Source: an optimization exercise on an open RTL-to-GDS flow (aim: small area and a short achievable clock period). Production flows keep margins and buffers that such runs may drop. RTL that was checked went through simulation tests only; none was proved equivalent to the original. Not every run is shown, and edits may drop behaviour that the tests do not exercise. For runs 2 to 9, only the layout was checked, not whether the RTL still works. Power and IR-drop figures of this design are not reliable: the tool's default activity estimate is inflated in some of its runs.

Fig. 1: run 1, static IR drop
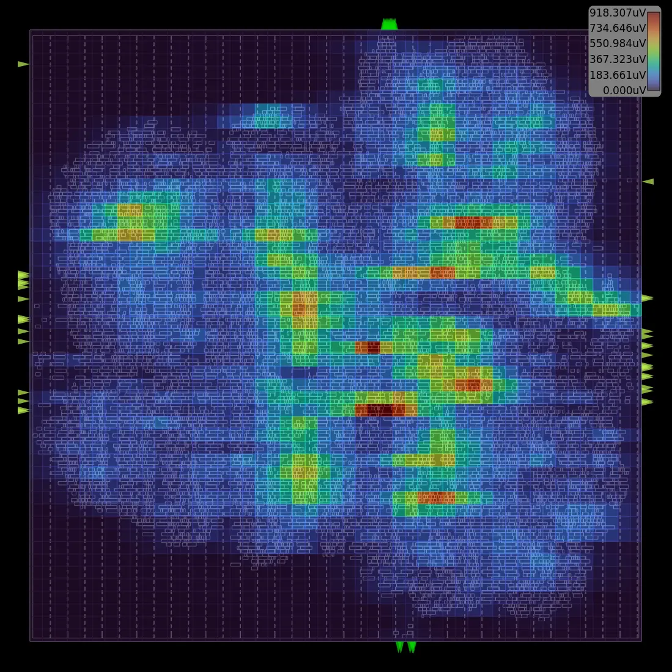
Fig. 2: run 1, I/O pins on the die edge
The bar under the picture is 100 um long. Pins as bars across the die edge, other pins in gray.
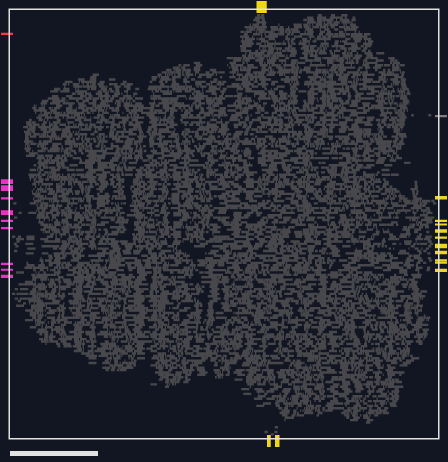
Fig. 3: run 1, cells colored by class
The bar under the picture is 100 um long.
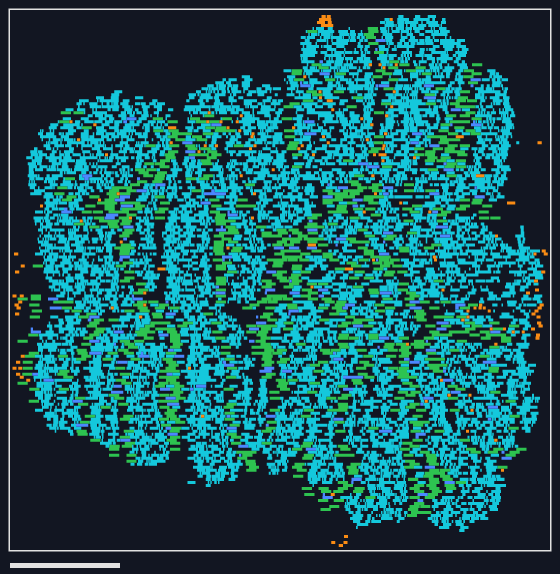
Fig. 4: run 1, met3 routing
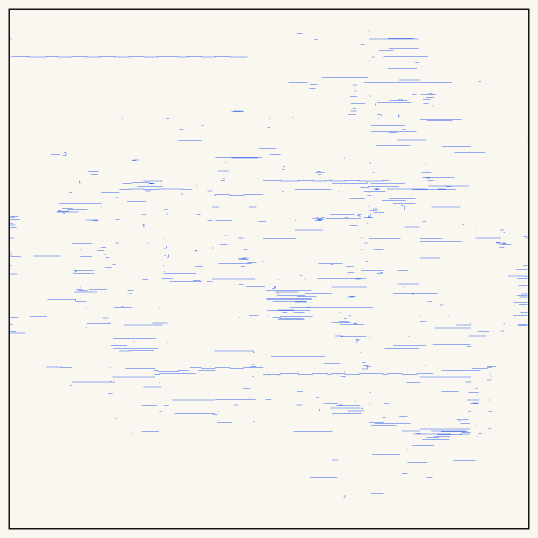
## design.v

```verilog
module my_fir
#(parameter F=10)
(
input logic                clk,
input logic                rst,
input logic signed  [15:0] filter_in,
output logic signed [31:0] filter_out
    );
logic signed [15:0] shift_regs [0:16];
logic signed [15:0] coes       [0:16];
logic signed [31:0] mults      [0:16];
logic signed [31:0] psum       [0: 3];
logic signed [31:0] sum;
logic signed [31:0] mult16_d;    
always@(posedge clk,posedge rst)
  if(rst)
    for(int i=0;i<=16;i++)
     shift_regs[i]<=0;
  else
  begin
     shift_regs[0]<=filter_in;
     for(int i=0;i<16;i++)
       shift_regs[i+1]<=shift_regs[i];
  end
assign coes[0]= -17;
assign coes[1]=  62;
assign coes[2]=  456;
assign coes[3]=  1482;
assign coes[4]=  3367;
assign coes[5]=  6013;
assign coes[6]=  8880;
assign coes[7]=  11129;
assign coes[8]=  11983;
assign coes[9]=  11129;
assign coes[10]= 8880;
assign coes[11]= 6013;
assign coes[12]= 3367;
assign coes[13]= 1482;
assign coes[14]= 456;
assign coes[15]= 62;
assign coes[16]= -17;
always@(posedge clk,posedge rst)
  if(rst)
    for(int i=0;i<=16;i++)
      mults[i]<=0;
  else
  begin
    for(int i=0;i<=16;i++)
      mults[i]<=coes[i]*shift_regs[i]; 
  end
always@(posedge clk,posedge rst)
  if(rst)
     for(int i=0;i<4;i++)
       psum[i]<=0;
  else
       for(int i=0;i<4;i++)
        psum[i]<=mults[4*i]+mults[4*i+1]+mults[4*i+2]+mults[4*i+3];
always@(posedge clk,posedge rst)
  if(rst)
     mult16_d<=0;
  else
     mult16_d<=mults[16];
always@(posedge clk,posedge rst)
  if(rst)
     sum<=0;
  else
    sum<=psum[0]+psum[1]+psum[2]+psum[3]+mult16_d;
assign filter_out=(sum>>>F);
endmodule
```

## config.mk

```make
export PLATFORM = sky130hd
export DESIGN_NAME = my_fir
export DESIGN_NICKNAME = my_fir
export VERILOG_FILES = /design/flow/design.v
export SDC_FILE = /design/flow/constraint.sdc
export NUM_CORES = 4
export LEC_CHECK = 0
export CAP_MARGIN = 20
export CORE_MARGIN = 2
export CORE_UTILIZATION = 40
export PLACE_DENSITY = 0.6
export SLEW_MARGIN = 20
```

## run.sh

```bash
#!/bin/bash
# synth_recipe.tcl (not shown) runs the flow's synth.tcl, then flattens the netlist and writes it again
# the make line also repeats each setting of config.mk as NAME=value (left out here)
make -C /OpenROAD-flow-scripts/flow DESIGN_CONFIG=/design/flow/config.mk WORK_HOME=/design/flow/orfs CLKGATE_MAP_FILE= SYNTH_SCRIPT=/design/flow/synth_recipe.tcl finish
```

## constraint.sdc

```tcl
create_clock -name core_clock -period 6.5 [get_ports {clk}]
set_input_delay 1.3000 -clock core_clock [delete_from_list [all_inputs] [get_ports {clk}]]
set_output_delay 1.3000 -clock core_clock [all_outputs]
set_load 0.01 [all_outputs]
```

==> impl_results.md, run 1 <==
* R2R depth at 19
* CTS Buf Count at 106
* Status: no timing/DRC/antenna violations
* Worst Setup Path Type: flop to flop
* Post-synth top area share at around 30%
* Yosys reg bits at 867
* Crit Reg-Reg Startpoint: shift_regs[11][4]
* Routed met1 length at 104000 um
* Std-Cell Core Area at 0.233 mm2
* Hold WS at 337 ps
* Input/output buffers at 49
* Clk_skew at about 46 ps
* Ys async rst share at 100%
* Reg-to-reg endpoint: mults[11][28]
* Hold Crit Depth at 0
* Largest family of logic cells by synthesized area: adder cells
* RD Place Congestion at around 0.89
* Die X at 489 um
* Via density at ~4.8
* Area grow syn2layout at 9.51%
* DR iter-0 viols at 3339
* Place WS at about 100 ps
* Gr busiest metal: met2
* Starting Density at a little over 40%
* DP Wirelength at 190000 um
* Worst skew pair latency at about 750 ps
* F_max at about 0.16 GHz
* Finished Cell Area at 0.103 mm2
* Die area at 0.239 mm2
* Finished Layout Cells at 12130
* Hold Crit Start: mults[16][4]
* Slew Viols, Final at 0
* CTS max path bufs at 3
* Clock Pin Slew Worst Setup and Hold Paths at 60 ps
* Post-Syn Instances at approximately 8700
* TritonCTS clock tree: built
* Worst EP arrival at 6860 ps
* Total GRT Usage at between 10% and 20%
* DRT Pass-1 Iters at 6
* Layout Nets at 11843
* Worst Path Max Fanout at 6
* Top FF cell, synth: dfrtp_1
* Setup TNS at 0 ps
Back to the opening pictures, Fig. 1:

Back to the opening pictures, Fig. 2:
color	port	pins	direction	edge
red	clk	1	input	left
magenta	filter_in	16	input	left
yellow	filter_out	32	output	16 right, 11 top, 5 bottom
all pins by edge	17 left, 17 right, 11 top, 5 bottom

Back to the opening pictures, Fig. 3:
color	class	cells
orange	other buffers and delay cells	156
cyan	combinational and other logic	7778
green	flops	867
blue	clock drivers and dummy loads	194

Back to the opening pictures, Fig. 4:
nets with wire on the layer	342
longest straight run	83.0 um
share of all routed wire	2.8%
main direction	horizontal

[run 1: repair_timing]
action                     CTS  global route
setup buffers                0             3
gates resized for setup      0            23
setup endpoints to repair    0             7
[run 1: final cells by class]
| type | instances | area [um2] | area share (%) |
|---|---|---|---|
| clock inverter | 59 | 764 | 0.743 |
| multi-input combinational | 5556 | 63900 | 62.1 |
| tap | 3132 | 3920 | 3.81 |
| antenna | 3 | 7.51 | 0.00729 |
| clock buffer | 135 | 2910 | 2.83 |
| sequential | 867 | 21700 | 21.1 |
| timing repair buffer | 156 | 1390 | 1.35 |
| inverter | 2222 | 8340 | 8.11 |
[run 1: cell usage after synthesis (19+ instances only)]
cell type	n
a31oi_1	37
nand4_1	19
or2_2	34
inv_1	2221
or3_1	24
nor2b_1	45
ha_1	1524
nor2_1	269
fa_1	1392
dfrtp_1	867
o21ai_0	198
a21o_1	174
o211ai_1	20
xnor2_1	435
xor2_1	156
o21bai_1	82
nand2b_1	55
nand3_1	73
nor3_1	70
a211oi_1	38
nand2_1	182
o21a_1	63
and3_1	41
a21oi_1	405
[run 1: critical path, cell delays in order (launching register included)]
cell	delay, ps
dfrtp_2	480
fa_1	480
buf_4	160
fa_1	500
fa_1	580
fa_1	450
fa_1	490
inv_1	50
fa_1	470
inv_1	40
ha_1	330
and3_1	200
a21boi_1	150
o41a_1	400
o31a_1	290
a311o_1	360
a21o_1	200
and4_1	210
mux2i_1	140
o211ai_1	100
[run 1: layout by cell type, fill, tap and decap left out, types with 38 or more instances in the layout]
cell,instances
a211oi_1,38
a21o_1,174
a21oi_1,404
and3_1,41
buf_4,99
clkbuf_16,107
clkdlybuf4s50_1,49
dfrtp_1,855
fa_1,1391
ha_1,1523
inv_1,2220
nand2_1,182
nand2b_1,55
nand3_1,73
nor2_1,267
nor2b_1,45
nor3_1,70
o21a_1,63
o21ai_0,195
o21bai_1,82
xnor2_1,435
xor2_1,156
[run 1: sequential cells by signal, indices dropped and copies added (netlist names)]
name,flops
sum,22
mult16_d,22
psum,126
shift_regs,272
mults,425
--- run 2: outline of the changes from run 1 ---
design.v: 69 -> 2180 lines; modules unchanged: 0
  my_fir: edited, 69 -> 2176 lines
  fa_: new, 4 lines
==> module fa_ as of run 2 <==
module fa_ (input logic a, input logic b, input logic c, output logic s, output logic co);
assign s = a ^ b ^ c;
assign co = (a & b) | (a & c) | (b & c);
endmodule
--- a/config.mk
+++ b/config.mk
@@ -6,4 +6,5 @@
 export NUM_CORES = 4
 export LEC_CHECK = 0
+export ABC_CLOCK_PERIOD_IN_PS = 2700
 export CAP_MARGIN = 20
 export CORE_MARGIN = 2
@@ -11,2 +12,3 @@
 export PLACE_DENSITY = 0.6
 export SLEW_MARGIN = 20
+export SYNTH_HIERARCHICAL = 1
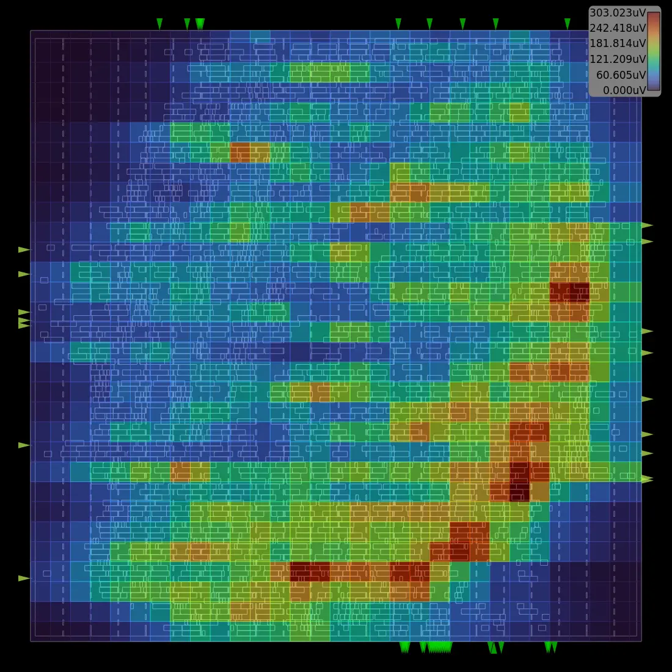
Fig. 5. Static IR drop (run 2).

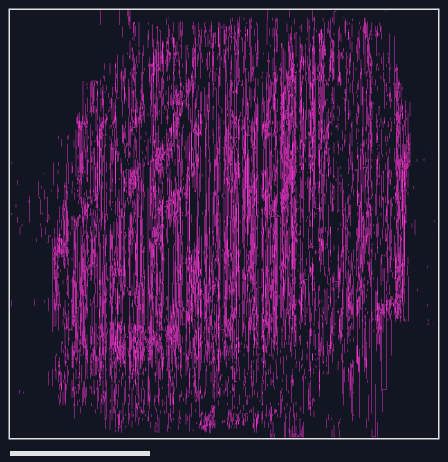
Fig. 6. The metal 2 layer (run 2).
The bar under the picture is 100 um long.
main direction	vertical
share of all routed wire	48%

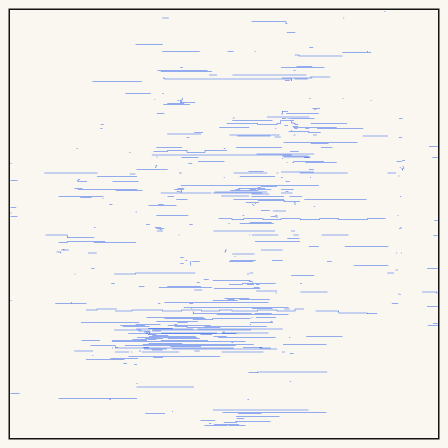
Fig. 7. Met3 routing (run 2).
wire length on this layer	6240 um
longest straight run	99.8 um

==> run 2 against run 1 <==
Compared with the run above:
- non-clock buffer count is 93 lower
- final cell count is 69% lower
- highest routed layer is now met4
- global-route usage is 3.1 points higher
- maximum frequency is 82% higher
- critical path type unchanged
- still clean
==> impl_results.md, run 2 <==
* Final Hold Viols at 0
* Met3 capacity usage during global routing at 4.11%
* Worst EP arrival at 3920 ps
* Grt ovf at 0
* Area grow syn2layout at 12.7%
* Sequential-to-total area share from yosys stat at between 40 and 50%
* F_max at between 0.2 and 0.3 GHz
* Die area at 0.0936 mm2
* Gr busiest metal: met2
* Yosys reg bits at 624
* Max-Cap Viols at 0
* Worst Setup Path Type: flop to flop
* Top cell type by total area after synthesis: dfrtp_1
* Setup-failing EPs final at 0
* Commonest cells in the netlist: fa_1 (708), dfrtp_1 (624), inv_1 (255)
* Top FF cell, synth: dfrtp_1
* Slew Viols, Final at 0
* Layout Nets at 3353
* Setup Buffers After CTS at 0
* Antenna fix cells at 0
* Die H at 306 um
* TritonCTS clock tree: built
* DRT Pass-1 Iters at 5
* Yosys Warn Count at 8
* WL final at 101000 um
* Mean Syn Cell Area at 15.6 um2
* Cells resized by post-CTS repair at 0
* Worst Path Max Fanout at 6
* Commonest cells after routing, fill and taps aside: fa_1 (708), dfrtp_1 (624), inv_1 (254)
* RD Place Congestion at 0.966
* CTS Buf Count at 70
* Status: no timing/DRC/antenna violations
* Cts hold-fix bufs at 0
* DP Wirelength at 79000 um
* Largest register FFs at about 270
* End of the critical path: h_4020
* Reg-to-reg slack, setup at 3080 ps
* Post-layout min period at 3420 ps
* DRC at 0
* Finished Cell Area at 0.0411 mm2
* DR iter-0 viols at 1554
* Ys async rst share at 100%
* Min-Delay Path Class: flop to flop
* Fraction of final layout cells sized beyond drive strength 1 at 6.23%
* Via density at roughly 5.2
* Most common cell after layout, fill and taps aside: fa_1
* Final Worst Setup Slack at 3080 ps
* Crit Reg-Reg Startpoint: d[1][15]
* Input/output buffers at 49
* I/O pin cnt at 50
* Post-Syn Instances at 2336
* Vias at 19230
* Biggest regs: d (272), q (22)
* R2R depth at 8
* Worst skew pair latency at 660 ps
* Count leader, synth: fa_1
* Crit share post-route at 52.6%
* Starting Density at a little over 40%
* Total GRT Usage at 22.6%
* Netlist cell types at 67
* Place WS at 3120 ps
* DRT antenna net count at 0
* Die X at 306 um
* Biggest register: d
* Clock Pin Slew Worst Setup and Hold Paths at 60 ps
* Post-synth EDFFs at 0
* Grt met2 use at a little over a third
* First-pass GRT wire length at between 100000 and 150000 um
* GR Layer Usage met1 at 31.7%
* Crit. Startpoint: d[1][15]
* H-Tree Depth at 3
* Std-Cell Core Area at approximately 0.09 mm2
* Routed len/inst at 27.3 um
* Reg-to-reg endpoint: h_4020
* Dominant cells by area after synthesis: dfrtp_1 (43%), fa_1 (39%), ha_1 (4.9%)
* Post-synth top area share at 42.8%
* Row count at 110
* RSZ-0062 raised after global routing: no
* Placed cell area at 0.0386 mm2
* CTS max path bufs at 3
* Clk_skew at 49.0 ps
* Worst Setup Start Kind: flop
* Hold WS at 334 ps
* Vias in the first global route at ~22000
* Crit. End Element: flop
* Worst EP required at 7000 ps
==> run 2: cell count changes in the layout (fill, tap and decap cells not counted), moves of 63 or more <==
cell / delta
fa_1: -683
xnor2_1: -361
dfrtp_1: -231
nand2_1: -143
o21ai_0: -153
o21bai_1: -63
inv_1: -1966
a21o_1: -128
buf_4: -90
xor2_1: -134
ha_1: -1380
a21oi_1: -323
nor2_1: -197
==> run 2: modules after synthesis (local to each module, per instance) <==
module,cells,flops+latches
fa_,1,0
my_fir,1634,624
==> run 2: final cells by class <==
class	count	area, um2
clock buffer	88	1920
clock inverter	38	573
fill	7781	49100
inverter	255	961
multi-input combinational	1470	19900
sequential	624	15600
tap	1176	1470
timing repair buffer	63	658
==> run 2: how the worst min path moves through the flow <==
stage	start	to	slack [ps]	cells after the start
after detailed placement	d[14][5]	d[15][5]	330	0
after global routing	d[14][4]	d[15][4]	340	0
final	d[14][4]	d[15][4]	330	0
after CTS	d[14][12]	d[15][12]	330	0
after global placement	d[7][5]	d[8][5]	330	0
after floorplan	d[14][0]	d[15][0]	330	0
==> run 2: logic make-up (layout without fill, tap and decap cells) <==
logic type	after synthesis	after routing	synth area share, %
and+or+nand+nor	196	196	2.53
buffers and inverters	273	444	2.94
other	2	33	0.0206
xor gates and xnor gates	96	96	2.31
DFF	624	624	42.8
AOI/OAI and AO/OA	290	290	5.50
muxes	4	4	0.110
adders and majority gates	851	851	43.8
==> run 2: per-layer routing <==
| layer | wire length (um) | vias to the layer above |
|---|---|---|
| li1 | - | 7742 |
| met1 | 43300 | 10676 |
| met2 | 48200 | 658 |
| met3 | 6240 | 154 |
| met4 | 3540 | 0 |
| met5 | 0 | - |
==> run 2: through the flow <==
stage	setup TNS (ps)	instances	utilization [%]
5_1_grt	0	3714	45.6
6_report	0	3714	45.6
3_3_place_gp	0	3588	42.8
4_1_cts	0	3714	45.6
2_1_floorplan	-2071010	2367	-
3_5_place_dp	0	3588	42.8
==> run 2: critical path: stages, from the launching register on <==
cell and delay [ps]:
dfrtp_1 680, fa_1 530, fa_1 410, fa_1 430, fa_1 520, inv_1 50
fa_1 360, inv_1 70, ha_1 220
Fig. 8: run 2, I/O pins on the die edge
The bar under the picture is 100 um long. Pins as bars across the die edge, other pins in gray.
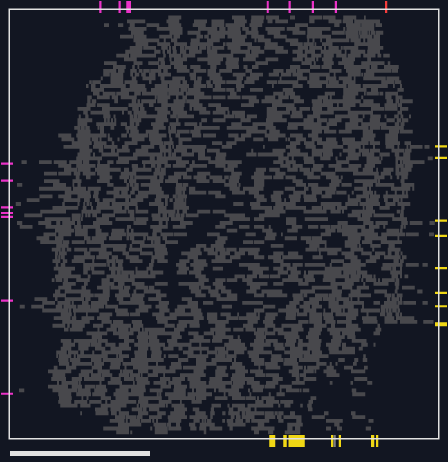

==> inputs of run 3 (changes only) <==
--- a/config.mk
+++ b/config.mk
@@ -10,5 +10,6 @@
 export CORE_MARGIN = 2
 export CORE_UTILIZATION = 40
 export PLACE_DENSITY = 0.6
+export SETUP_SLACK_MARGIN = 3.8
 export SLEW_MARGIN = 20
 export SYNTH_HIERARCHICAL = 1
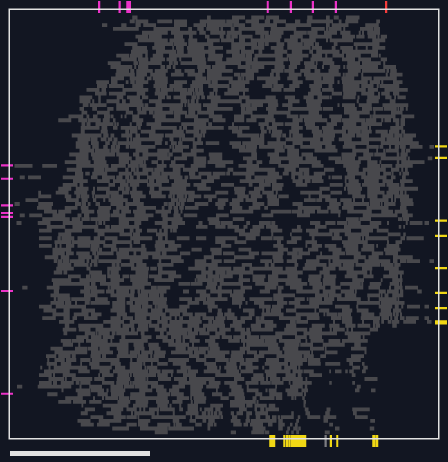
Fig. 9. I/O pins on the die edge (run 3).
The bar under the picture is 100 um long. Pins as bars across the die edge, other pins in gray.
color	port	pins	direction	edge
magenta	filter_in	16	input	9 top, 7 left
yellow	filter_out	32	output	23 bottom, 9 right
red	clk	1	input	top
all pins by edge	24 bottom, 10 top, 9 right, 7 left

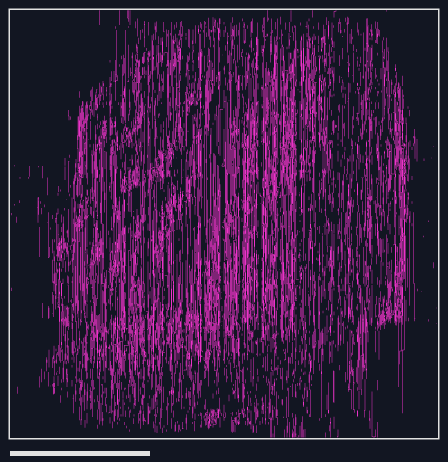
Fig. 10. The metal 2 layer (run 3).
The bar under the picture is 100 um long.
WL final: 105000 um
vias: 19719
grt met2 use: 36.3%

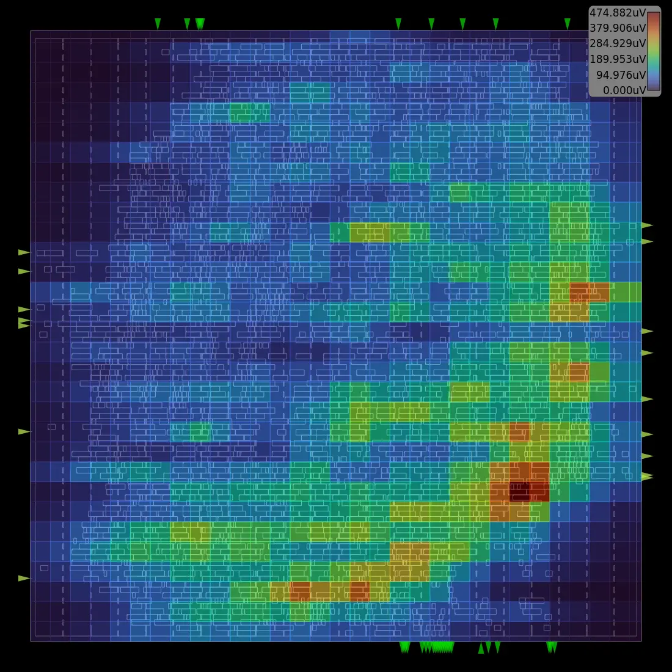
Fig. 11. Static IR drop (run 3).

==> run 3 against run 2 <==
Compared with the run above:
- setup slack gained 270 ps
- clock-buffer cell count is 8 higher
- design area grew 7.7%
- die area unchanged
- largest cell class unchanged
- wire length rose by 3.4%
- global-route usage grew 0.67 points
- critical path depth shrank 1
==> impl_results.md, run 3 <==
* DRT Pass-1 Iters at 7
* Netlist cell types at 67
* Finished Cell Area at 0.0443 mm2
* Via density at 5.08
* Antenna fix cells at 0
* I/O pin cnt at 50
* Worst Setup Start Kind: flop
* Crit path max-delay family: adder cells
* Worst Setup Path Type: flop to flop
* Setup-failing EPs final at 0
* Row count at 110
* Routed len/inst at 27.0 um
* Max-Cap Viols at 0
* # placed instances at around 3600
* Crit share post-route at 48.5%
* Buf/Inv on CP at 1
* Pin count of the biggest net entering global routing at 155
* RD Place Congestion at 0.981
* Critical Path Max Stage Delay at 560 ps
* First-pass GRT wire length at 154000 um
* Input/output buffers at 49
* Yosys reg bits at 624
* CTS max path bufs at 3
* Ys async rst share at 100%
* Slowest CP cell: fa_1
* Top FF cell, synth: dfrtp_1
* Final Worst Setup Slack at 3350 ps
* DP Wirelength at 78500 um
* Vias in the first global route at 22715
* Layout Nets at 3519
* DRT antenna net count at 0
* Status: no timing/DRC/antenna violations
* Worst-margin pin slew at between 800 and 900 ps
* Post-layout min period at roughly 3200 ps
* Worst EP required at just over 7000 ps
* Crit. End Element: flop
* Die X at around 310 um
* Cts hold-fix bufs at 0
* Commonest cells after routing, fill and taps aside: dfrtp_1 (497), fa_1 (431), fa_2 (277)
* Min-Delay Path Class: flop to flop
* Hold WS at 340 ps
* Starting Density at between 40 and 50%
* Slew Viols, Final at 0
* Crit-path cells: fa_1 > fa_1 > fa_2 > inv_2 > fa_1 > fa_2 > fa_2
* Most common cell after layout, fill and taps aside: dfrtp_1
* Largest register FFs at 272
* RSZ-0062 raised after global routing: yes
* Slew headroom at 44.3%
* Mean Syn Cell Area at 15.6 um2
* Clk_skew at roughly 33 ps
* Place WS at 3100 ps
* Post-Route Utilization at approximately half
* Top cell type by total area after synthesis: dfrtp_1
* Placed cell area at 0.0385 mm2
* Biggest regs: d (272), q (22)
* Worst EP arrival at between 3000 and 4000 ps
* Yosys Warn Count at 8
* F_max at between 0.3 and 0.4 GHz
* Worst skew pair latency at 660 ps
* TritonCTS clock tree: built
* Die H at 306 um
* Grt ovf at 0
* DR iter-0 viols at 1621
* Commonest cells in the netlist: fa_1 (708), dfrtp_1 (624), inv_1 (255)
* Clock Pin Slew Worst Setup and Hold Paths at 60 ps
* DRC at 0
* Clk sinks at 624
* CTS Buf Count at 72
* Area grow syn2layout at 21.4%
* Worst Path Max Fanout at 1
* Initial antenna violation count at 4
* Fraction of final layout cells sized beyond drive strength 1 at 31.0%
* Count leader, synth: fa_1
* Biggest register: d
* Mapped Area at 0.0365 mm2
* Finished Layout Cells at 3879
* Total GRT Usage at a little under a quarter
* Post-synth top area share at 42.8%
* Setup TNS at 0 ps
* CTS Root Cell: clkbuf_16
* Post-synth EDFFs at 0
* Die area at roughly 0.094 mm2
* Std-Cell Core Area at 0.0901 mm2
* Dominant cells by area after synthesis: dfrtp_1 (43%), fa_1 (39%), ha_1 (4.9%)
* Sequential-to-total area share from yosys stat at 42.8%
* Final Hold Viols at 0
* H-Tree Depth at 3
* Post-Syn Instances at 2336
[run 3: cell count changes in the layout (fill, tap and decap cells not counted), sizes merged]
cell	previous run	this run
clkdlybuf4s50	49	17
clkbuf	88	97
clkinvlp	7	2
inv	260	261
dlygate4sd2	0	21
bufinv	8	9
clkinv	18	14
buf	14	188
[run 3: per-module statistics from Yosys, one instance, submodules excluded]
| module | flip-flops and latches | area [um2] | cells inside |
|---|---|---|---|
| my_fir | 624 | 22400 | 1634 |
| fa_ | 0 | 20.0 | 1 |
[run 3: area by class of cell]
class | instances | area, um2
fill | 7466 | 45900
multi-input combinational | 1470 | 21200
sequential | 624 | 15900
timing repair buffer | 227 | 2170
clock buffer | 96 | 2040
tap | 1176 | 1470
inverter | 255 | 961
clock inverter | 31 | 490
[run 3: path summary, 6_finish.rpt]
check	from	endpoint	slack, ps	cells past startpoint
min in group asynchronous	rst	d[16][13]	1160	2
max in group asynchronous	rst	d[8][0]	3980	3
max reg2reg	r1_3032	h_4024	3350	7
max	r1_3032	h_4024	3350	7
min reg2reg	d[14][14]	d[15][14]	340	0
min	d[14][14]	d[15][14]	340	0
[run 3: cell families after synthesis]
logic type / Yosys count / share of synthesized area (%)
DFF: 624 / 42.8
buffers and inverters: 273 / 2.94
and+or+nand+nor: 196 / 2.53
AOI/OAI and AO/OA: 290 / 5.50
other: 2 / 0.0206
xor gates and xnor gates: 96 / 2.31
muxes: 4 / 0.110
adders and majority gates: 851 / 43.8
[run 3: what timing repair did]
item | CTS | global route
setup buffers | 116 | 53
cloned | 0 | 0
pin swaps | 163 | 115
setup endpoints to repair | 246 | 212
resized for setup | 571 | 153
[run 3: worst register-to-register path: cells and delay by family, from the launching register on]
kind | cells | cell delay [ps]
buffers and inverters | 1 | 60
adder cells (fa/ha/maj) | 6 | 2640
flip-flops | 1 | 390
[run 3: metal layers]
metal,vias up,global-route usage (%),share of wire [%]
li1,8068,-,-
met1,10712,30.7,41
met2,720,36.3,47
met3,217,6.01,7.3
met4,2,11.2,4.9
met5,-,0,0.012
==> run 4: too many edits to list; what changed since run 3 <==
design.v: 2180 -> 2564 lines; modules unchanged: 1
  my_fir: edited, 2176 -> 2560 lines
==> config.mk (replaced) <==
export PLATFORM = sky130hd
export DESIGN_NAME = my_fir
export DESIGN_NICKNAME = my_fir
export VERILOG_FILES = /design/flow/design.v
export SDC_FILE = /design/flow/constraint.sdc
export NUM_CORES = 4
export LEC_CHECK = 0
export CAP_MARGIN = 20
export CORE_MARGIN = 2
export CORE_UTILIZATION = 60
export CTS_CLUSTER_DIAMETER = 80
export CTS_CLUSTER_SIZE = 18
export PLACE_DENSITY = 0.75
export SETUP_SLACK_MARGIN = 3.7
export SLEW_MARGIN = 20
export SYNTH_HIERARCHICAL = 1
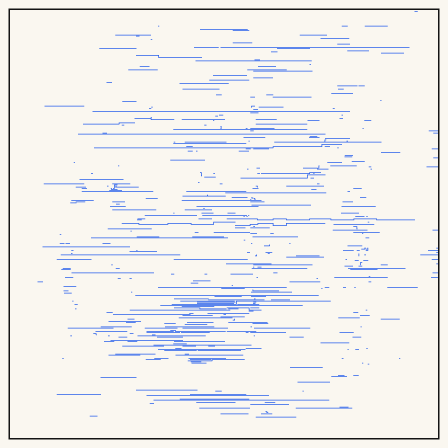
Fig. 12. Met3 routing (run 4).
main direction	horizontal
share of all routed wire	6.7%
longest straight run	155 um
wire length on this layer	6290 um

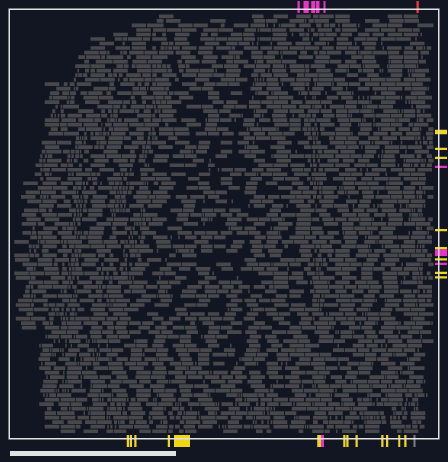
Fig. 13. I/O pins on the die edge (run 4).
The bar under the picture is 100 um long. Pins as bars across the die edge, other pins in gray.
color	port	pins	direction	edge
yellow	filter_out	32	output	23 bottom, 9 right
magenta	filter_in	16	input	9 top, 5 right, 2 bottom
red	clk	1	input	top
all pins by edge	26 bottom, 14 right, 10 top

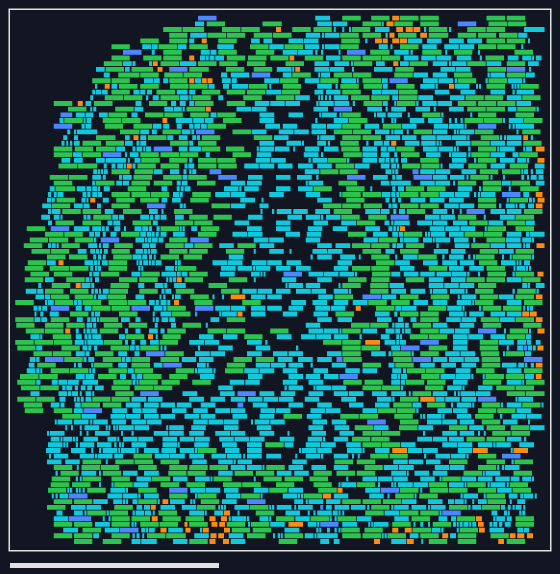
Fig. 14. Cells colored by class (run 4).
The bar under the picture is 100 um long.
color	class	cells
blue	clock drivers and dummy loads	60
orange	other buffers and delay cells	94
green	flops	739
cyan	combinational and other logic	1704

==> run 4 against run 3 <==
Compared with the run above:
- maximum frequency increased by 11%
- critical path type unchanged
- critical endpoint is now q[21]
==> impl_results.md, run 4 <==
* Status: no timing/DRC/antenna violations
* Reg-to-reg endpoint: q[21]
* Via density at ~5.6
* Clock Pin Slew Worst Setup and Hold Paths at 80 ps
* Worst EP required at 7030 ps
* Crit. End Element: flop
* Initial antenna violation count at 5
* Crit share post-route at a little over two fifths
* Layout Nets at 3442
* RSZ-0062 raised after global routing: yes
* Post-layout min period at 2830 ps
* Clk sinks at 739
* Yosys Warn Count at 8
* Mean Syn Cell Area at 15.8 um2
* Mapped Area at 0.0388 mm2
* Area grow syn2layout at 9.52%
* Crit Reg-Reg Startpoint: h_4247
* Starting Density at 60.5%
* Reg-to-reg slack, setup at 3670 ps
* Vias in the first global route at 22559
* DRT Pass-1 Iters at 5
* Post-Syn Instances at 2455
* CTS max path bufs at 3
* RD Place Congestion at 0.972
* R2R depth at 12
* Most common cell after layout, fill and taps aside: dfrtp_1
* DR iter-0 viols at around 1500
* Fillers at ~4400
* Setup-failing EPs final at 0
* Crit. Startpoint: h_4247
* Pin count of the biggest net entering global routing at 146
* Top cell type by total area after synthesis: dfrtp_1
* Biggest regs: d (256), q (22)
* Die area at 0.0667 mm2
* Routed len/inst at between 20 and 30 um
* TritonCTS clock tree: built
* Count leader, synth: dfrtp_1
* Commonest cells after routing, fill and taps aside: dfrtp_1 (723), fa_1 (677), inv_1 (386)
* DRC at 0
* Final Hold Viols at 0
* End of the critical path: q[21]
* Die H at 258 um
* Worst skew pair latency at 610 ps
* Dominant cells by area after synthesis: dfrtp_1 (48%), fa_1 (35%), ha_1 (4.9%)
* DP Wirelength at about 74000 um
* Post-synth top area share at 47.7%
* Worst Setup Path Type: flop to flop
* Grt ovf at 0
* Input/output buffers at 49
## run 4: layer usage
metal	up-vias	global-route usage, %	part of all wire, %
met1	10690	43.4	42
met5	-	0	0
met3	209	5.82	6.7
met2	701	46.1	47
li1	7843	-	-
met4	0	10.9	4.3
## run 4: worst max-delay path, stage by stage (launching register included)
cell      delay, ps
dfrtp_1         400
ha_4            270
nor4b_4         260
o41ai_4         170
or3_4           390
a211oi_4        220
buf_6           150
nor2_4           50
o22ai_4         240
o41ai_4         100
buf_6           150
o31ai_4         190
xnor2_1         160
## run 4: cells by family (layout without fill, tap and decap cells)
logic type / count (synthesis) / count (layout) / synth area share [%]
buffers and inverters: 399 / 541 / 3.96
and+or+nand+nor: 177 / 177 / 2.41
AOI/OAI and AO/OA: 211 / 211 / 3.63
DFF: 739 / 739 / 47.7
adders and majority gates: 836 / 836 / 40.2
muxes: 1 / 1 / 0.0258
other: 0 / 1 / 0
xor gates and xnor gates: 92 / 92 / 2.08
## run 4: how the worst min path moves through the flow
stage                     startpoint        end  slack (ps)  cells past startpoint
after global placement     d[12][14]  d[13][14]         330                      0
after detailed placement    d[12][8]   d[13][8]         330                      0
after floorplan             d[12][0]   d[13][0]         330                      0
after CTS                    d[6][5]    d[7][5]         330                      0
final                        d[6][5]    d[7][5]         330                      0
after global routing         d[6][5]    d[7][5]         330                      0
## run 4: layout make-up
type / count / share of cell area (%)
Multi-Input combinational cell: 1317 / 45.1
Sequential cell: 739 / 43.6
Inverter: 387 / 3.43
Clock buffer: 52 / 3.01
Tap cell: 855 / 2.52
Timing Repair Buffer: 94 / 2.10
Clock inverter: 8 / 0.233
Antenna cell: 1 / 0.00589
## run 4: stage by stage
stage | cells | setup slack [ps] | TNS [ps]
after global placement | 3358 | 3120 | 0
after detailed placement | 3358 | 3000 | 0
after CTS | 3443 | 3690 | 0
after global routing | 3452 | 3570 | 0
after floorplan | 2455 | -4930 | -3641420
final | 3453 | 3670 | 0
## run 4: timing repair
item	CTS	global route
hold buffers	0	0
pin swaps	32	27
buffers inserted	25	8
setup endpoints to repair	66	38
resized for setup	95	36
endpoints found under the hold margin	0	0
## run 4: Yosys stat by module (local to each module, per instance)
module	cells inside	flip-flops and latches	copies in the design
my_fir	1778	739	1
fa_	1	0	677
==> inputs of run 5 (changes only) <==
--- a/config.mk
+++ b/config.mk
@@ -11,6 +11,6 @@
 export CTS_CLUSTER_DIAMETER = 80
 export CTS_CLUSTER_SIZE = 18
 export PLACE_DENSITY = 0.75
-export SETUP_SLACK_MARGIN = 3.7
+export SETUP_SLACK_MARGIN = 3.85
 export SLEW_MARGIN = 20
 export SYNTH_HIERARCHICAL = 1
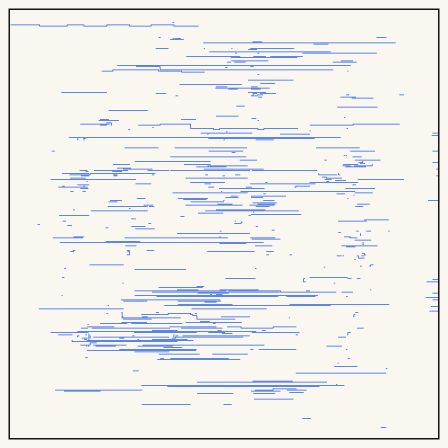
Fig. 15. Met3 routing (run 5).
longest straight run	164 um
main direction	horizontal
wire length on this layer	6870 um

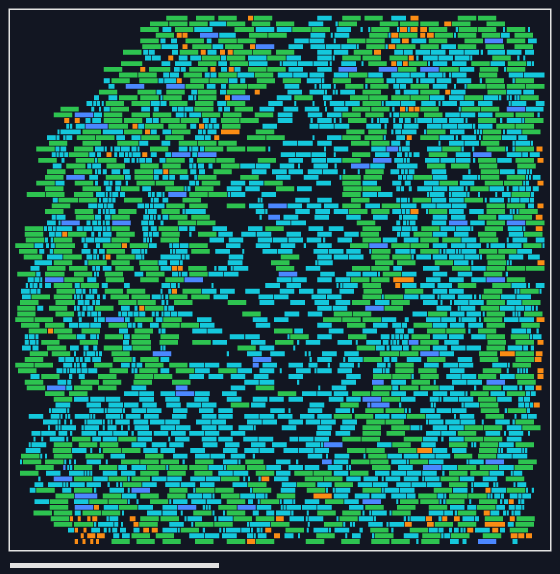
Fig. 16. Cells colored by class (run 5).
The bar under the picture is 100 um long.
color	class	cells
blue	clock drivers and dummy loads	59
orange	other buffers and delay cells	111
green	flops	739
cyan	combinational and other logic	1704

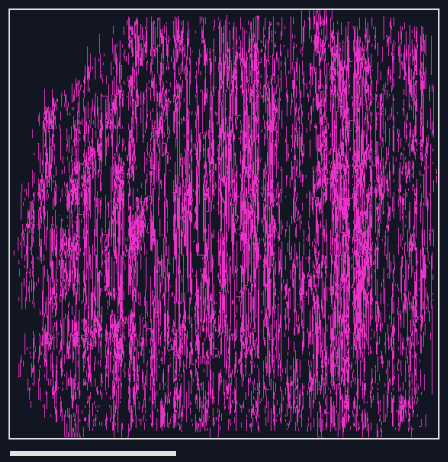
Fig. 17. The metal 2 layer (run 5).
The bar under the picture is 100 um long.
vias: 19440
grt met2 use: 46.6%
WL final: 94800 um

==> run 5 against run 4 <==
Compared with the run above:
- via count barely moved
- maximum frequency rose by 1.8%
- register-to-register slack improved by 50 ps
- global-route usage rose by 0.29 points
- flip-flop and latch count did not move
- synthesized cell count did not move
- clock-buffer cell count fell by 1
- largest cell class unchanged
- design area rose by 0.77%
- worst hold slack improved by 16 ps
- first-iteration DRC count rose by 6.2%
- die area did not move
==> impl_results.md, run 5 <==
* Worst EP required at 7010 ps
* Status: no timing/DRC/antenna violations
* Vias in the first global route at 22349
* Via density at 5.60
* Layout Nets at 3458
* Largest register FFs at 256
* Worst Path Max Fanout at 3
* Most common cell after layout, fill and taps aside: dfrtp_1
* Starting Density at 60.5%
* First-pass GRT wire length at 143000 um
* Final Worst Setup Slack at 3720 ps
* Hold Crit Depth at 0
* Dominant cells by area after synthesis: dfrtp_1 (48%), fa_1 (35%), ha_1 (4.9%)
* Hold Crit Start: d[6][3]
* DP Wirelength at 73600 um
* R2R depth at 11
* Place WS at 3000 ps
* Post-synth EDFFs at 0
* CTS Root Cell: clkbuf_16
* Worst EP arrival at 3290 ps
* Row count at 93
* Clock Pin Slew Worst Setup and Hold Paths at about 80 ps
* Crit Reg-Reg Startpoint: d[8][2]
* Mapped Area at 0.0388 mm2
* Post-Route Utilization at 66.7%
* Top FF cell, synth: dfrtp_1
* Yosys reg bits at roughly 740
* Clk_skew at about 24 ps
* Grt ovf at 0
* Initial antenna violation count at 1
* Commonest cells after routing, fill and taps aside: dfrtp_1 (709), fa_1 (676), inv_1 (386)
* Routed len/inst at 27.3 um
* Crit. End Element: flop
* Worst Setup Path Type: flop to flop
* CTS Buf Count at 48
* Worst-margin pin slew at slightly above 900 ps
* Post-Syn Instances at 2455
* Count leader, synth: dfrtp_1
* Mean Syn Cell Area at 15.8 um2
* Ys async rst share at 100%
* Hold WS at 349 ps
* DRT antenna net count at 0
* DRC at 0
* Setup-failing EPs final at 0
* Max-Cap Viols at 0
* Die area at between 0.06 and 0.07 mm2
* Min-Delay Path Class: flop to flop
==> run 5: cell counts after synthesis <==
Identical to the previous run, type by type.
==> run 5: worst register-to-register path, delay by kind of cell (launching register included) <==
family / cells / cell delay, ps
compound gates: 7 / 1190
fa+ha+maj: 1 / 380
buf+inv: 1 / 170
flops: 1 / 480
simple gates: 2 / 430
==> run 5: cell type report <==
type / instances / area, um2
Clock buffer: 51 / 1230
Tap cell: 855 / 1070
Inverter: 387 / 1460
Fill cell: 4341 / 21300
Clock inverter: 8 / 139
Sequential cell: 739 / 18500
Antenna cell: 1 / 2.50
Multi-Input combinational cell: 1317 / 19300
Timing Repair Buffer: 111 / 1010
==> run 5: timing repair <==
action                                  CTS  global route
endpoints found under the setup margin  103           196
gates resized for setup                 173            58
hold endpoints to repair                  0             0
cloned                                    0             2
pin swaps                                55            36
setup buffers                            41            11
==> run 5: how the worst max path moves through the flow <==
stage,slack [ps],startpoint,depth (start not counted),end
finish,3720,d[8][2],11,pr5[16]
global route,3600,h_4237,13,q[15]
CTS,3700,h_4247,12,q[21]
detailed placement,3000,d[8][0],11,pr5[14]
global placement,3030,d[8][0],11,pr5[16]
floorplan,-4930,rst,1,d[0][0]
==> run 5: cells by family after synthesis <==
group	share of synthesized area, %
mux	0.0258
buf+inv	3.96
xor+xnor	2.08
flops	47.7
simple gates	2.41
fa+ha+maj	40.2
compound gates	3.63
==> run 5: per-stage QoR <==
step                      std cells  TNS (ps)
after global routing           3468         0
after CTS                      3455         0
final                          3469         0
after floorplan                2455  -3641420
after global placement         3355         0
after detailed placement       3355         0
==> run 5: per-layer routing <==
metal  vias up  share of wire, %  GRT usage, %
met5         -                 0             0
met4         0               3.8          9.41
met3       195               7.3          6.72
met2       694                47          46.6
met1     10670                42          43.9
li1       7881                 -             -
==> run 5: per-module statistics from Yosys, one instance, submodules excluded <==
module	cells	cell area [um2]
fa_	1	20.0
my_fir	1778	25200
==> inputs of run 6 (changes only) <==
--- a/config.mk
+++ b/config.mk
@@ -5,6 +5,7 @@
 export SDC_FILE = /design/flow/constraint.sdc
 export NUM_CORES = 4
 export LEC_CHECK = 0
+export ABC_CLOCK_PERIOD_IN_PS = 2400
 export CAP_MARGIN = 20
 export CORE_MARGIN = 2
 export CORE_UTILIZATION = 60
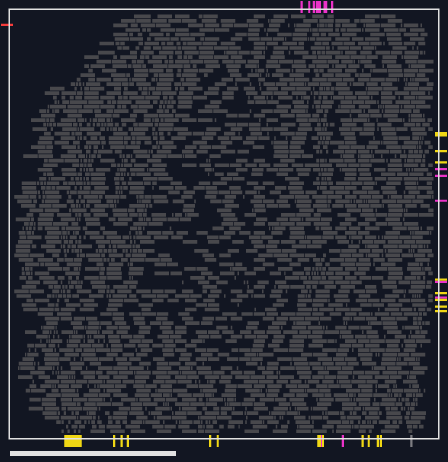
Fig. 18. I/O pins on the die edge (run 6).
The bar under the picture is 100 um long. Pins as bars across the die edge, other pins in gray.
color	port	pins	direction	edge
red	clk	1	input	left
yellow	filter_out	32	output	23 bottom, 9 right
magenta	filter_in	16	input	9 top, 5 right, 2 bottom

==> run 6 against run 5 <==
Compared with the run above:
- largest cell class unchanged
- non-clock buffer count unchanged
- setup slack unchanged
==> impl_results.md, run 6 <==
* Die area at 0.0667 mm2
* Post-synth EDFFs at 0
* Slowest CP cell: dfrtp_4
* Layout Nets at between 3000 and 4000
* DR iter-0 viols at 1625
* DP Wirelength at 73600 um
* Worst skew pair latency at 630 ps
* Die X at between 200 and 300 um
* Slew Viols, Final at 0
* Initial antenna violation count at 1
* Vias in the first global route at roughly 22000
* Hold WS at around 350 ps
* Sequential-to-total area share from yosys stat at 47.7%
* Largest register FFs at 256
* Crit share post-route at 42.8%
* Starting Density at 60.5%
* Worst Setup Start Kind: flop
* DRT Pass-1 Iters at 5
* Routed len/inst at approximately 27 um
* Max-Cap Viols at 0
* Finished Cell Area at about 0.043 mm2
* # placed instances at around 3400
* Biggest regs: d (256), q (22)
* Status: no timing/DRC/antenna violations
* Input/output buffers at 49
* Vias at 19440
* Critical Path Max Stage Delay at 480 ps
* CTS max path bufs at 3
* Pin count of the biggest net entering global routing at around 190
* Reg-to-reg slack, setup at 3720 ps
* Die H at approximately 260 um
* Via density at 5.60
* H-Tree Depth at 2
* Commonest cells in the netlist: dfrtp_1 (739), fa_1 (683), inv_1 (387)
* DRT antenna net count at 0
* Area grow syn2layout at 10.4%
* Commonest cells after routing, fill and taps aside: dfrtp_1 (709), fa_1 (676), inv_1 (386)
* Top cell type by total area after synthesis: dfrtp_1
* RSZ-0062 raised after global routing: yes
* TritonCTS clock tree: built
* Crit. End Element: flop
* Ys async rst share at 100%
* First-pass GRT wire length at around 140000 um
* Setup-failing EPs final at 0
* Grt ovf at 0
* F_max at 0.359 GHz
* Mapped Area at 0.0388 mm2
* Worst-margin pin slew at roughly 910 ps
* WL final at 94800 um
* R2R depth at 11
* CTS Root Cell: clkbuf_16
* I/O pin cnt at 50
* Cts hold-fix bufs at 0
* CTS Buf Count at 48
* Most common cell after layout, fill and taps aside: dfrtp_1
* Post-Syn Instances at 2455
* Post-layout min period at 2780 ps
* Worst Path Max Fanout at 3
* Fraction of final layout cells sized beyond drive strength 1 at 10.3%
* Netlist cell types at 61
* Top FF cell, synth: dfrtp_1
* Biggest register: d
* Post-synth top area share at 47.7%
* Clk_skew at about 24 ps
* Yosys reg bits at about 740
* DRC at 0
* Hold Crit Depth at 0
* Std-Cell Core Area at 0.0641 mm2
* Placed cell area at 0.0404 mm2
* Worst EP arrival at 3290 ps
* Clk sinks at 739
* RD Place Congestion at slightly below 1
* Min-Delay Path Class: flop to flop
* Worst EP required at 7010 ps
* Final Hold Viols at 0
* Yosys Warn Count at 8
* Dominant cells by area after synthesis: dfrtp_1 (48%), fa_1 (35%), ha_1 (4.9%)
* Finished Layout Cells at 3469
* Row count at 93
* Fillers at 4341
* Clock Pin Slew Worst Setup and Hold Paths at 80 ps
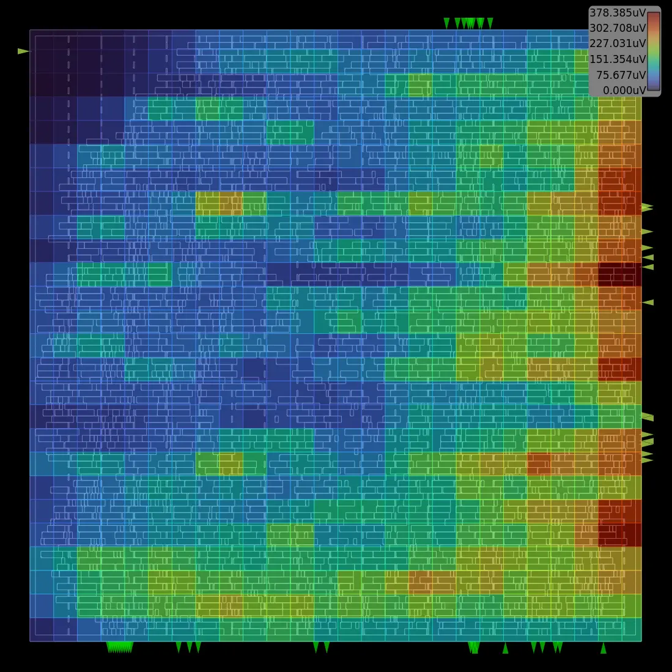
Fig. 19. Static IR drop (run 6).

run 6: cell counts in the layout (fill, tap and decap cells not counted):
Identical to the previous run, type by type.
run 6: path summary, 6_finish.rpt:
| kind | startpoint | end |
|---|---|---|
| max in group asynchronous | rst | d[1][0] |
| hold reg to reg | d[6][3] | d[7][3] |
| min in group asynchronous | rst | d[1][14] |
| setup / recovery | d[8][2] | pr5[16] |
| setup reg to reg | d[8][2] | pr5[16] |
| hold / removal | d[6][3] | d[7][3] |
run 6: Yosys stat by module (local to each module, per instance):
module	cell area, um2	cells inside	copies in the design	flops+latches
my_fir	25200	1778	1	739
fa_	20.0	1	677	0
run 6: layout make-up:
cell class / instances / area, um2 / share of cell area (%)
antenna: 1 / 2.50 / 0.00585
clock buffer: 51 / 1230 / 2.88
clock inverter: 8 / 139 / 0.325
inverter: 387 / 1460 / 3.40
multi-input combinational: 1317 / 19300 / 45.2
sequential: 739 / 18500 / 43.3
tap: 855 / 1070 / 2.50
timing repair buffer: 111 / 1010 / 2.35
run 6: cells by family after synthesis:
logic type,Yosys count,synth area share [%]
AOI/OAI and AO/OA,211,3.63
xor gates and xnor gates,92,2.08
and+or+nand+nor,177,2.41
muxes,1,0.0258
buffers and inverters,399,3.96
DFF,739,47.7
adders and majority gates,836,40.2
run 6: timing repair:
action / 4_1_cts / 5_1_grt
resized for setup: 173 / 58
setup endpoints to repair: 103 / 196
buffers inserted: 41 / 11
cloned: 0 / 2
pin swaps: 55 / 36
run 6: routing by layer:
layer	routed length, um	GRT usage (%)	share of wire, %
met3	6870	6.72	7.3
met5	0	0	0
met2	44600	46.6	47
met1	39700	43.9	42
met4	3620	9.41	3.8
run 6: worst max-delay path: cells and delay by family (launching register included):
kind | cells | cell delay (ps)
AOI/OAI and AO/OA | 7 | 1190
DFF | 1 | 480
and+or+nand+nor | 2 | 430
adders and majority gates | 1 | 380
buffers and inverters | 1 | 170
run 6: through the flow:
step	setup slack, ps	utilization (%)	TNS, ps
after floorplan	-4930	-	-3641420
after global placement	3030	63.0	0
after detailed placement	3000	63.0	0
after CTS	3700	66.2	0
after global routing	3600	66.7	0
final	3720	66.7	0
==> inputs of run 7 (changes only) <==
--- a/config.mk
+++ b/config.mk
@@ -12,6 +12,6 @@
 export CTS_CLUSTER_DIAMETER = 80
 export CTS_CLUSTER_SIZE = 18
 export PLACE_DENSITY = 0.75
-export SETUP_SLACK_MARGIN = 3.85
+export SETUP_SLACK_MARGIN = 3.95
 export SLEW_MARGIN = 20
 export SYNTH_HIERARCHICAL = 1
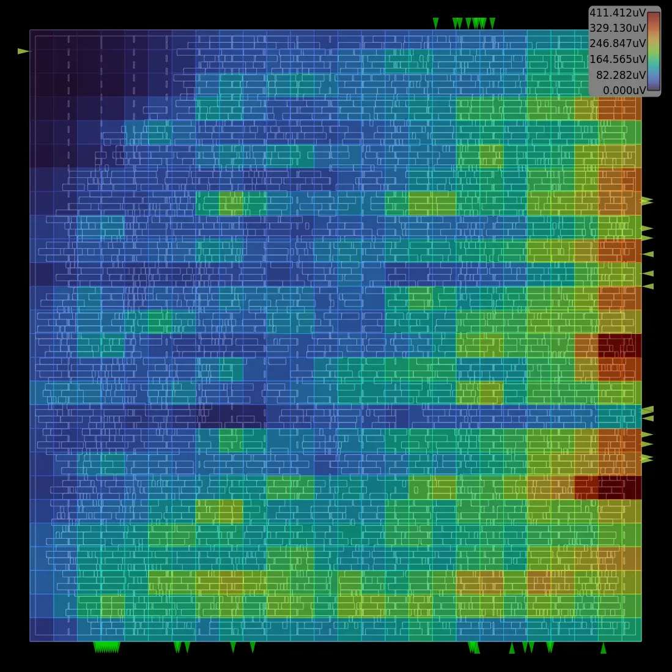
Fig. 20. Static IR drop (run 7).

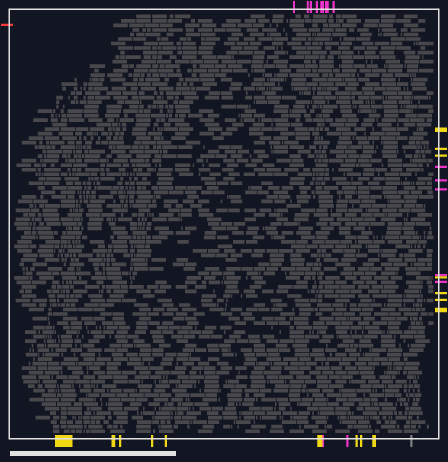
Fig. 21. I/O pins on the die edge (run 7).
The bar under the picture is 100 um long. Pins as bars across the die edge, other pins in gray.
input/output buffers: 49
Die H: 258 um
Die X: 258 um

==> run 7 against run 6 <==
Compared with the run above:
- synthesized area unchanged
- sequential share of layout area down 0.32 points
- design area up 0.92%
- still clean
- critical path type unchanged
- via count up 1.6%
- die area unchanged
- final cell count up 0.61%
- synthesized cell count unchanged
- clock-buffer cell count up 2
- flip-flop and latch count unchanged
==> impl_results.md, run 7 <==
* Crit Reg-Reg Startpoint: d[8][2]
* Multiplexer area fraction after synthesis at less than 1%
* Hold Crit Depth at 0
* Max-Cap Viols at 0
* Starting Density at between 60 and 70%
* Status: no timing/DRC/antenna violations
* XOR/XNOR Fraction of Synth Area at around 2.1%
* Cts hold-fix bufs at 0
* Slowest CP cell: dfrtp_2
* DRC at 0
* TritonCTS clock tree: built
* Worst Setup Path Type: flop to flop
* Dominant cells by area after synthesis: dfrtp_1 (48%), fa_1 (35%), ha_1 (4.9%)
* # placed instances at around 3400
* Worst EP arrival at 3340 ps
* Commonest cells after routing, fill and taps aside: dfrtp_1 (681), fa_1 (666), inv_1 (386)
* Initial antenna violation count at 2
* Area grow syn2layout at 11.4%
* Finished Layout Cells at 3490
* H-Tree Depth at 2
* Post-Syn Instances at 2455
* Fraction of final layout cells sized beyond drive strength 1 at 13.5%
* Most common cell after layout, fill and taps aside: dfrtp_1
* Setup-failing EPs final at 0
* DRT Pass-1 Iters at 7
* Buf/Inv on CP at 2
* Hold Crit Start: d[12][15]
* Largest register FFs at 256
* I/O pin cnt at 50
* Worst EP required at 7040 ps
* Hold WS at around 340 ps
* Worst skew pair latency at 620 ps
* Ys async rst share at 100%
* Reg-to-reg slack, setup at 3700 ps
* Row count at a little over 90
* Routed len/inst at ~27 um
* Mean Syn Cell Area at 15.8 um2
* Crit. End Element: flop
* Finished Cell Area at 0.0432 mm2
* Top cell type by total area after synthesis: dfrtp_1
* Clock Pin Slew Worst Setup and Hold Paths at approximately 80 ps
* Biggest register: d
* Yosys Warn Count at 8
* First-pass GRT wire length at 144000 um
* Placed cell area at 0.0404 mm2
* Crit-path cells: ha_1 > a21o_1 > a21oi_2 > o21bai_2 > a2111oi_4 > o31ai_4 > buf_4 > buf_6 > o21a_1 > nor2_2 > xnor2_1
* Worst-margin pin slew at 807 ps
* Min-Delay Path Class: flop to flop
* Post-Route Utilization at ~67%
* Top FF cell, synth: dfrtp_1
* Netlist cell types at 61
* Mapped Area at 0.0388 mm2
* Total GRT Usage at 30.4%
* Post-synth top area share at 47.7%
* RD Place Congestion at between 0.9 and 1
* RSZ-0062 raised after global routing: yes
* Final Hold Viols at 0
* F_max at 0.357 GHz
* Sequential-to-total area share from yosys stat at a little under half
* Slew Viols, Final at 0
* Vias in the first global route at between 20000 and 25000
* Crit path depth at 11
* Largest family of logic cells by synthesized area: adder cells
* Reg-to-reg endpoint: pr5[12]
* Clk sinks at 739
* DRT antenna net count at 0
* Adder-cell share of the synthesized area at 40.2%
* Synth Area in Simple Gates at 2.41%
* Worst Setup Start Kind: flop
* Slew headroom at 46.2%
* Layout Nets at ~3500
* Crit path max-delay family: compound AO/OA/AOI/OAI gates
* Commonest cells in the netlist: dfrtp_1 (739), fa_1 (683), inv_1 (387)
* Synth Area in Compound Gates at under 10%
* Die area at approximately 0.067 mm2
* Grt ovf at 0
* Via density at roughly 5.7
* CTS Root Cell: clkbuf_16
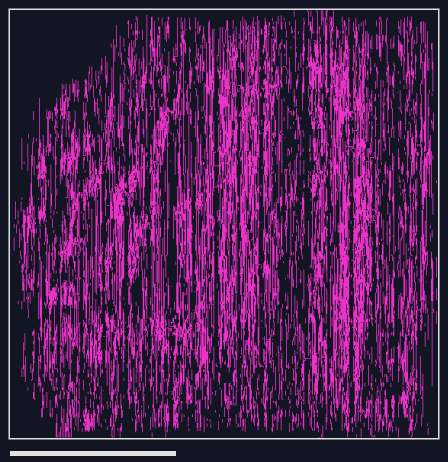
Fig. 22. The metal 2 layer (run 7).
The bar under the picture is 100 um long.
grt met2 use: 47.5%
vias: 19759
WL final: 95800 um

## run 7: Yosys stat by module, one instance, submodules excluded
module | cells | cell area (um2)
fa_ | 1 | 20.0
my_fir | 1778 | 25200
## run 7: timing repair
action                                  in CTS  in global routing
setup buffers                               36                 32
pin swaps                                   85                 65
gates cloned                                 0                  2
resized for setup                          254                 84
endpoints found under the setup margin     191                492
## run 7: logic make-up after synthesis
family                     Yosys count
and+or+nand+nor                    177
AOI/OAI and AO/OA                  211
xor gates and xnor gates            92
buffers and inverters              399
DFF                                739
muxes                                1
adders and majority gates          836
## run 7: worst max path at each step
| stage | from | to | slack [ps] |
|---|---|---|---|
| after detailed placement | d[8][0] | pr5[16] | 2820 |
| after global placement | d[8][0] | pr5[16] | 2950 |
| after global routing | d[4][0] | pr5[14] | 3560 |
| after floorplan | rst | d[0][0] | -4930 |
| after CTS | d[5][0] | pr6[16] | 3550 |
| final | d[8][2] | pr5[12] | 3700 |
## run 7: worst reg2reg max path: cells and delay by family, from the launching register on
family / cells / cell delay, ps
compound gates: 6 / 1270
simple gates: 1 / 100
buf+inv: 2 / 300
xor+xnor: 1 / 120
fa+ha+maj: 1 / 350
flops: 1 / 600
## run 7: per-stage QoR
step | setup TNS (ps) | worst slack (ps)
floorplan | -3641420 | -4930
global placement | 0 | 2950
detailed placement | 0 | 2820
CTS | 0 | 3550
global route | 0 | 3560
finish | 0 | 3700
## run 7: per-layer routing
| layer | up-vias | GRT usage [%] | share of wire (%) |
|---|---|---|---|
| met5 | - | 0 | 0 |
| met2 | 669 | 47.5 | 48 |
| met1 | 10960 | 43.8 | 41 |
| met4 | 0 | 11.5 | 4.4 |
| met3 | 218 | 5.40 | 6.5 |
| li1 | 7912 | - | - |
## run 7: area by class of cell
class,instances,area [um2]
repair inverters,1,5.00
multi-input cells,1317,19500
clock buffers,53,1260
repair buffers,130,1250
diodes,2,5.00
inverters,387,1460
fillers,4253,20900
well taps,855,1070
flip-flops and latches,739,18600
clock inverters,6,80.1
==> run 8: too many edits to list; what changed since run 7 <==
design.v: 2564 -> 2882 lines; modules unchanged: 1
  my_fir: edited, 2560 -> 2637 lines
  anb_: new, 3 lines
  ha_: new, 4 lines
  or2_: new, 3 lines
  orn_: new, 3 lines
  padd_: new, 75 lines
  x2_: new, 3 lines
  cpa_: new, 150 lines
==> module or2_ as of run 8 <==
module or2_ (input logic a, input logic b, output logic y);
assign y = a | b;
endmodule
==> module anb_ as of run 8 <==
module anb_ (input logic a, input logic b, output logic y);
assign y = ~a & b;
endmodule
==> module orn_ as of run 8 <==
module orn_ (input logic a, input logic b, output logic y);
assign y = ~a | b;
endmodule
==> module cpa_ as of run 8 <==
module cpa_ (input logic [56:0] i, output logic [21:0] y);
wire g0_0 = ~i[0] & ~i[32];
wire p0_0 = ~i[0] ^ ~i[32];
wire g1_1 = ~i[1] & 1'b0;
wire p1_1 = ~i[1] ^ 1'b0;
wire g2_2 = i[2] & ~i[33];
wire p2_2 = i[2] ^ ~i[33];
wire g3_3 = ~i[3] & 1'b0;
wire p3_3 = ~i[3] ^ 1'b0;
wire g4_4 = ~i[4] & i[34];
wire p4_4 = ~i[4] ^ i[34];
wire g5_5 = i[5] & ~i[35];
wire p5_5 = i[5] ^ ~i[35];
wire g6_6 = ~i[6] & 1'b0;
wire p6_6 = ~i[6] ^ 1'b0;
wire g7_7 = ~i[7] & 1'b0;
wire p7_7 = ~i[7] ^ 1'b0;
wire g8_8 = ~i[8] & 1'b0;
wire p8_8 = ~i[8] ^ 1'b0;
wire g9_9 = ~i[9] & i[36];
wire p9_9 = ~i[9] ^ i[36];
wire g10_10 = ~i[10] & 1'b0;
wire p10_10 = ~i[10] ^ 1'b0;
wire g11_11 = ~i[11] & i[37];
wire p11_11 = ~i[11] ^ i[37];
wire g12_12 = i[12] & ~i[38];
wire p12_12 = i[12] ^ ~i[38];
wire g13_13 = i[13] & ~i[39];
wire p13_13 = i[13] ^ ~i[39];
wire g14_14 = i[14] & ~i[40];
wire p14_14 = i[14] ^ ~i[40];
wire g15_15 = ~i[15] & i[41];
wire p15_15 = ~i[15] ^ i[41];
wire g16_16 = ~i[16] & i[42];
wire p16_16 = ~i[16] ^ i[42];
wire g17_17 = ~i[17] & i[43];
wire p17_17 = ~i[17] ^ i[43];
wire g18_18 = i[18] & ~i[44];
wire p18_18 = i[18] ^ ~i[44];
wire g19_19 = i[19] & ~i[45];
wire p19_19 = i[19] ^ ~i[45];
wire g20_20 = i[20] & ~i[46];
wire p20_20 = i[20] ^ ~i[46];
wire g21_21 = ~i[21] & i[47];
wire p21_21 = ~i[21] ^ i[47];
wire g22_22 = i[22] & ~i[48];
wire p22_22 = i[22] ^ ~i[48];
wire g23_23 = ~i[23] & i[49];
wire p23_23 = ~i[23] ^ i[49];
wire g24_24 = i[24] & ~i[50];
wire p24_24 = i[24] ^ ~i[50];
wire g25_25 = i[25] & ~i[51];
wire p25_25 = i[25] ^ ~i[51];
wire g26_26 = i[26] & ~i[52];
wire p26_26 = i[26] ^ ~i[52];
wire g27_27 = i[27] & ~i[53];
wire p27_27 = i[27] ^ ~i[53];
wire g28_28 = ~i[28] & 1'b0;
wire p28_28 = ~i[28] ^ 1'b0;
wire g29_29 = ~i[29] & i[54];
wire p29_29 = ~i[29] ^ i[54];
wire g30_30 = ~i[30] & i[55];
wire p30_30 = ~i[30] ^ i[55];
wire g31_31 = i[31] & ~i[56];
wire p31_31 = i[31] ^ ~i[56];
wire g1_0 = g1_1 | (p1_1 & g0_0);
wire g3_2 = g3_3 | (p3_3 & g2_2);
wire p3_2 = p3_3 & p2_2;
wire g5_4 = g5_5 | (p5_5 & g4_4);
wire p5_4 = p5_5 & p4_4;
wire g7_6 = g7_7 | (p7_7 & g6_6);
wire p7_6 = p7_7 & p6_6;
wire g9_8 = g9_9 | (p9_9 & g8_8);
wire p9_8 = p9_9 & p8_8;
wire g11_10 = g11_11 | (p11_11 & g10_10);
wire p11_10 = p11_11 & p10_10;
wire g13_12 = g13_13 | (p13_13 & g12_12);
wire p13_12 = p13_13 & p12_12;
wire g15_14 = g15_15 | (p15_15 & g14_14);
wire p15_14 = p15_15 & p14_14;
wire g17_16 = g17_17 | (p17_17 & g16_16);
wire p17_16 = p17_17 & p16_16;
wire g19_18 = g19_19 | (p19_19 & g18_18);
wire p19_18 = p19_19 & p18_18;
wire g21_20 = g21_21 | (p21_21 & g20_20);
wire p21_20 = p21_21 & p20_20;
wire g23_22 = g23_23 | (p23_23 & g22_22);
wire p23_22 = p23_23 & p22_22;
wire g25_24 = g25_25 | (p25_25 & g24_24);
wire p25_24 = p25_25 & p24_24;
wire g27_26 = g27_27 | (p27_27 & g26_26);
wire p27_26 = p27_27 & p26_26;
wire g29_28 = g29_29 | (p29_29 & g28_28);
wire p29_28 = p29_29 & p28_28;
wire g31_30 = g31_31 | (p31_31 & g30_30);
wire p31_30 = p31_31 & p30_30;
wire g3_0 = g3_2 | (p3_2 & g1_0);
wire g7_4 = g7_6 | (p7_6 & g5_4);
wire p7_4 = p7_6 & p5_4;
wire g11_8 = g11_10 | (p11_10 & g9_8);
wire p11_8 = p11_10 & p9_8;
wire g15_12 = g15_14 | (p15_14 & g13_12);
wire p15_12 = p15_14 & p13_12;
wire g19_16 = g19_18 | (p19_18 & g17_16);
wire p19_16 = p19_18 & p17_16;
wire g23_20 = g23_22 | (p23_22 & g21_20);
wire p23_20 = p23_22 & p21_20;
wire g27_24 = g27_26 | (p27_26 & g25_24);
wire p27_24 = p27_26 & p25_24;
wire g31_28 = g31_30 | (p31_30 & g29_28);
wire p31_28 = p31_30 & p29_28;
wire g7_0 = g7_4 | (p7_4 & g3_0);
wire g15_8 = g15_12 | (p15_12 & g11_8);
wire p15_8 = p15_12 & p11_8;
wire g23_16 = g23_20 | (p23_20 & g19_16);
wire p23_16 = p23_20 & p19_16;
wire g31_24 = g31_28 | (p31_28 & g27_24);
wire p31_24 = p31_28 & p27_24;
wire g15_0 = g15_8 | (p15_8 & g7_0);
wire g31_16 = g31_24 | (p31_24 & g23_16);
wire p31_16 = p31_24 & p23_16;
wire g31_0 = g31_16 | (p31_16 & g15_0);
wire g23_0 = g23_16 | (p23_16 & g15_0);
wire g11_0 = g11_8 | (p11_8 & g7_0);
wire g19_0 = g19_16 | (p19_16 & g15_0);
wire g27_0 = g27_24 | (p27_24 & g23_0);
wire g5_0 = g5_4 | (p5_4 & g3_0);
wire g9_0 = g9_8 | (p9_8 & g7_0);
wire g13_0 = g13_12 | (p13_12 & g11_0);
wire g17_0 = g17_16 | (p17_16 & g15_0);
wire g21_0 = g21_20 | (p21_20 & g19_0);
wire g25_0 = g25_24 | (p25_24 & g23_0);
wire g29_0 = g29_28 | (p29_28 & g27_0);
wire g2_0 = g2_2 | (p2_2 & g1_0);
wire g4_0 = g4_4 | (p4_4 & g3_0);
wire g6_0 = g6_6 | (p6_6 & g5_0);
wire g8_0 = g8_8 | (p8_8 & g7_0);
wire g10_0 = g10_10 | (p10_10 & g9_0);
wire g12_0 = g12_12 | (p12_12 & g11_0);
wire g14_0 = g14_14 | (p14_14 & g13_0);
wire g16_0 = g16_16 | (p16_16 & g15_0);
wire g18_0 = g18_18 | (p18_18 & g17_0);
wire g20_0 = g20_20 | (p20_20 & g19_0);
wire g22_0 = g22_22 | (p22_22 & g21_0);
wire g24_0 = g24_24 | (p24_24 & g23_0);
wire g26_0 = g26_26 | (p26_26 & g25_0);
wire g28_0 = g28_28 | (p28_28 & g27_0);
wire g30_0 = g30_30 | (p30_30 & g29_0);
assign y = {p31_31 ^ g30_0, p30_30 ^ g29_0, p29_29 ^ g28_0, p28_28 ^ g27_0, p27_27 ^ g26_0, p26_26 ^ g25_0, p25_25 ^ g24_0, p24_24 ^ g23_0, p23_23 ^ g22_0, p22_22 ^ g21_0, p21_21 ^ g20_0, p20_20 ^ g19_0, p19_19 ^ g18_0, p18_18 ^ g17_0, p17_17 ^ g16_0, p16_16 ^ g15_0, p15_15 ^ g14_0, p14_14 ^ g13_0, p13_13 ^ g12_0, p12_12 ^ g11_0, p11_11 ^ g10_0, p10_10 ^ g9_0};
endmodule
==> module x2_ as of run 8 <==
module x2_ (input logic a, input logic b, output logic y);
assign y = a ^ b;
endmodule
==> module ha_ as of run 8 <==
module ha_ (input logic a, input logic b, output logic s, output logic co);
assign s = a ^ b;
assign co = a & b;
endmodule
==> module padd_ as of run 8 <==
module padd_ (input logic [15:0] a, input logic [15:0] b, output logic [16:0] p);
wire p__g0_0 = a[0] & b[0];
wire p__p0_0 = a[0] ^ b[0];
wire p__g1_1 = a[1] & b[1];
wire p__p1_1 = a[1] ^ b[1];
wire p__g2_2 = a[2] & b[2];
wire p__p2_2 = a[2] ^ b[2];
wire p__g3_3 = a[3] & b[3];
wire p__p3_3 = a[3] ^ b[3];
wire p__g4_4 = a[4] & b[4];
wire p__p4_4 = a[4] ^ b[4];
wire p__g5_5 = a[5] & b[5];
wire p__p5_5 = a[5] ^ b[5];
wire p__g6_6 = a[6] & b[6];
wire p__p6_6 = a[6] ^ b[6];
wire p__g7_7 = a[7] & b[7];
wire p__p7_7 = a[7] ^ b[7];
wire p__g8_8 = a[8] & b[8];
wire p__p8_8 = a[8] ^ b[8];
wire p__g9_9 = a[9] & b[9];
wire p__p9_9 = a[9] ^ b[9];
wire p__g10_10 = a[10] & b[10];
wire p__p10_10 = a[10] ^ b[10];
wire p__g11_11 = a[11] & b[11];
wire p__p11_11 = a[11] ^ b[11];
wire p__g12_12 = a[12] & b[12];
wire p__p12_12 = a[12] ^ b[12];
wire p__g13_13 = a[13] & b[13];
wire p__p13_13 = a[13] ^ b[13];
wire p__g14_14 = a[14] & b[14];
wire p__p14_14 = a[14] ^ b[14];
wire p__g15_15 = a[15] & b[15];
wire p__p15_15 = a[15] ^ b[15];
wire p__g16_16 = a[15] & b[15];
wire p__p16_16 = a[15] ^ b[15];
wire p__g1_0 = p__g1_1 | (p__p1_1 & p__g0_0);
wire p__g3_2 = p__g3_3 | (p__p3_3 & p__g2_2);
wire p__p3_2 = p__p3_3 & p__p2_2;
wire p__g5_4 = p__g5_5 | (p__p5_5 & p__g4_4);
wire p__p5_4 = p__p5_5 & p__p4_4;
wire p__g7_6 = p__g7_7 | (p__p7_7 & p__g6_6);
wire p__p7_6 = p__p7_7 & p__p6_6;
wire p__g9_8 = p__g9_9 | (p__p9_9 & p__g8_8);
wire p__p9_8 = p__p9_9 & p__p8_8;
wire p__g11_10 = p__g11_11 | (p__p11_11 & p__g10_10);
wire p__p11_10 = p__p11_11 & p__p10_10;
wire p__g13_12 = p__g13_13 | (p__p13_13 & p__g12_12);
wire p__p13_12 = p__p13_13 & p__p12_12;
wire p__g15_14 = p__g15_15 | (p__p15_15 & p__g14_14);
wire p__p15_14 = p__p15_15 & p__p14_14;
wire p__g3_0 = p__g3_2 | (p__p3_2 & p__g1_0);
wire p__g7_4 = p__g7_6 | (p__p7_6 & p__g5_4);
wire p__p7_4 = p__p7_6 & p__p5_4;
wire p__g11_8 = p__g11_10 | (p__p11_10 & p__g9_8);
wire p__p11_8 = p__p11_10 & p__p9_8;
wire p__g15_12 = p__g15_14 | (p__p15_14 & p__g13_12);
wire p__p15_12 = p__p15_14 & p__p13_12;
wire p__g7_0 = p__g7_4 | (p__p7_4 & p__g3_0);
wire p__g15_8 = p__g15_12 | (p__p15_12 & p__g11_8);
wire p__p15_8 = p__p15_12 & p__p11_8;
wire p__g15_0 = p__g15_8 | (p__p15_8 & p__g7_0);
wire p__g11_0 = p__g11_8 | (p__p11_8 & p__g7_0);
wire p__g5_0 = p__g5_4 | (p__p5_4 & p__g3_0);
wire p__g9_0 = p__g9_8 | (p__p9_8 & p__g7_0);
wire p__g13_0 = p__g13_12 | (p__p13_12 & p__g11_0);
wire p__g2_0 = p__g2_2 | (p__p2_2 & p__g1_0);
wire p__g4_0 = p__g4_4 | (p__p4_4 & p__g3_0);
wire p__g6_0 = p__g6_6 | (p__p6_6 & p__g5_0);
wire p__g8_0 = p__g8_8 | (p__p8_8 & p__g7_0);
wire p__g10_0 = p__g10_10 | (p__p10_10 & p__g9_0);
wire p__g12_0 = p__g12_12 | (p__p12_12 & p__g11_0);
wire p__g14_0 = p__g14_14 | (p__p14_14 & p__g13_0);
wire p__g16_0 = p__g16_16 | (p__p16_16 & p__g15_0);
assign p = {p__p16_16 ^ p__g15_0, p__p15_15 ^ p__g14_0, p__p14_14 ^ p__g13_0, p__p13_13 ^ p__g12_0, p__p12_12 ^ p__g11_0, p__p11_11 ^ p__g10_0, p__p10_10 ^ p__g9_0, p__p9_9 ^ p__g8_0, p__p8_8 ^ p__g7_0, p__p7_7 ^ p__g6_0, p__p6_6 ^ p__g5_0, p__p5_5 ^ p__g4_0, p__p4_4 ^ p__g3_0, p__p3_3 ^ p__g2_0, p__p2_2 ^ p__g1_0, p__p1_1 ^ p__g0_0, p__p0_0};
endmodule
--- a/config.mk
+++ b/config.mk
@@ -6,5 +6,5 @@
 export NUM_CORES = 4
 export LEC_CHECK = 0
-export ABC_CLOCK_PERIOD_IN_PS = 2400
+export ABC_CLOCK_PERIOD_IN_PS = 2600
 export CAP_MARGIN = 20
 export CORE_MARGIN = 2
@@ -13,5 +13,5 @@
 export CTS_CLUSTER_SIZE = 18
 export PLACE_DENSITY = 0.75
-export SETUP_SLACK_MARGIN = 3.95
+export SETUP_SLACK_MARGIN = 3.75
 export SLEW_MARGIN = 20
 export SYNTH_HIERARCHICAL = 1
==> run 8 against run 7 <==
Compared with the run above:
- maximum frequency is 1.2% lower
- sequential share of layout area is 1.3 points higher
- core utilization is 2.1 points lower
- clock skew hardly changed
- flip-flop and latch count stayed put
- synthesized area is 0.17% lower
- critical path type unchanged
- largest cell class unchanged
==> impl_results.md, run 8 <==
* Status: no timing/DRC/antenna violations
* Largest register FFs at 256
* XOR/XNOR Fraction of Synth Area at under 10%
* I/O pin cnt at 50
* Row count at 93
* Via density at 5.60
* RD Place Congestion at 0.963
* Multiplexer area fraction after synthesis at 0%
* Final Hold Viols at 0
* Fraction of final layout cells sized beyond drive strength 1 at 6.10%
* Reg-to-reg slack, setup at 3660 ps
* Place WS at 3270 ps
* Min-Delay Path Class: flop to flop
* Ys async rst share at 100%
* DRC at 0
* DRT antenna net count at 0
* Worst EP required at 6990 ps
* Worst Setup Path Type: flop to flop
* Biggest regs: d (256), q (22)
* Worst Setup Start Kind: flop
* Crit Reg-Reg Startpoint: h_4239
* F_max at about 0.35 GHz
* Slew headroom at 37.8%
* RSZ-0062 raised after global routing: yes
* Worst skew pair latency at 600 ps
* Most common cell after layout, fill and taps aside: fa_1
* Reg-to-reg endpoint: q[21]
* Adder-cell share of the synthesized area at 41.7%
* Post-synth EDFFs at 0
* First-pass GRT wire length at 138000 um
* Top FF cell, synth: dfrtp_1
* Vias in the first global route at 21494
* Hold Crit Depth at 0
* Mapped Area at 0.0387 mm2
* Pin count of the biggest net entering global routing at 142
* Sequential-to-total area share from yosys stat at 47.8%
* WL final at around 92000 um
* Buf/Inv on CP at 1
* Total GRT Usage at 29.5%
* Antenna fix cells at 0
* TritonCTS clock tree: built
* DP Wirelength at 72900 um
* Input/output buffers at ~50
* Max-Cap Viols at 0
* Commonest cells in the netlist: dfrtp_1 (739), fa_1 (733), inv_1 (365)
* CTS Buf Count at between 40 and 50
* Routed len/inst at 27.8 um
* Clk_skew at about 24 ps
* Crit. End Element: flop
* Synth Area in Simple Gates at 2.21%
* Netlist cell types at 39
* Top cell type by total area after synthesis: dfrtp_1
* Crit path max-delay family: compound AO/OA/AOI/OAI gates
* Dominant cells by area after synthesis: dfrtp_1 (48%), fa_1 (38%), ha_1 (3.7%)
* Worst Path Max Fanout at 3
* Die area at ~0.067 mm2
* CTS max path bufs at 3
* Hold WS at 347 ps
* Final Worst Setup Slack at 3660 ps
* Biggest register: d
* Setup-failing EPs final at 0
* Worst-margin pin slew at around 930 ps
* Placed cell area at slightly above 0.04 mm2
* Clk sinks at between 700 and 800
* DRT Pass-1 Iters at 5
* Post-layout min period at 2840 ps
* Worst EP arrival at about 3300 ps
* Crit share post-route at 43.6%
* Largest family of logic cells by synthesized area: adder cells
* Slowest CP cell: dfrtp_1
* Synth Area in Compound Gates at 2.49%
* Cts hold-fix bufs at 0
* R2R depth at 11
* Clock Pin Slew Worst Setup and Hold Paths at 80 ps
* WHS Endpoint: d[13][11]
* Hold Crit Start: d[12][11]
* Mean Syn Cell Area at between 15 and 20 um2
* Starting Density at 60.4%
* Crit. Startpoint: h_4239
* Initial antenna violation count at 1
-- run 8: cell count changes after synthesis, sizes merged, moves of 26 or more --
cell	change
fa	+50
ha	-37
xnor2	-35
xor2	+32
a21oi	-28
nand3	-26
-- run 8: kinds of logic after synthesis --
kind of cell | after synthesis
flops | 739
simple gates | 137
compound gates | 137
xor+xnor | 89
fa+ha+maj | 849
buf+inv | 381
-- run 8: worst reg2reg max path, cell delays in order (launching register included) --
cell and delay (ps):
dfrtp_1 400, ha_4 290, nor2b_1 250, a221oi_4 120
nor4_4 240, buf_6 160, o21ai_4 100, a41oi_4 350
a31oi_4 150, fa_2 390, xnor2_2 150, xnor2_1 120
-- run 8: worst max path at each step --
stage                     endpoint  slack, ps  cells past startpoint
after floorplan            d[0][0]      -4930                      1
after global placement     d[6][1]       3330                      4
after global routing         q[21]       3530                     12
after CTS                    q[21]       3620                     11
after detailed placement   d[7][0]       3270                      4
final                        q[21]       3660                     11
-- run 8: what timing repair did --
| item | in CTS | in global routing |
|---|---|---|
| endpoints found under the setup margin | 59 | 115 |
| buffers inserted | 4 | 7 |
| resized for setup | 57 | 29 |
| pin swaps | 6 | 8 |
| gates cloned | 0 | 1 |
-- run 8: Yosys stat by module, one instance, submodules excluded, a selection --
module,copies in the design,cells inside,area (um2),flops+latches
fa_,676,1,20.0,0
or2_,26,1,6.26,0
my_fir,1,989,19500,739
anb_,8,1,13.8,0
x2_,35,1,8.76,0
ha_,2,1,12.5,0
cpa_,1,134,1090,0
-- run 8: layer usage --
layer / vias up / global-route usage [%] / wire, um
li1: 7259 / - / -
met1: 10345 / 42.6 / 37900
met2: 669 / 46.2 / 44000
met3: 188 / 5.43 / 6020
met4: 0 / 10.5 / 3730
met5: - / 0 / 0
-- run 8: cell type report --
type,instances,area (um2),area share [%]
Inverter,365,1370,3.28
Timing Repair inverter,1,5.00,0.0120
Timing Repair Buffer,73,733,1.75
Multi-Input combinational cell,1212,18900,45.1
Clock buffer,50,1230,2.94
Clock inverter,4,43.8,0.105
Sequential cell,739,18500,44.3
Tap cell,855,1070,2.56
-- run 8: per-stage QoR --
| step | TNS, ps | cells |
|---|---|---|
| 6_report | 0 | 3299 |
| 3_5_place_dp | 0 | 3233 |
| 3_3_place_gp | 0 | 3233 |
| 4_1_cts | 0 | 3291 |
| 5_1_grt | 0 | 3299 |
| 2_1_floorplan | -3641420 | 2332 |
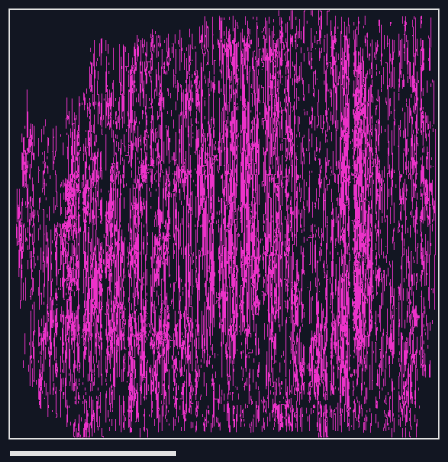
Fig. 23. The metal 2 layer (run 8).
The bar under the picture is 100 um long.
share of all routed wire	48%
main direction	vertical
wire length on this layer	44.0 mm
nets with wire on the layer	2937

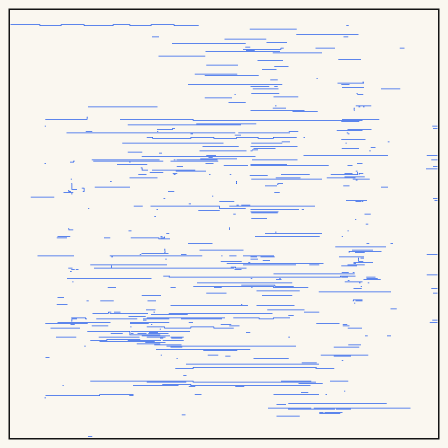
Fig. 24. Met3 routing (run 8).
share of all routed wire	6.6%
nets with wire on the layer	225

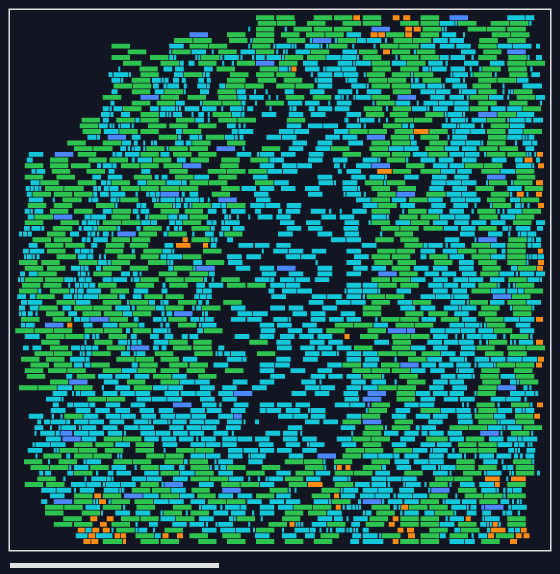
Fig. 25. Cells colored by class (run 8).
The bar under the picture is 100 um long.
Post-Route Utilization: 65.2%
Std-Cell Core Area: 0.0641 mm2
fraction of area in registers: 44.3%
Finished Cell Area: 0.0418 mm2

==> inputs of run 9 (changes only) <==
--- a/config.mk
+++ b/config.mk
@@ -12,6 +12,6 @@
 export CTS_CLUSTER_DIAMETER = 80
 export CTS_CLUSTER_SIZE = 18
 export PLACE_DENSITY = 0.75
-export SETUP_SLACK_MARGIN = 3.75
+export SETUP_SLACK_MARGIN = 3.85
 export SLEW_MARGIN = 20
 export SYNTH_HIERARCHICAL = 1
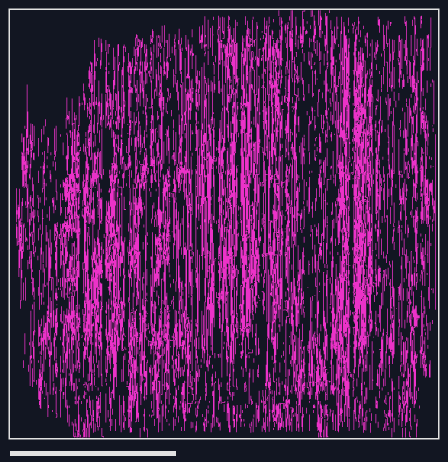
Fig. 26. The metal 2 layer (run 9).
The bar under the picture is 100 um long.
main direction	vertical
wire length on this layer	44.4 mm
longest straight run	114 um

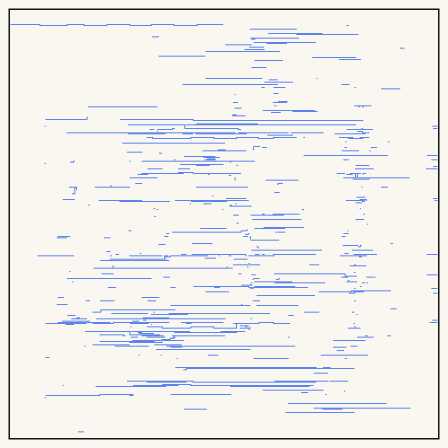
Fig. 27. Met3 routing (run 9).
met3 capacity usage during global routing: 5.44%
vias: 18481
WL final: 92300 um

==> run 9 against run 8 <==
Compared with the run above:
- first-iteration DRC count rose by 5.4%
- setup slack improved by 41 ps
- synthesized area did not move
- flip-flop and latch count did not move
- synthesized cell count did not move
- die area did not move
- non-clock buffer count rose by 23
==> impl_results.md, run 9 <==
* Worst Setup Start Kind: flop
* Std-Cell Core Area at 0.0641 mm2
* Commonest cells in the netlist: dfrtp_1 (739), fa_1 (733), inv_1 (365)
* Slowest CP cell: nor4_1
* Pin count of the biggest net entering global routing at 142
* Routed len/inst at 27.8 um
* Final Hold Viols at 0
* Biggest regs: d (256), q (22)
* Crit Reg-Reg Startpoint: h_4263
* Clock Pin Slew Worst Setup and Hold Paths at approximately 80 ps
* Layout Nets at 3330
* DRT antenna net count at 0
* Biggest register: d
* First-pass GRT wire length at approximately 140000 um
* Crit. Startpoint: h_4263
* Finished Layout Cells at 3322
* Critical Path Max Stage Delay at 510 ps
* # placed instances at between 3000 and 4000
* Final Worst Setup Slack at 3700 ps
* Clk_skew at between 20 and 25 ps
* DRC at 0
* Via density at 5.56
* Worst EP arrival at approximately 3300 ps
* Die X at approximately 260 um
* Finished Cell Area at roughly 0.042 mm2
* Initial antenna violation count at 0
* Row count at 93
* Cts hold-fix bufs at 0
* Netlist cell types at 39
* Hold Crit Depth at 0
* Worst-margin pin slew at 886 ps
* Clk sinks at 739
* Max-Cap Viols at 0
* R2R depth at 9
* Worst Path Max Fanout at 4
* Grt ovf at 0
* Fraction of final layout cells sized beyond drive strength 1 at 8.92%
* DP Wirelength at about 73000 um
* Slew headroom at 40.6%
* Input/output buffers at 49
* Yosys reg bits at ~740
* Slew Viols, Final at 0
* Commonest cells after routing, fill and taps aside: fa_1 (727), dfrtp_1 (697), inv_1 (362)
* Post-synth top area share at 47.8%
* Post-Syn Instances at 2332
* Crit share post-route at 43.0%
* Worst EP required at 6990 ps
* DRT Pass-1 Iters at 5
* Dominant cells by area after synthesis: dfrtp_1 (48%), fa_1 (38%), ha_1 (3.7%)
* Hold WS at ~350 ps
* Post-layout min period at 2800 ps
* Placed cell area at between 0.04 and 0.05 mm2
* Mean Syn Cell Area at 16.6 um2
* Die area at 0.0666 mm2
* Starting Density at between 60% and 70%
* Crit. End Element: flop
* Total GRT Usage at 29.5%
* RSZ-0062 raised after global routing: yes
* Antenna fix cells at 0
* Vias in the first global route at 21528
* Die H at 258 um
* Yosys Warn Count at 9
* Count leader, synth: dfrtp_1
* CTS Buf Count at 48
* Top cell type by total area after synthesis: dfrtp_1
* Top FF cell, synth: dfrtp_1
* Post-synth EDFFs at 0
* DR iter-0 viols at approximately 1600
* Setup-failing EPs final at 0
* Min-Delay Path Class: flop to flop
* Crit-path cells: ha_1 > nand2_1 > nor4_1 > o21ai_4 > a41oi_4 > a31oi_4 > fa_2 > xnor2_2 > xnor2_1
* Most common cell after layout, fill and taps aside: fa_1
* Hold Crit Start: d[12][11]
* Worst skew pair latency at approximately 600 ps
* Ys async rst share at 100%
* Area grow syn2layout at 8.72%
* CTS max path bufs at 3
* CTS Root Cell: clkbuf_16
* I/O pin cnt at 50
* TritonCTS clock tree: built
* RD Place Congestion at 0.963
* Status: no timing/DRC/antenna violations
* F_max at 0.358 GHz
* Worst Setup Path Type: flop to flop
* Place WS at 3270 ps
* Largest register FFs at 256
* Fillers at 4410
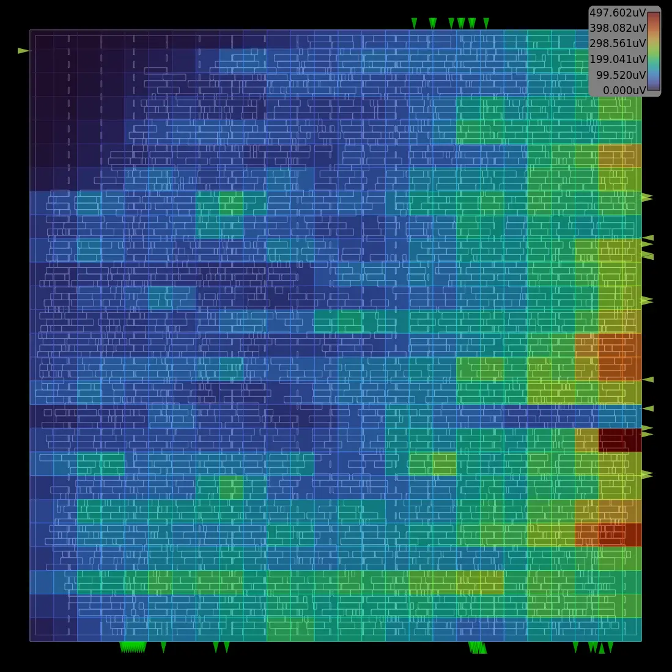
Fig. 28. Static IR drop (run 9).

[run 9: cell counts after synthesis]
No cell type changed its count.
[run 9: area by class of cell]
cell class                 instances  area (um2)  share of cell area (%)
clock buffer                      50        1230                    2.92
clock inverter                     4        43.8                   0.104
inverter                         365        1370                    3.26
multi-input combinational       1212       18900                    45.0
sequential                       739       18600                    44.1
tap                              855        1070                    2.54
timing repair buffer              96         863                    2.05
timing repair inverter             1        5.00                  0.0119
[run 9: worst paths after layout]
check,end,slack [ps]
max,q[21],3700
min,d[13][11],350
max reg2reg,q[21],3700
min reg2reg,d[13][11],350
max in group asynchronous,d[8][13],4240
min in group asynchronous,q[13],1260
[run 9: metal layers]
metal,global-route usage (%),vias up,routed length (um)
li1,-,7296,-
met1,42.6,10358,38400
met2,46.5,632,44400
met3,5.44,195,5760
met4,10.1,0,3780
met5,0,-,0
[run 9: modules after synthesis, one instance, submodules excluded, a selection]
module / flip-flops and latches / copies in the design / area [um2] / cells
my_fir: 739 / 1 / 19500 / 989
cpa_: 0 / 1 / 1090 / 134
or2_: 0 / 26 / 6.26 / 1
fa_: 0 / 676 / 20.0 / 1
padd_: 0 / 6 / 669 / 77
x2_: 0 / 35 / 8.76 / 1
[run 9: metrics by stage]
stage	TNS (ps)	utilization [%]
after detailed placement	0	62.9
final	0	65.6
after global placement	0	62.9
after global routing	0	65.6
after floorplan	-3641420	-
after CTS	0	65.1
[run 9: repair_timing]
action,CTS,global route
buffers inserted,6,28
cloned,0,1
gates resized for setup,111,40
endpoints found under the setup margin,93,295
pin swaps,7,13
[run 9: critical path: cells and delay by family, from the launching register on]
family                   cells  cell delay [ps]
adder cells (fa/ha/maj)      2              760
AO/OA/AOI/OAI                3              680
AND/OR/NAND/NOR              2              600
flip-flops                   1              370
XOR/XNOR                     2              270
[run 9: cell families (layout without fill, tap and decap cells)]
family	Yosys count	after routing	share of synthesized area, %
fa+ha+maj	849	849	41.7
flops	739	739	47.8
buf+inv	381	516	3.85
compound gates	137	137	2.49
simple gates	137	137	2.21
xor+xnor	89	89	2.01
--- run 10: outline of the changes from run 9 ---
design.v: 2882 -> 2828 lines; modules unchanged: 7
  my_fir: edited, 2637 -> 2620 lines
  cpa_: edited, 150 -> 113 lines
==> module cpa_ as of run 10 <==
module cpa_ (input logic [45:0] i, output logic [21:0] y);
wire g0_0 = i[45];
wire p0_0 = 1'b0;
wire g1_1 = ~i[0] & 1'b0;
wire p1_1 = ~i[0] ^ 1'b0;
wire g2_2 = ~i[1] & i[24];
wire p2_2 = ~i[1] ^ i[24];
wire g3_3 = ~i[2] & 1'b0;
wire p3_3 = ~i[2] ^ 1'b0;
wire g4_4 = i[3] & ~i[25];
wire p4_4 = i[3] ^ ~i[25];
wire g5_5 = ~i[4] & i[26];
wire p5_5 = ~i[4] ^ i[26];
wire g6_6 = i[5] & ~i[27];
wire p6_6 = i[5] ^ ~i[27];
wire g7_7 = ~i[6] & i[28];
wire p7_7 = ~i[6] ^ i[28];
wire g8_8 = i[7] & ~i[29];
wire p8_8 = i[7] ^ ~i[29];
wire g9_9 = i[8] & ~i[30];
wire p9_9 = i[8] ^ ~i[30];
wire g10_10 = ~i[9] & i[31];
wire p10_10 = ~i[9] ^ i[31];
wire g11_11 = ~i[10] & i[32];
wire p11_11 = ~i[10] ^ i[32];
wire g12_12 = i[11] & ~i[33];
wire p12_12 = i[11] ^ ~i[33];
wire g13_13 = i[12] & ~i[34];
wire p13_13 = i[12] ^ ~i[34];
wire g14_14 = ~i[13] & i[35];
wire p14_14 = ~i[13] ^ i[35];
wire g15_15 = ~i[14] & i[36];
wire p15_15 = ~i[14] ^ i[36];
wire g16_16 = i[15] & ~i[37];
wire p16_16 = i[15] ^ ~i[37];
wire g17_17 = i[16] & ~i[38];
wire p17_17 = i[16] ^ ~i[38];
wire g18_18 = i[17] & ~i[39];
wire p18_18 = i[17] ^ ~i[39];
wire g19_19 = i[18] & ~i[40];
wire p19_19 = i[18] ^ ~i[40];
wire g20_20 = i[19] & ~i[41];
wire p20_20 = i[19] ^ ~i[41];
wire g21_21 = ~i[20] & 1'b0;
wire p21_21 = ~i[20] ^ 1'b0;
wire g22_22 = ~i[21] & i[42];
wire p22_22 = ~i[21] ^ i[42];
wire g23_23 = ~i[22] & i[43];
wire p23_23 = ~i[22] ^ i[43];
wire g24_24 = i[23] & ~i[44];
wire p24_24 = i[23] ^ ~i[44];
wire g1_0 = g1_1 | (p1_1 & g0_0);
wire g3_2 = g3_3 | (p3_3 & g2_2);
wire p3_2 = p3_3 & p2_2;
wire g5_4 = g5_5 | (p5_5 & g4_4);
wire p5_4 = p5_5 & p4_4;
wire g7_6 = g7_7 | (p7_7 & g6_6);
wire p7_6 = p7_7 & p6_6;
wire g9_8 = g9_9 | (p9_9 & g8_8);
wire p9_8 = p9_9 & p8_8;
wire g11_10 = g11_11 | (p11_11 & g10_10);
wire p11_10 = p11_11 & p10_10;
wire g13_12 = g13_13 | (p13_13 & g12_12);
wire p13_12 = p13_13 & p12_12;
wire g15_14 = g15_15 | (p15_15 & g14_14);
wire p15_14 = p15_15 & p14_14;
wire g17_16 = g17_17 | (p17_17 & g16_16);
wire p17_16 = p17_17 & p16_16;
wire g19_18 = g19_19 | (p19_19 & g18_18);
wire p19_18 = p19_19 & p18_18;
wire g21_20 = g21_21 | (p21_21 & g20_20);
wire p21_20 = p21_21 & p20_20;
wire g23_22 = g23_23 | (p23_23 & g22_22);
wire p23_22 = p23_23 & p22_22;
wire g3_0 = g3_2 | (p3_2 & g1_0);
wire g7_4 = g7_6 | (p7_6 & g5_4);
wire p7_4 = p7_6 & p5_4;
wire g11_8 = g11_10 | (p11_10 & g9_8);
wire p11_8 = p11_10 & p9_8;
wire g15_12 = g15_14 | (p15_14 & g13_12);
wire p15_12 = p15_14 & p13_12;
wire g19_16 = g19_18 | (p19_18 & g17_16);
wire p19_16 = p19_18 & p17_16;
wire g23_20 = g23_22 | (p23_22 & g21_20);
wire p23_20 = p23_22 & p21_20;
wire g7_0 = g7_4 | (p7_4 & g3_0);
wire g15_8 = g15_12 | (p15_12 & g11_8);
wire p15_8 = p15_12 & p11_8;
wire g23_16 = g23_20 | (p23_20 & g19_16);
wire p23_16 = p23_20 & p19_16;
wire g15_0 = g15_8 | (p15_8 & g7_0);
wire g23_0 = g23_16 | (p23_16 & g15_0);
wire g11_0 = g11_8 | (p11_8 & g7_0);
wire g19_0 = g19_16 | (p19_16 & g15_0);
wire g5_0 = g5_4 | (p5_4 & g3_0);
wire g9_0 = g9_8 | (p9_8 & g7_0);
wire g13_0 = g13_12 | (p13_12 & g11_0);
wire g17_0 = g17_16 | (p17_16 & g15_0);
wire g21_0 = g21_20 | (p21_20 & g19_0);
wire g2_0 = g2_2 | (p2_2 & g1_0);
wire g4_0 = g4_4 | (p4_4 & g3_0);
wire g6_0 = g6_6 | (p6_6 & g5_0);
wire g8_0 = g8_8 | (p8_8 & g7_0);
wire g10_0 = g10_10 | (p10_10 & g9_0);
wire g12_0 = g12_12 | (p12_12 & g11_0);
wire g14_0 = g14_14 | (p14_14 & g13_0);
wire g16_0 = g16_16 | (p16_16 & g15_0);
wire g18_0 = g18_18 | (p18_18 & g17_0);
wire g20_0 = g20_20 | (p20_20 & g19_0);
wire g22_0 = g22_22 | (p22_22 & g21_0);
wire g24_0 = g24_24 | (p24_24 & g23_0);
assign y = {p24_24 ^ g23_0, p23_23 ^ g22_0, p22_22 ^ g21_0, p21_21 ^ g20_0, p20_20 ^ g19_0, p19_19 ^ g18_0, p18_18 ^ g17_0, p17_17 ^ g16_0, p16_16 ^ g15_0, p15_15 ^ g14_0, p14_14 ^ g13_0, p13_13 ^ g12_0, p12_12 ^ g11_0, p11_11 ^ g10_0, p10_10 ^ g9_0, p9_9 ^ g8_0, p8_8 ^ g7_0, p7_7 ^ g6_0, p6_6 ^ g5_0, p5_5 ^ g4_0, p4_4 ^ g3_0, p3_3 ^ g2_0};
endmodule
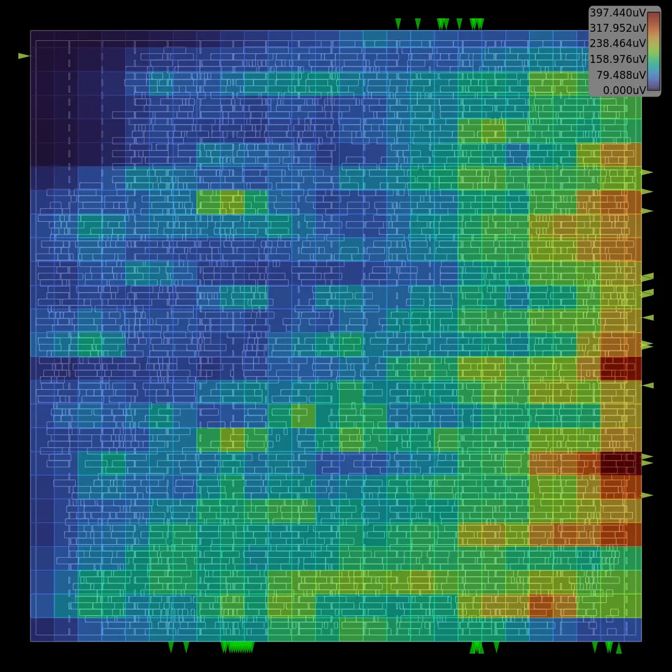
Fig. 29. Static IR drop (run 10).

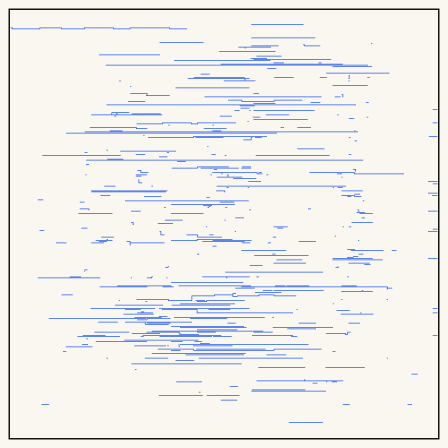
Fig. 30. Met3 routing (run 10).
WL final: 91500 um
vias: 18185
met3 capacity usage during global routing: 5.81%

==> run 10 against run 9 <==
Compared with the run above:
- first-iteration DRC count is 4.3% lower
- setup slack better by 94 ps
- register-to-register slack better by 160 ps
- critical path depth is 7 lower
- sequential share of layout area is 0.49 points higher
- via count is 1.6% lower
- wire length is 0.91% lower
- synthesized area is 0.63% lower
- die area is 0.62% lower
- final cell count is 2.4% lower
- highest routed layer unchanged
- clock skew is 6.1 ps lower
==> impl_results.md, run 10 <==
* Slew Viols, Final at 0
* Fraction of final layout cells sized beyond drive strength 1 at 9.56%
* DRC at 0
* Netlist cell types at 46
* Most common cell after layout, fill and taps aside: fa_1
* Hold Crit Start: d[12][5]
* Worst EP required at 5200 ps
* Clock Pin Slew Worst Setup and Hold Paths at 70 ps
* Row count at 92
* Min-Delay Path Class: flop to flop
* Clk sinks at 734
* Top FF cell, synth: dfrtp_1
* DRT antenna net count at 0
* Clk_skew at about 17 ps
* RSZ-0062 raised after global routing: yes
* Commonest cells after routing, fill and taps aside: fa_1 (734), dfrtp_1 (633), inv_1 (291)
* Largest register FFs at 256
* DP Wirelength at 71200 um
* Post-layout min period at 2700 ps
* RD Place Congestion at 0.948
* Worst-margin pin slew at 977 ps
* Grt ovf at 0
* Die area at 0.0662 mm2
* Slew headroom at a little over a third
* Crit. End Element: output pin
* Initial antenna violation count at 4
* Worst EP arrival at 1400 ps
* Pin count of the biggest net entering global routing at 190
* Dominant cells by area after synthesis: dfrtp_1 (43%), fa_1 (38%), dfstp_2 (5.3%)
* Worst Setup Start Kind: flop
* H-Tree Depth at 2
* Finished Cell Area at 0.0415 mm2
* TritonCTS clock tree: built
* Post-Syn Instances at about 2300
* Worst Path Max Fanout at 6
* Crit share post-route at 41.6%
* Ys async rst share at 100%
* Biggest regs: d (256), q (22)
* Die H at 257 um
* Reg-to-reg slack, setup at about 3900 ps
* Via density at between 5 and 6
* CTS max path bufs at 3
* Std-Cell Core Area at 0.0632 mm2
* CTS Buf Count at between 40 and 50
* Worst Setup Path Type: flop to output pin
* Placed cell area at 0.0400 mm2
* Routed len/inst at around 28 um
* DRT Pass-1 Iters at 5
* I/O pin cnt at 50
* Worst skew pair latency at 620 ps
* Status: no timing/DRC/antenna violations
* Total GRT Usage at 29.5%
* Post-Route Utilization at about two thirds
* Count leader, synth: fa_1
* First-pass GRT wire length at 138000 um
* Commonest cells in the netlist: fa_1 (734), dfrtp_1 (656), inv_1 (292)
* Biggest register: d
* Hold Crit Depth at 0
* Cts hold-fix bufs at 0
* Hold WS at roughly 350 ps
* Vias in the first global route at roughly 21000
* Final Worst Setup Slack at roughly 3800 ps
* Final Hold Viols at 0
* R2R depth at 3
* Sequential-to-total area share from yosys stat at 48.0%
* Yosys reg bits at 734
* Yosys Warn Count at 9
* F_max at 0.370 GHz
* Area grow syn2layout at 7.89%
* Layout Nets at between 3000 and 4000
* Crit Reg-Reg Startpoint: pr4[4]
* Top cell type by total area after synthesis: dfrtp_1
* Input/output buffers at slightly below 50
* DR iter-0 viols at 1511
* CTS Root Cell: clkbuf_16
* Post-synth EDFFs at 0
* Setup-failing EPs final at 0
* Setup TNS at 0 ps
* Post-synth top area share at 42.7%
* Place WS at 3280 ps
* Die X at between 200 and 300 um
* Starting Density at 60.9%
* Reg-to-reg endpoint: r0_2056
* Mapped Area at 0.0385 mm2
* Mean Syn Cell Area at 17.0 um2
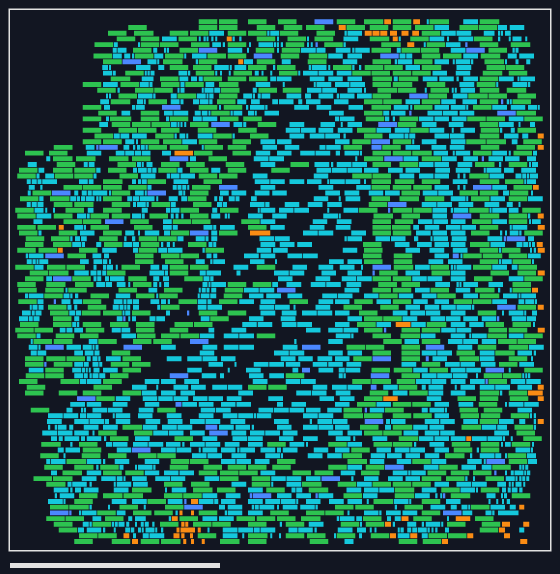
Fig. 31. Cells colored by class (run 10).
The bar under the picture is 100 um long.
color	class	cells
green	flops	734
orange	other buffers and delay cells	65
cyan	combinational and other logic	1518
blue	clock drivers and dummy loads	79

## run 10: cell count changes in the layout (fill, tap and decap cells not counted), sizes merged, moves of 5 or more
| cell | delta |
|---|---|
| nor2 | +7 |
| clkbuf | +24 |
| inv | -69 |
| nand2b | +5 |
| buf | -33 |
| dfstp | +78 |
| dfrtp | -83 |
## run 10: worst max-delay path: stages (launching register included)
cell             delay (ps)
dfrtp_2                 430
buf_12                  130
clkdlybuf4s15_1         230
## run 10: layout make-up
| cell class | count | area (um2) |
|---|---|---|
| diodes | 1 | 2.50 |
| clock buffers | 73 | 1330 |
| clock inverters | 6 | 58.8 |
| fillers | 4276 | 21700 |
| inverters | 293 | 1100 |
| multi-input cells | 1225 | 18800 |
| flip-flops and latches | 734 | 18500 |
| well taps | 846 | 1060 |
| repair buffers | 65 | 636 |
## run 10: repair_timing
| item | 4_1_cts | 5_1_grt |
|---|---|---|
| setup buffers | 4 | 1 |
| endpoints found under the setup margin | 54 | 176 |
| pin swaps | 1 | 0 |
| gates resized for setup | 78 | 19 |
| cloned | 0 | 1 |
## run 10: logic make-up after synthesis
group                    count (synthesis)  synth area share [%]
AND/OR/NAND/NOR                        151                  2.31
flip-flops                             734                  48.0
AO/OA/AOI/OAI                          136                  2.55
buffers and inverters                  309                  3.17
XOR/XNOR                                89                  2.03
adder cells (fa/ha/maj)                849                  41.9
## run 10: metal layers
layer  up-vias  GRT usage [%]  part of all wire (%)
met5         -              0                     0
met4         0           10.1                   4.0
met3       169           5.81                   6.8
met2       613           45.0                    47
met1     10247           43.8                    42
li1       7156              -                     -
## run 10: per-stage QoR
step,std cells
6_report,3243
5_1_grt,3242
4_1_cts,3239
3_5_place_dp,3156
3_3_place_gp,3156
2_1_floorplan,2268
## run 10: worst max path at each step
stage	endpoint	start	cells past startpoint	slack (ps)
2_1_floorplan	d[0][0]	rst	1	-4790
3_3_place_gp	d[13][1]	rst	3	3330
5_1_grt	filter_out[27]	q[21]	2	3750
6_report	filter_out[27]	q[21]	2	3800
3_5_place_dp	d[5][3]	rst	3	3280
4_1_cts	filter_out[27]	q[21]	2	3720
==> inputs of run 11 (changes only) <==
--- a/config.mk
+++ b/config.mk
@@ -12,6 +12,6 @@
 export CTS_CLUSTER_DIAMETER = 80
 export CTS_CLUSTER_SIZE = 18
 export PLACE_DENSITY = 0.75
-export SETUP_SLACK_MARGIN = 3.85
+export SETUP_SLACK_MARGIN = 3.95
 export SLEW_MARGIN = 20
 export SYNTH_HIERARCHICAL = 1
==> run 11 against run 10 <==
Compared with the run above:
- still clean
- flip-flop and latch count stayed put
- maximum frequency is 3.5% higher
- synthesized cell count stayed put
- final cell count hardly changed
- setup slack better by 91 ps
- wire length is 0.37% higher
- critical endpoint is now filter_out[23]
==> impl_results.md, run 11 <==
* Status: no timing/DRC/antenna violations
* DP Wirelength at roughly 71000 um
* Routed met1 length at 38600 um
* Slowest CP cell: dfrtp_2
* Routed len/inst at 28.3 um
* Std-Cell Core Area at 0.0632 mm2
* Post-synth top area share at 42.7%
* Setup-failing EPs final at 0
* Worst EP required at 5200 ps
* Biggest regs: d (256), q (22)
* Finished Layout Cells at about 3200
* H-Tree Depth at 2
* Worst EP arrival at 1310 ps
* WL final at 91800 um
* F_max at ~0.38 GHz
* Buf/Inv on CP at 2
* Placed cell area at 0.0400 mm2
* Worst Setup Start Kind: flop
* Clock Pin Slew Worst Setup and Hold Paths at approximately 80 ps
* Ys async rst share at 100%
* Via density at 5.61
* Vias in the first global route at 21177
* Biggest register: d
* Finished Cell Area at 0.0417 mm2
* Crit. Startpoint: q[21]
* Commonest cells after routing, fill and taps aside: fa_1 (730), dfrtp_1 (599), inv_1 (291)
* CTS max path bufs at 3
* Final Hold Viols at 0
* I/O pin cnt at 50
* # placed instances at 3156
* Critical Path Max Stage Delay at 440 ps
* RD Place Congestion at about 0.95
* Mean Syn Cell Area at 17.0 um2
* Worst-margin pin slew at between 800 and 900 ps
* Crit. End Element: output pin
* Commonest cells in the netlist: fa_1 (734), dfrtp_1 (656), inv_1 (292)
* Area grow syn2layout at 8.44%
* Post-synth EDFFs at 0
* Worst skew pair latency at 620 ps
* Die area at ~0.066 mm2
* Mapped Area at 0.0385 mm2
* Crit share post-route at 40.2%
* Max-Cap Viols at 0
* RSZ-0062 raised after global routing: yes
* Slew Viols, Final at 0
* Sequential-to-total area share from yosys stat at 48.0%
* Yosys reg bits at around 730
* Row count at 92
* WL met2 at between 40000 and 50000 um
* CTS Buf Count at between 40 and 50
* Clk_skew at 15.4 ps
* Pin count of the biggest net entering global routing at between 150 and 200
* Crit path max-delay family: flip-flops
* Post-Syn Instances at 2268
* Yosys Warn Count at 9
* Most common cell after layout, fill and taps aside: fa_1
* Netlist cell types at 46
* Initial antenna violation count at 6
* DRC at 0
* Input/output buffers at 49
* Hold WS at 351 ps
* Largest register FFs at between 200 and 300
* Cts hold-fix bufs at 0
* Grt ovf at 0
[run 11: final cells by class]
type,instances,area [um2],share of cell area [%]
Clock inverter,6,58.8,0.141
Multi-Input combinational cell,1225,18900,45.3
Clock buffer,73,1330,3.18
Timing Repair Buffer,68,708,1.70
Antenna cell,1,2.50,0.00600
Tap cell,846,1060,2.54
Inverter,293,1100,2.65
Sequential cell,734,18500,44.5
[run 11: cells by family after synthesis]
kind of cell             Yosys count  share of synthesized area [%]
adder cells (fa/ha/maj)          849                           41.9
flip-flops                       734                           48.0
buffers and inverters            309                           3.17
AND/OR/NAND/NOR                  151                           2.31
AO/OA/AOI/OAI                    136                           2.55
XOR/XNOR                          89                           2.03
[run 11: stage by stage]
step	utilization [%]	TNS (ps)	setup slack (ps)
final	66.0	0	3890
after global routing	66.0	0	3840
after CTS	65.8	0	3870
after detailed placement	63.3	0	3280
after global placement	63.3	0	3330
after floorplan	-	-3297380	-4790
[run 11: worst paths after layout]
kind,end,slack (ps),depth (start not counted)
hold / removal,h_4282,350,0
hold reg to reg,h_4282,350,0
setup / recovery,filter_out[23],3890,2
setup reg to reg,r0_2047,3950,4
max in group asynchronous,d[8][7],3940,3
min in group asynchronous,r0_2048,1200,2
[run 11: Yosys stat by module (local to each module, per instance), a selection]
module	cell area, um2	copies in the design	cells
fa_	20.0	676	1
or2_	6.26	25	1
anb_	13.8	6	1
orn_	6.26	3	1
padd_	669	6	77
ha_	12.5	2	1
x2_	8.76	35	1
[run 11: repair_timing]
action / in CTS / in global routing
endpoints found under the setup margin: 215 / 332
gates resized for setup: 144 / 48
buffers inserted: 5 / 4
pin swaps: 1 / 4
gates cloned: 1 / 0
[run 11: layer usage]
metal / GRT usage, % / up-vias
li1: - / 7165
met1: 43.8 / 10251
met2: 45.6 / 615
met3: 5.99 / 168
met4: 9.66 / 2
met5: 0 / -
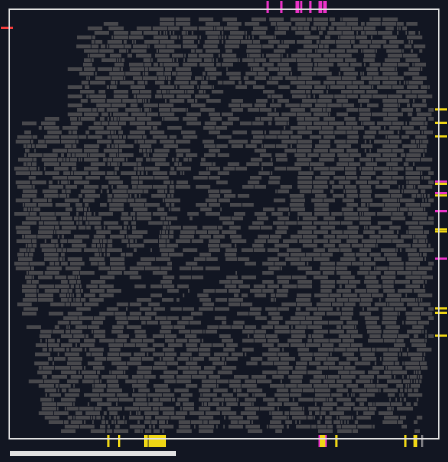
Fig. 32. I/O pins on the die edge (run 11).
The bar under the picture is 100 um long. Pins as bars across the die edge, other pins in gray.
Die H: 257 um
Die X: 257 um

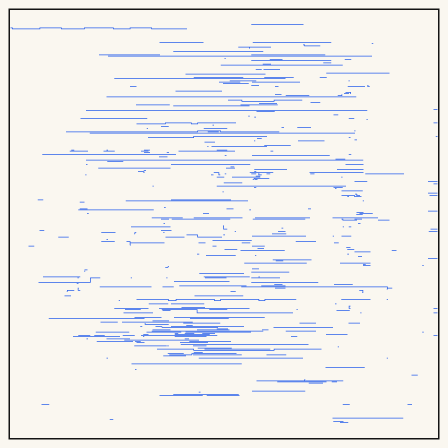
Fig. 33. Met3 routing (run 11).
longest straight run	169 um
main direction	horizontal
share of all routed wire	6.9%
wire length on this layer	6320 um

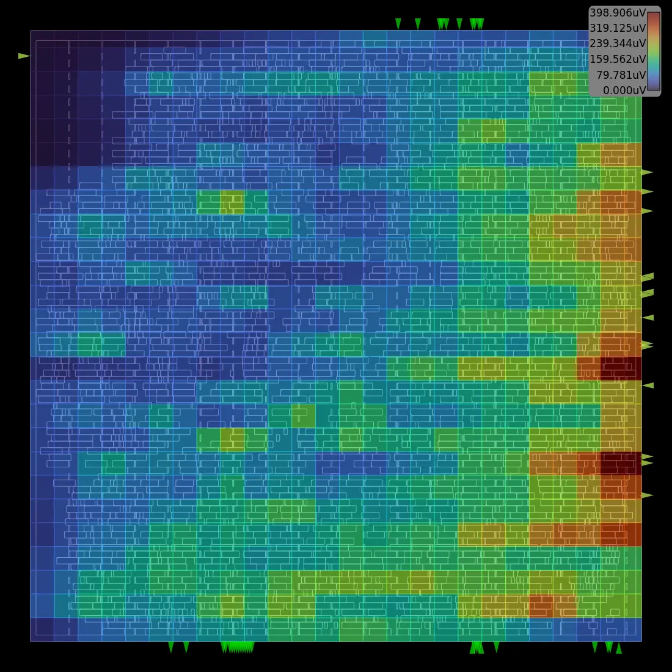
Fig. 34. Static IR drop (run 11).

## static timing again, ports no longer ideal
Ports are ideal in the flow. The routed layouts listed here were re-timed in OpenROAD.
Step 1: set_driving_cell puts a clkbuf_16 on clk and a buf_2 on each other input, an assumption about the parent block.
Step 2 adds t to the input delays and takes it off the output delays; t is the mean of the earliest and latest rising clock arrival at the registers after step 1. Input paths then give back, and output paths get back, about the clock's delay inside the block.
Three values: no drivers, after step 1, after step 2; two values: the first two.
run | shift t [ns] | slack for setup (ns) | hold WS [ns] | cell pins on the clock port's net
run 1 | 0.822 | 0.266 / 0.266 / 0.266 | 0.337 / 0.337 / 0.337 | 1
run 2 | 0.706 | 3.080 / 3.080 / 3.080 | 0.334 / 0.334 / 0.334 | 1
run 3 | 0.708 | 3.346 / 3.346 / 3.324 | 0.340 / 0.340 / 0.340 | 1
run 4 | 0.668 | 3.666 / 3.666 / 3.401 | 0.333 / 0.333 / 0.333 | 1
run 5 | 0.678 | 3.717 / 3.717 / 3.238 | 0.349 / 0.349 / 0.349 | 1
run 6 | 0.678 | 3.717 / 3.717 / 3.238 | 0.349 / 0.349 / 0.349 | 1
run 7 | 0.671 | 3.698 / 3.698 / 3.572 | 0.344 / 0.344 / 0.344 | 1
run 8 | 0.651 | 3.664 / 3.664 / 3.641 | 0.347 / 0.347 / 0.347 | 1
run 9 | 0.652 | 3.705 / 3.705 / 3.628 | 0.349 / 0.349 / 0.349 | 1
run 10 | 0.671 | 3.799 / 3.736 / 3.316 | 0.351 / 0.351 / 0.351 | 1
run 11 | 0.669 | 3.889 / 3.826 / 3.313 | 0.351 / 0.351 / 0.351 | 1
After both steps setup and hold are still met in every run listed. The setup slack of run 11, which loses most, moves by -0.063 ns with the drivers and by -0.576 ns with both steps. Setup slack includes reset recovery checks.
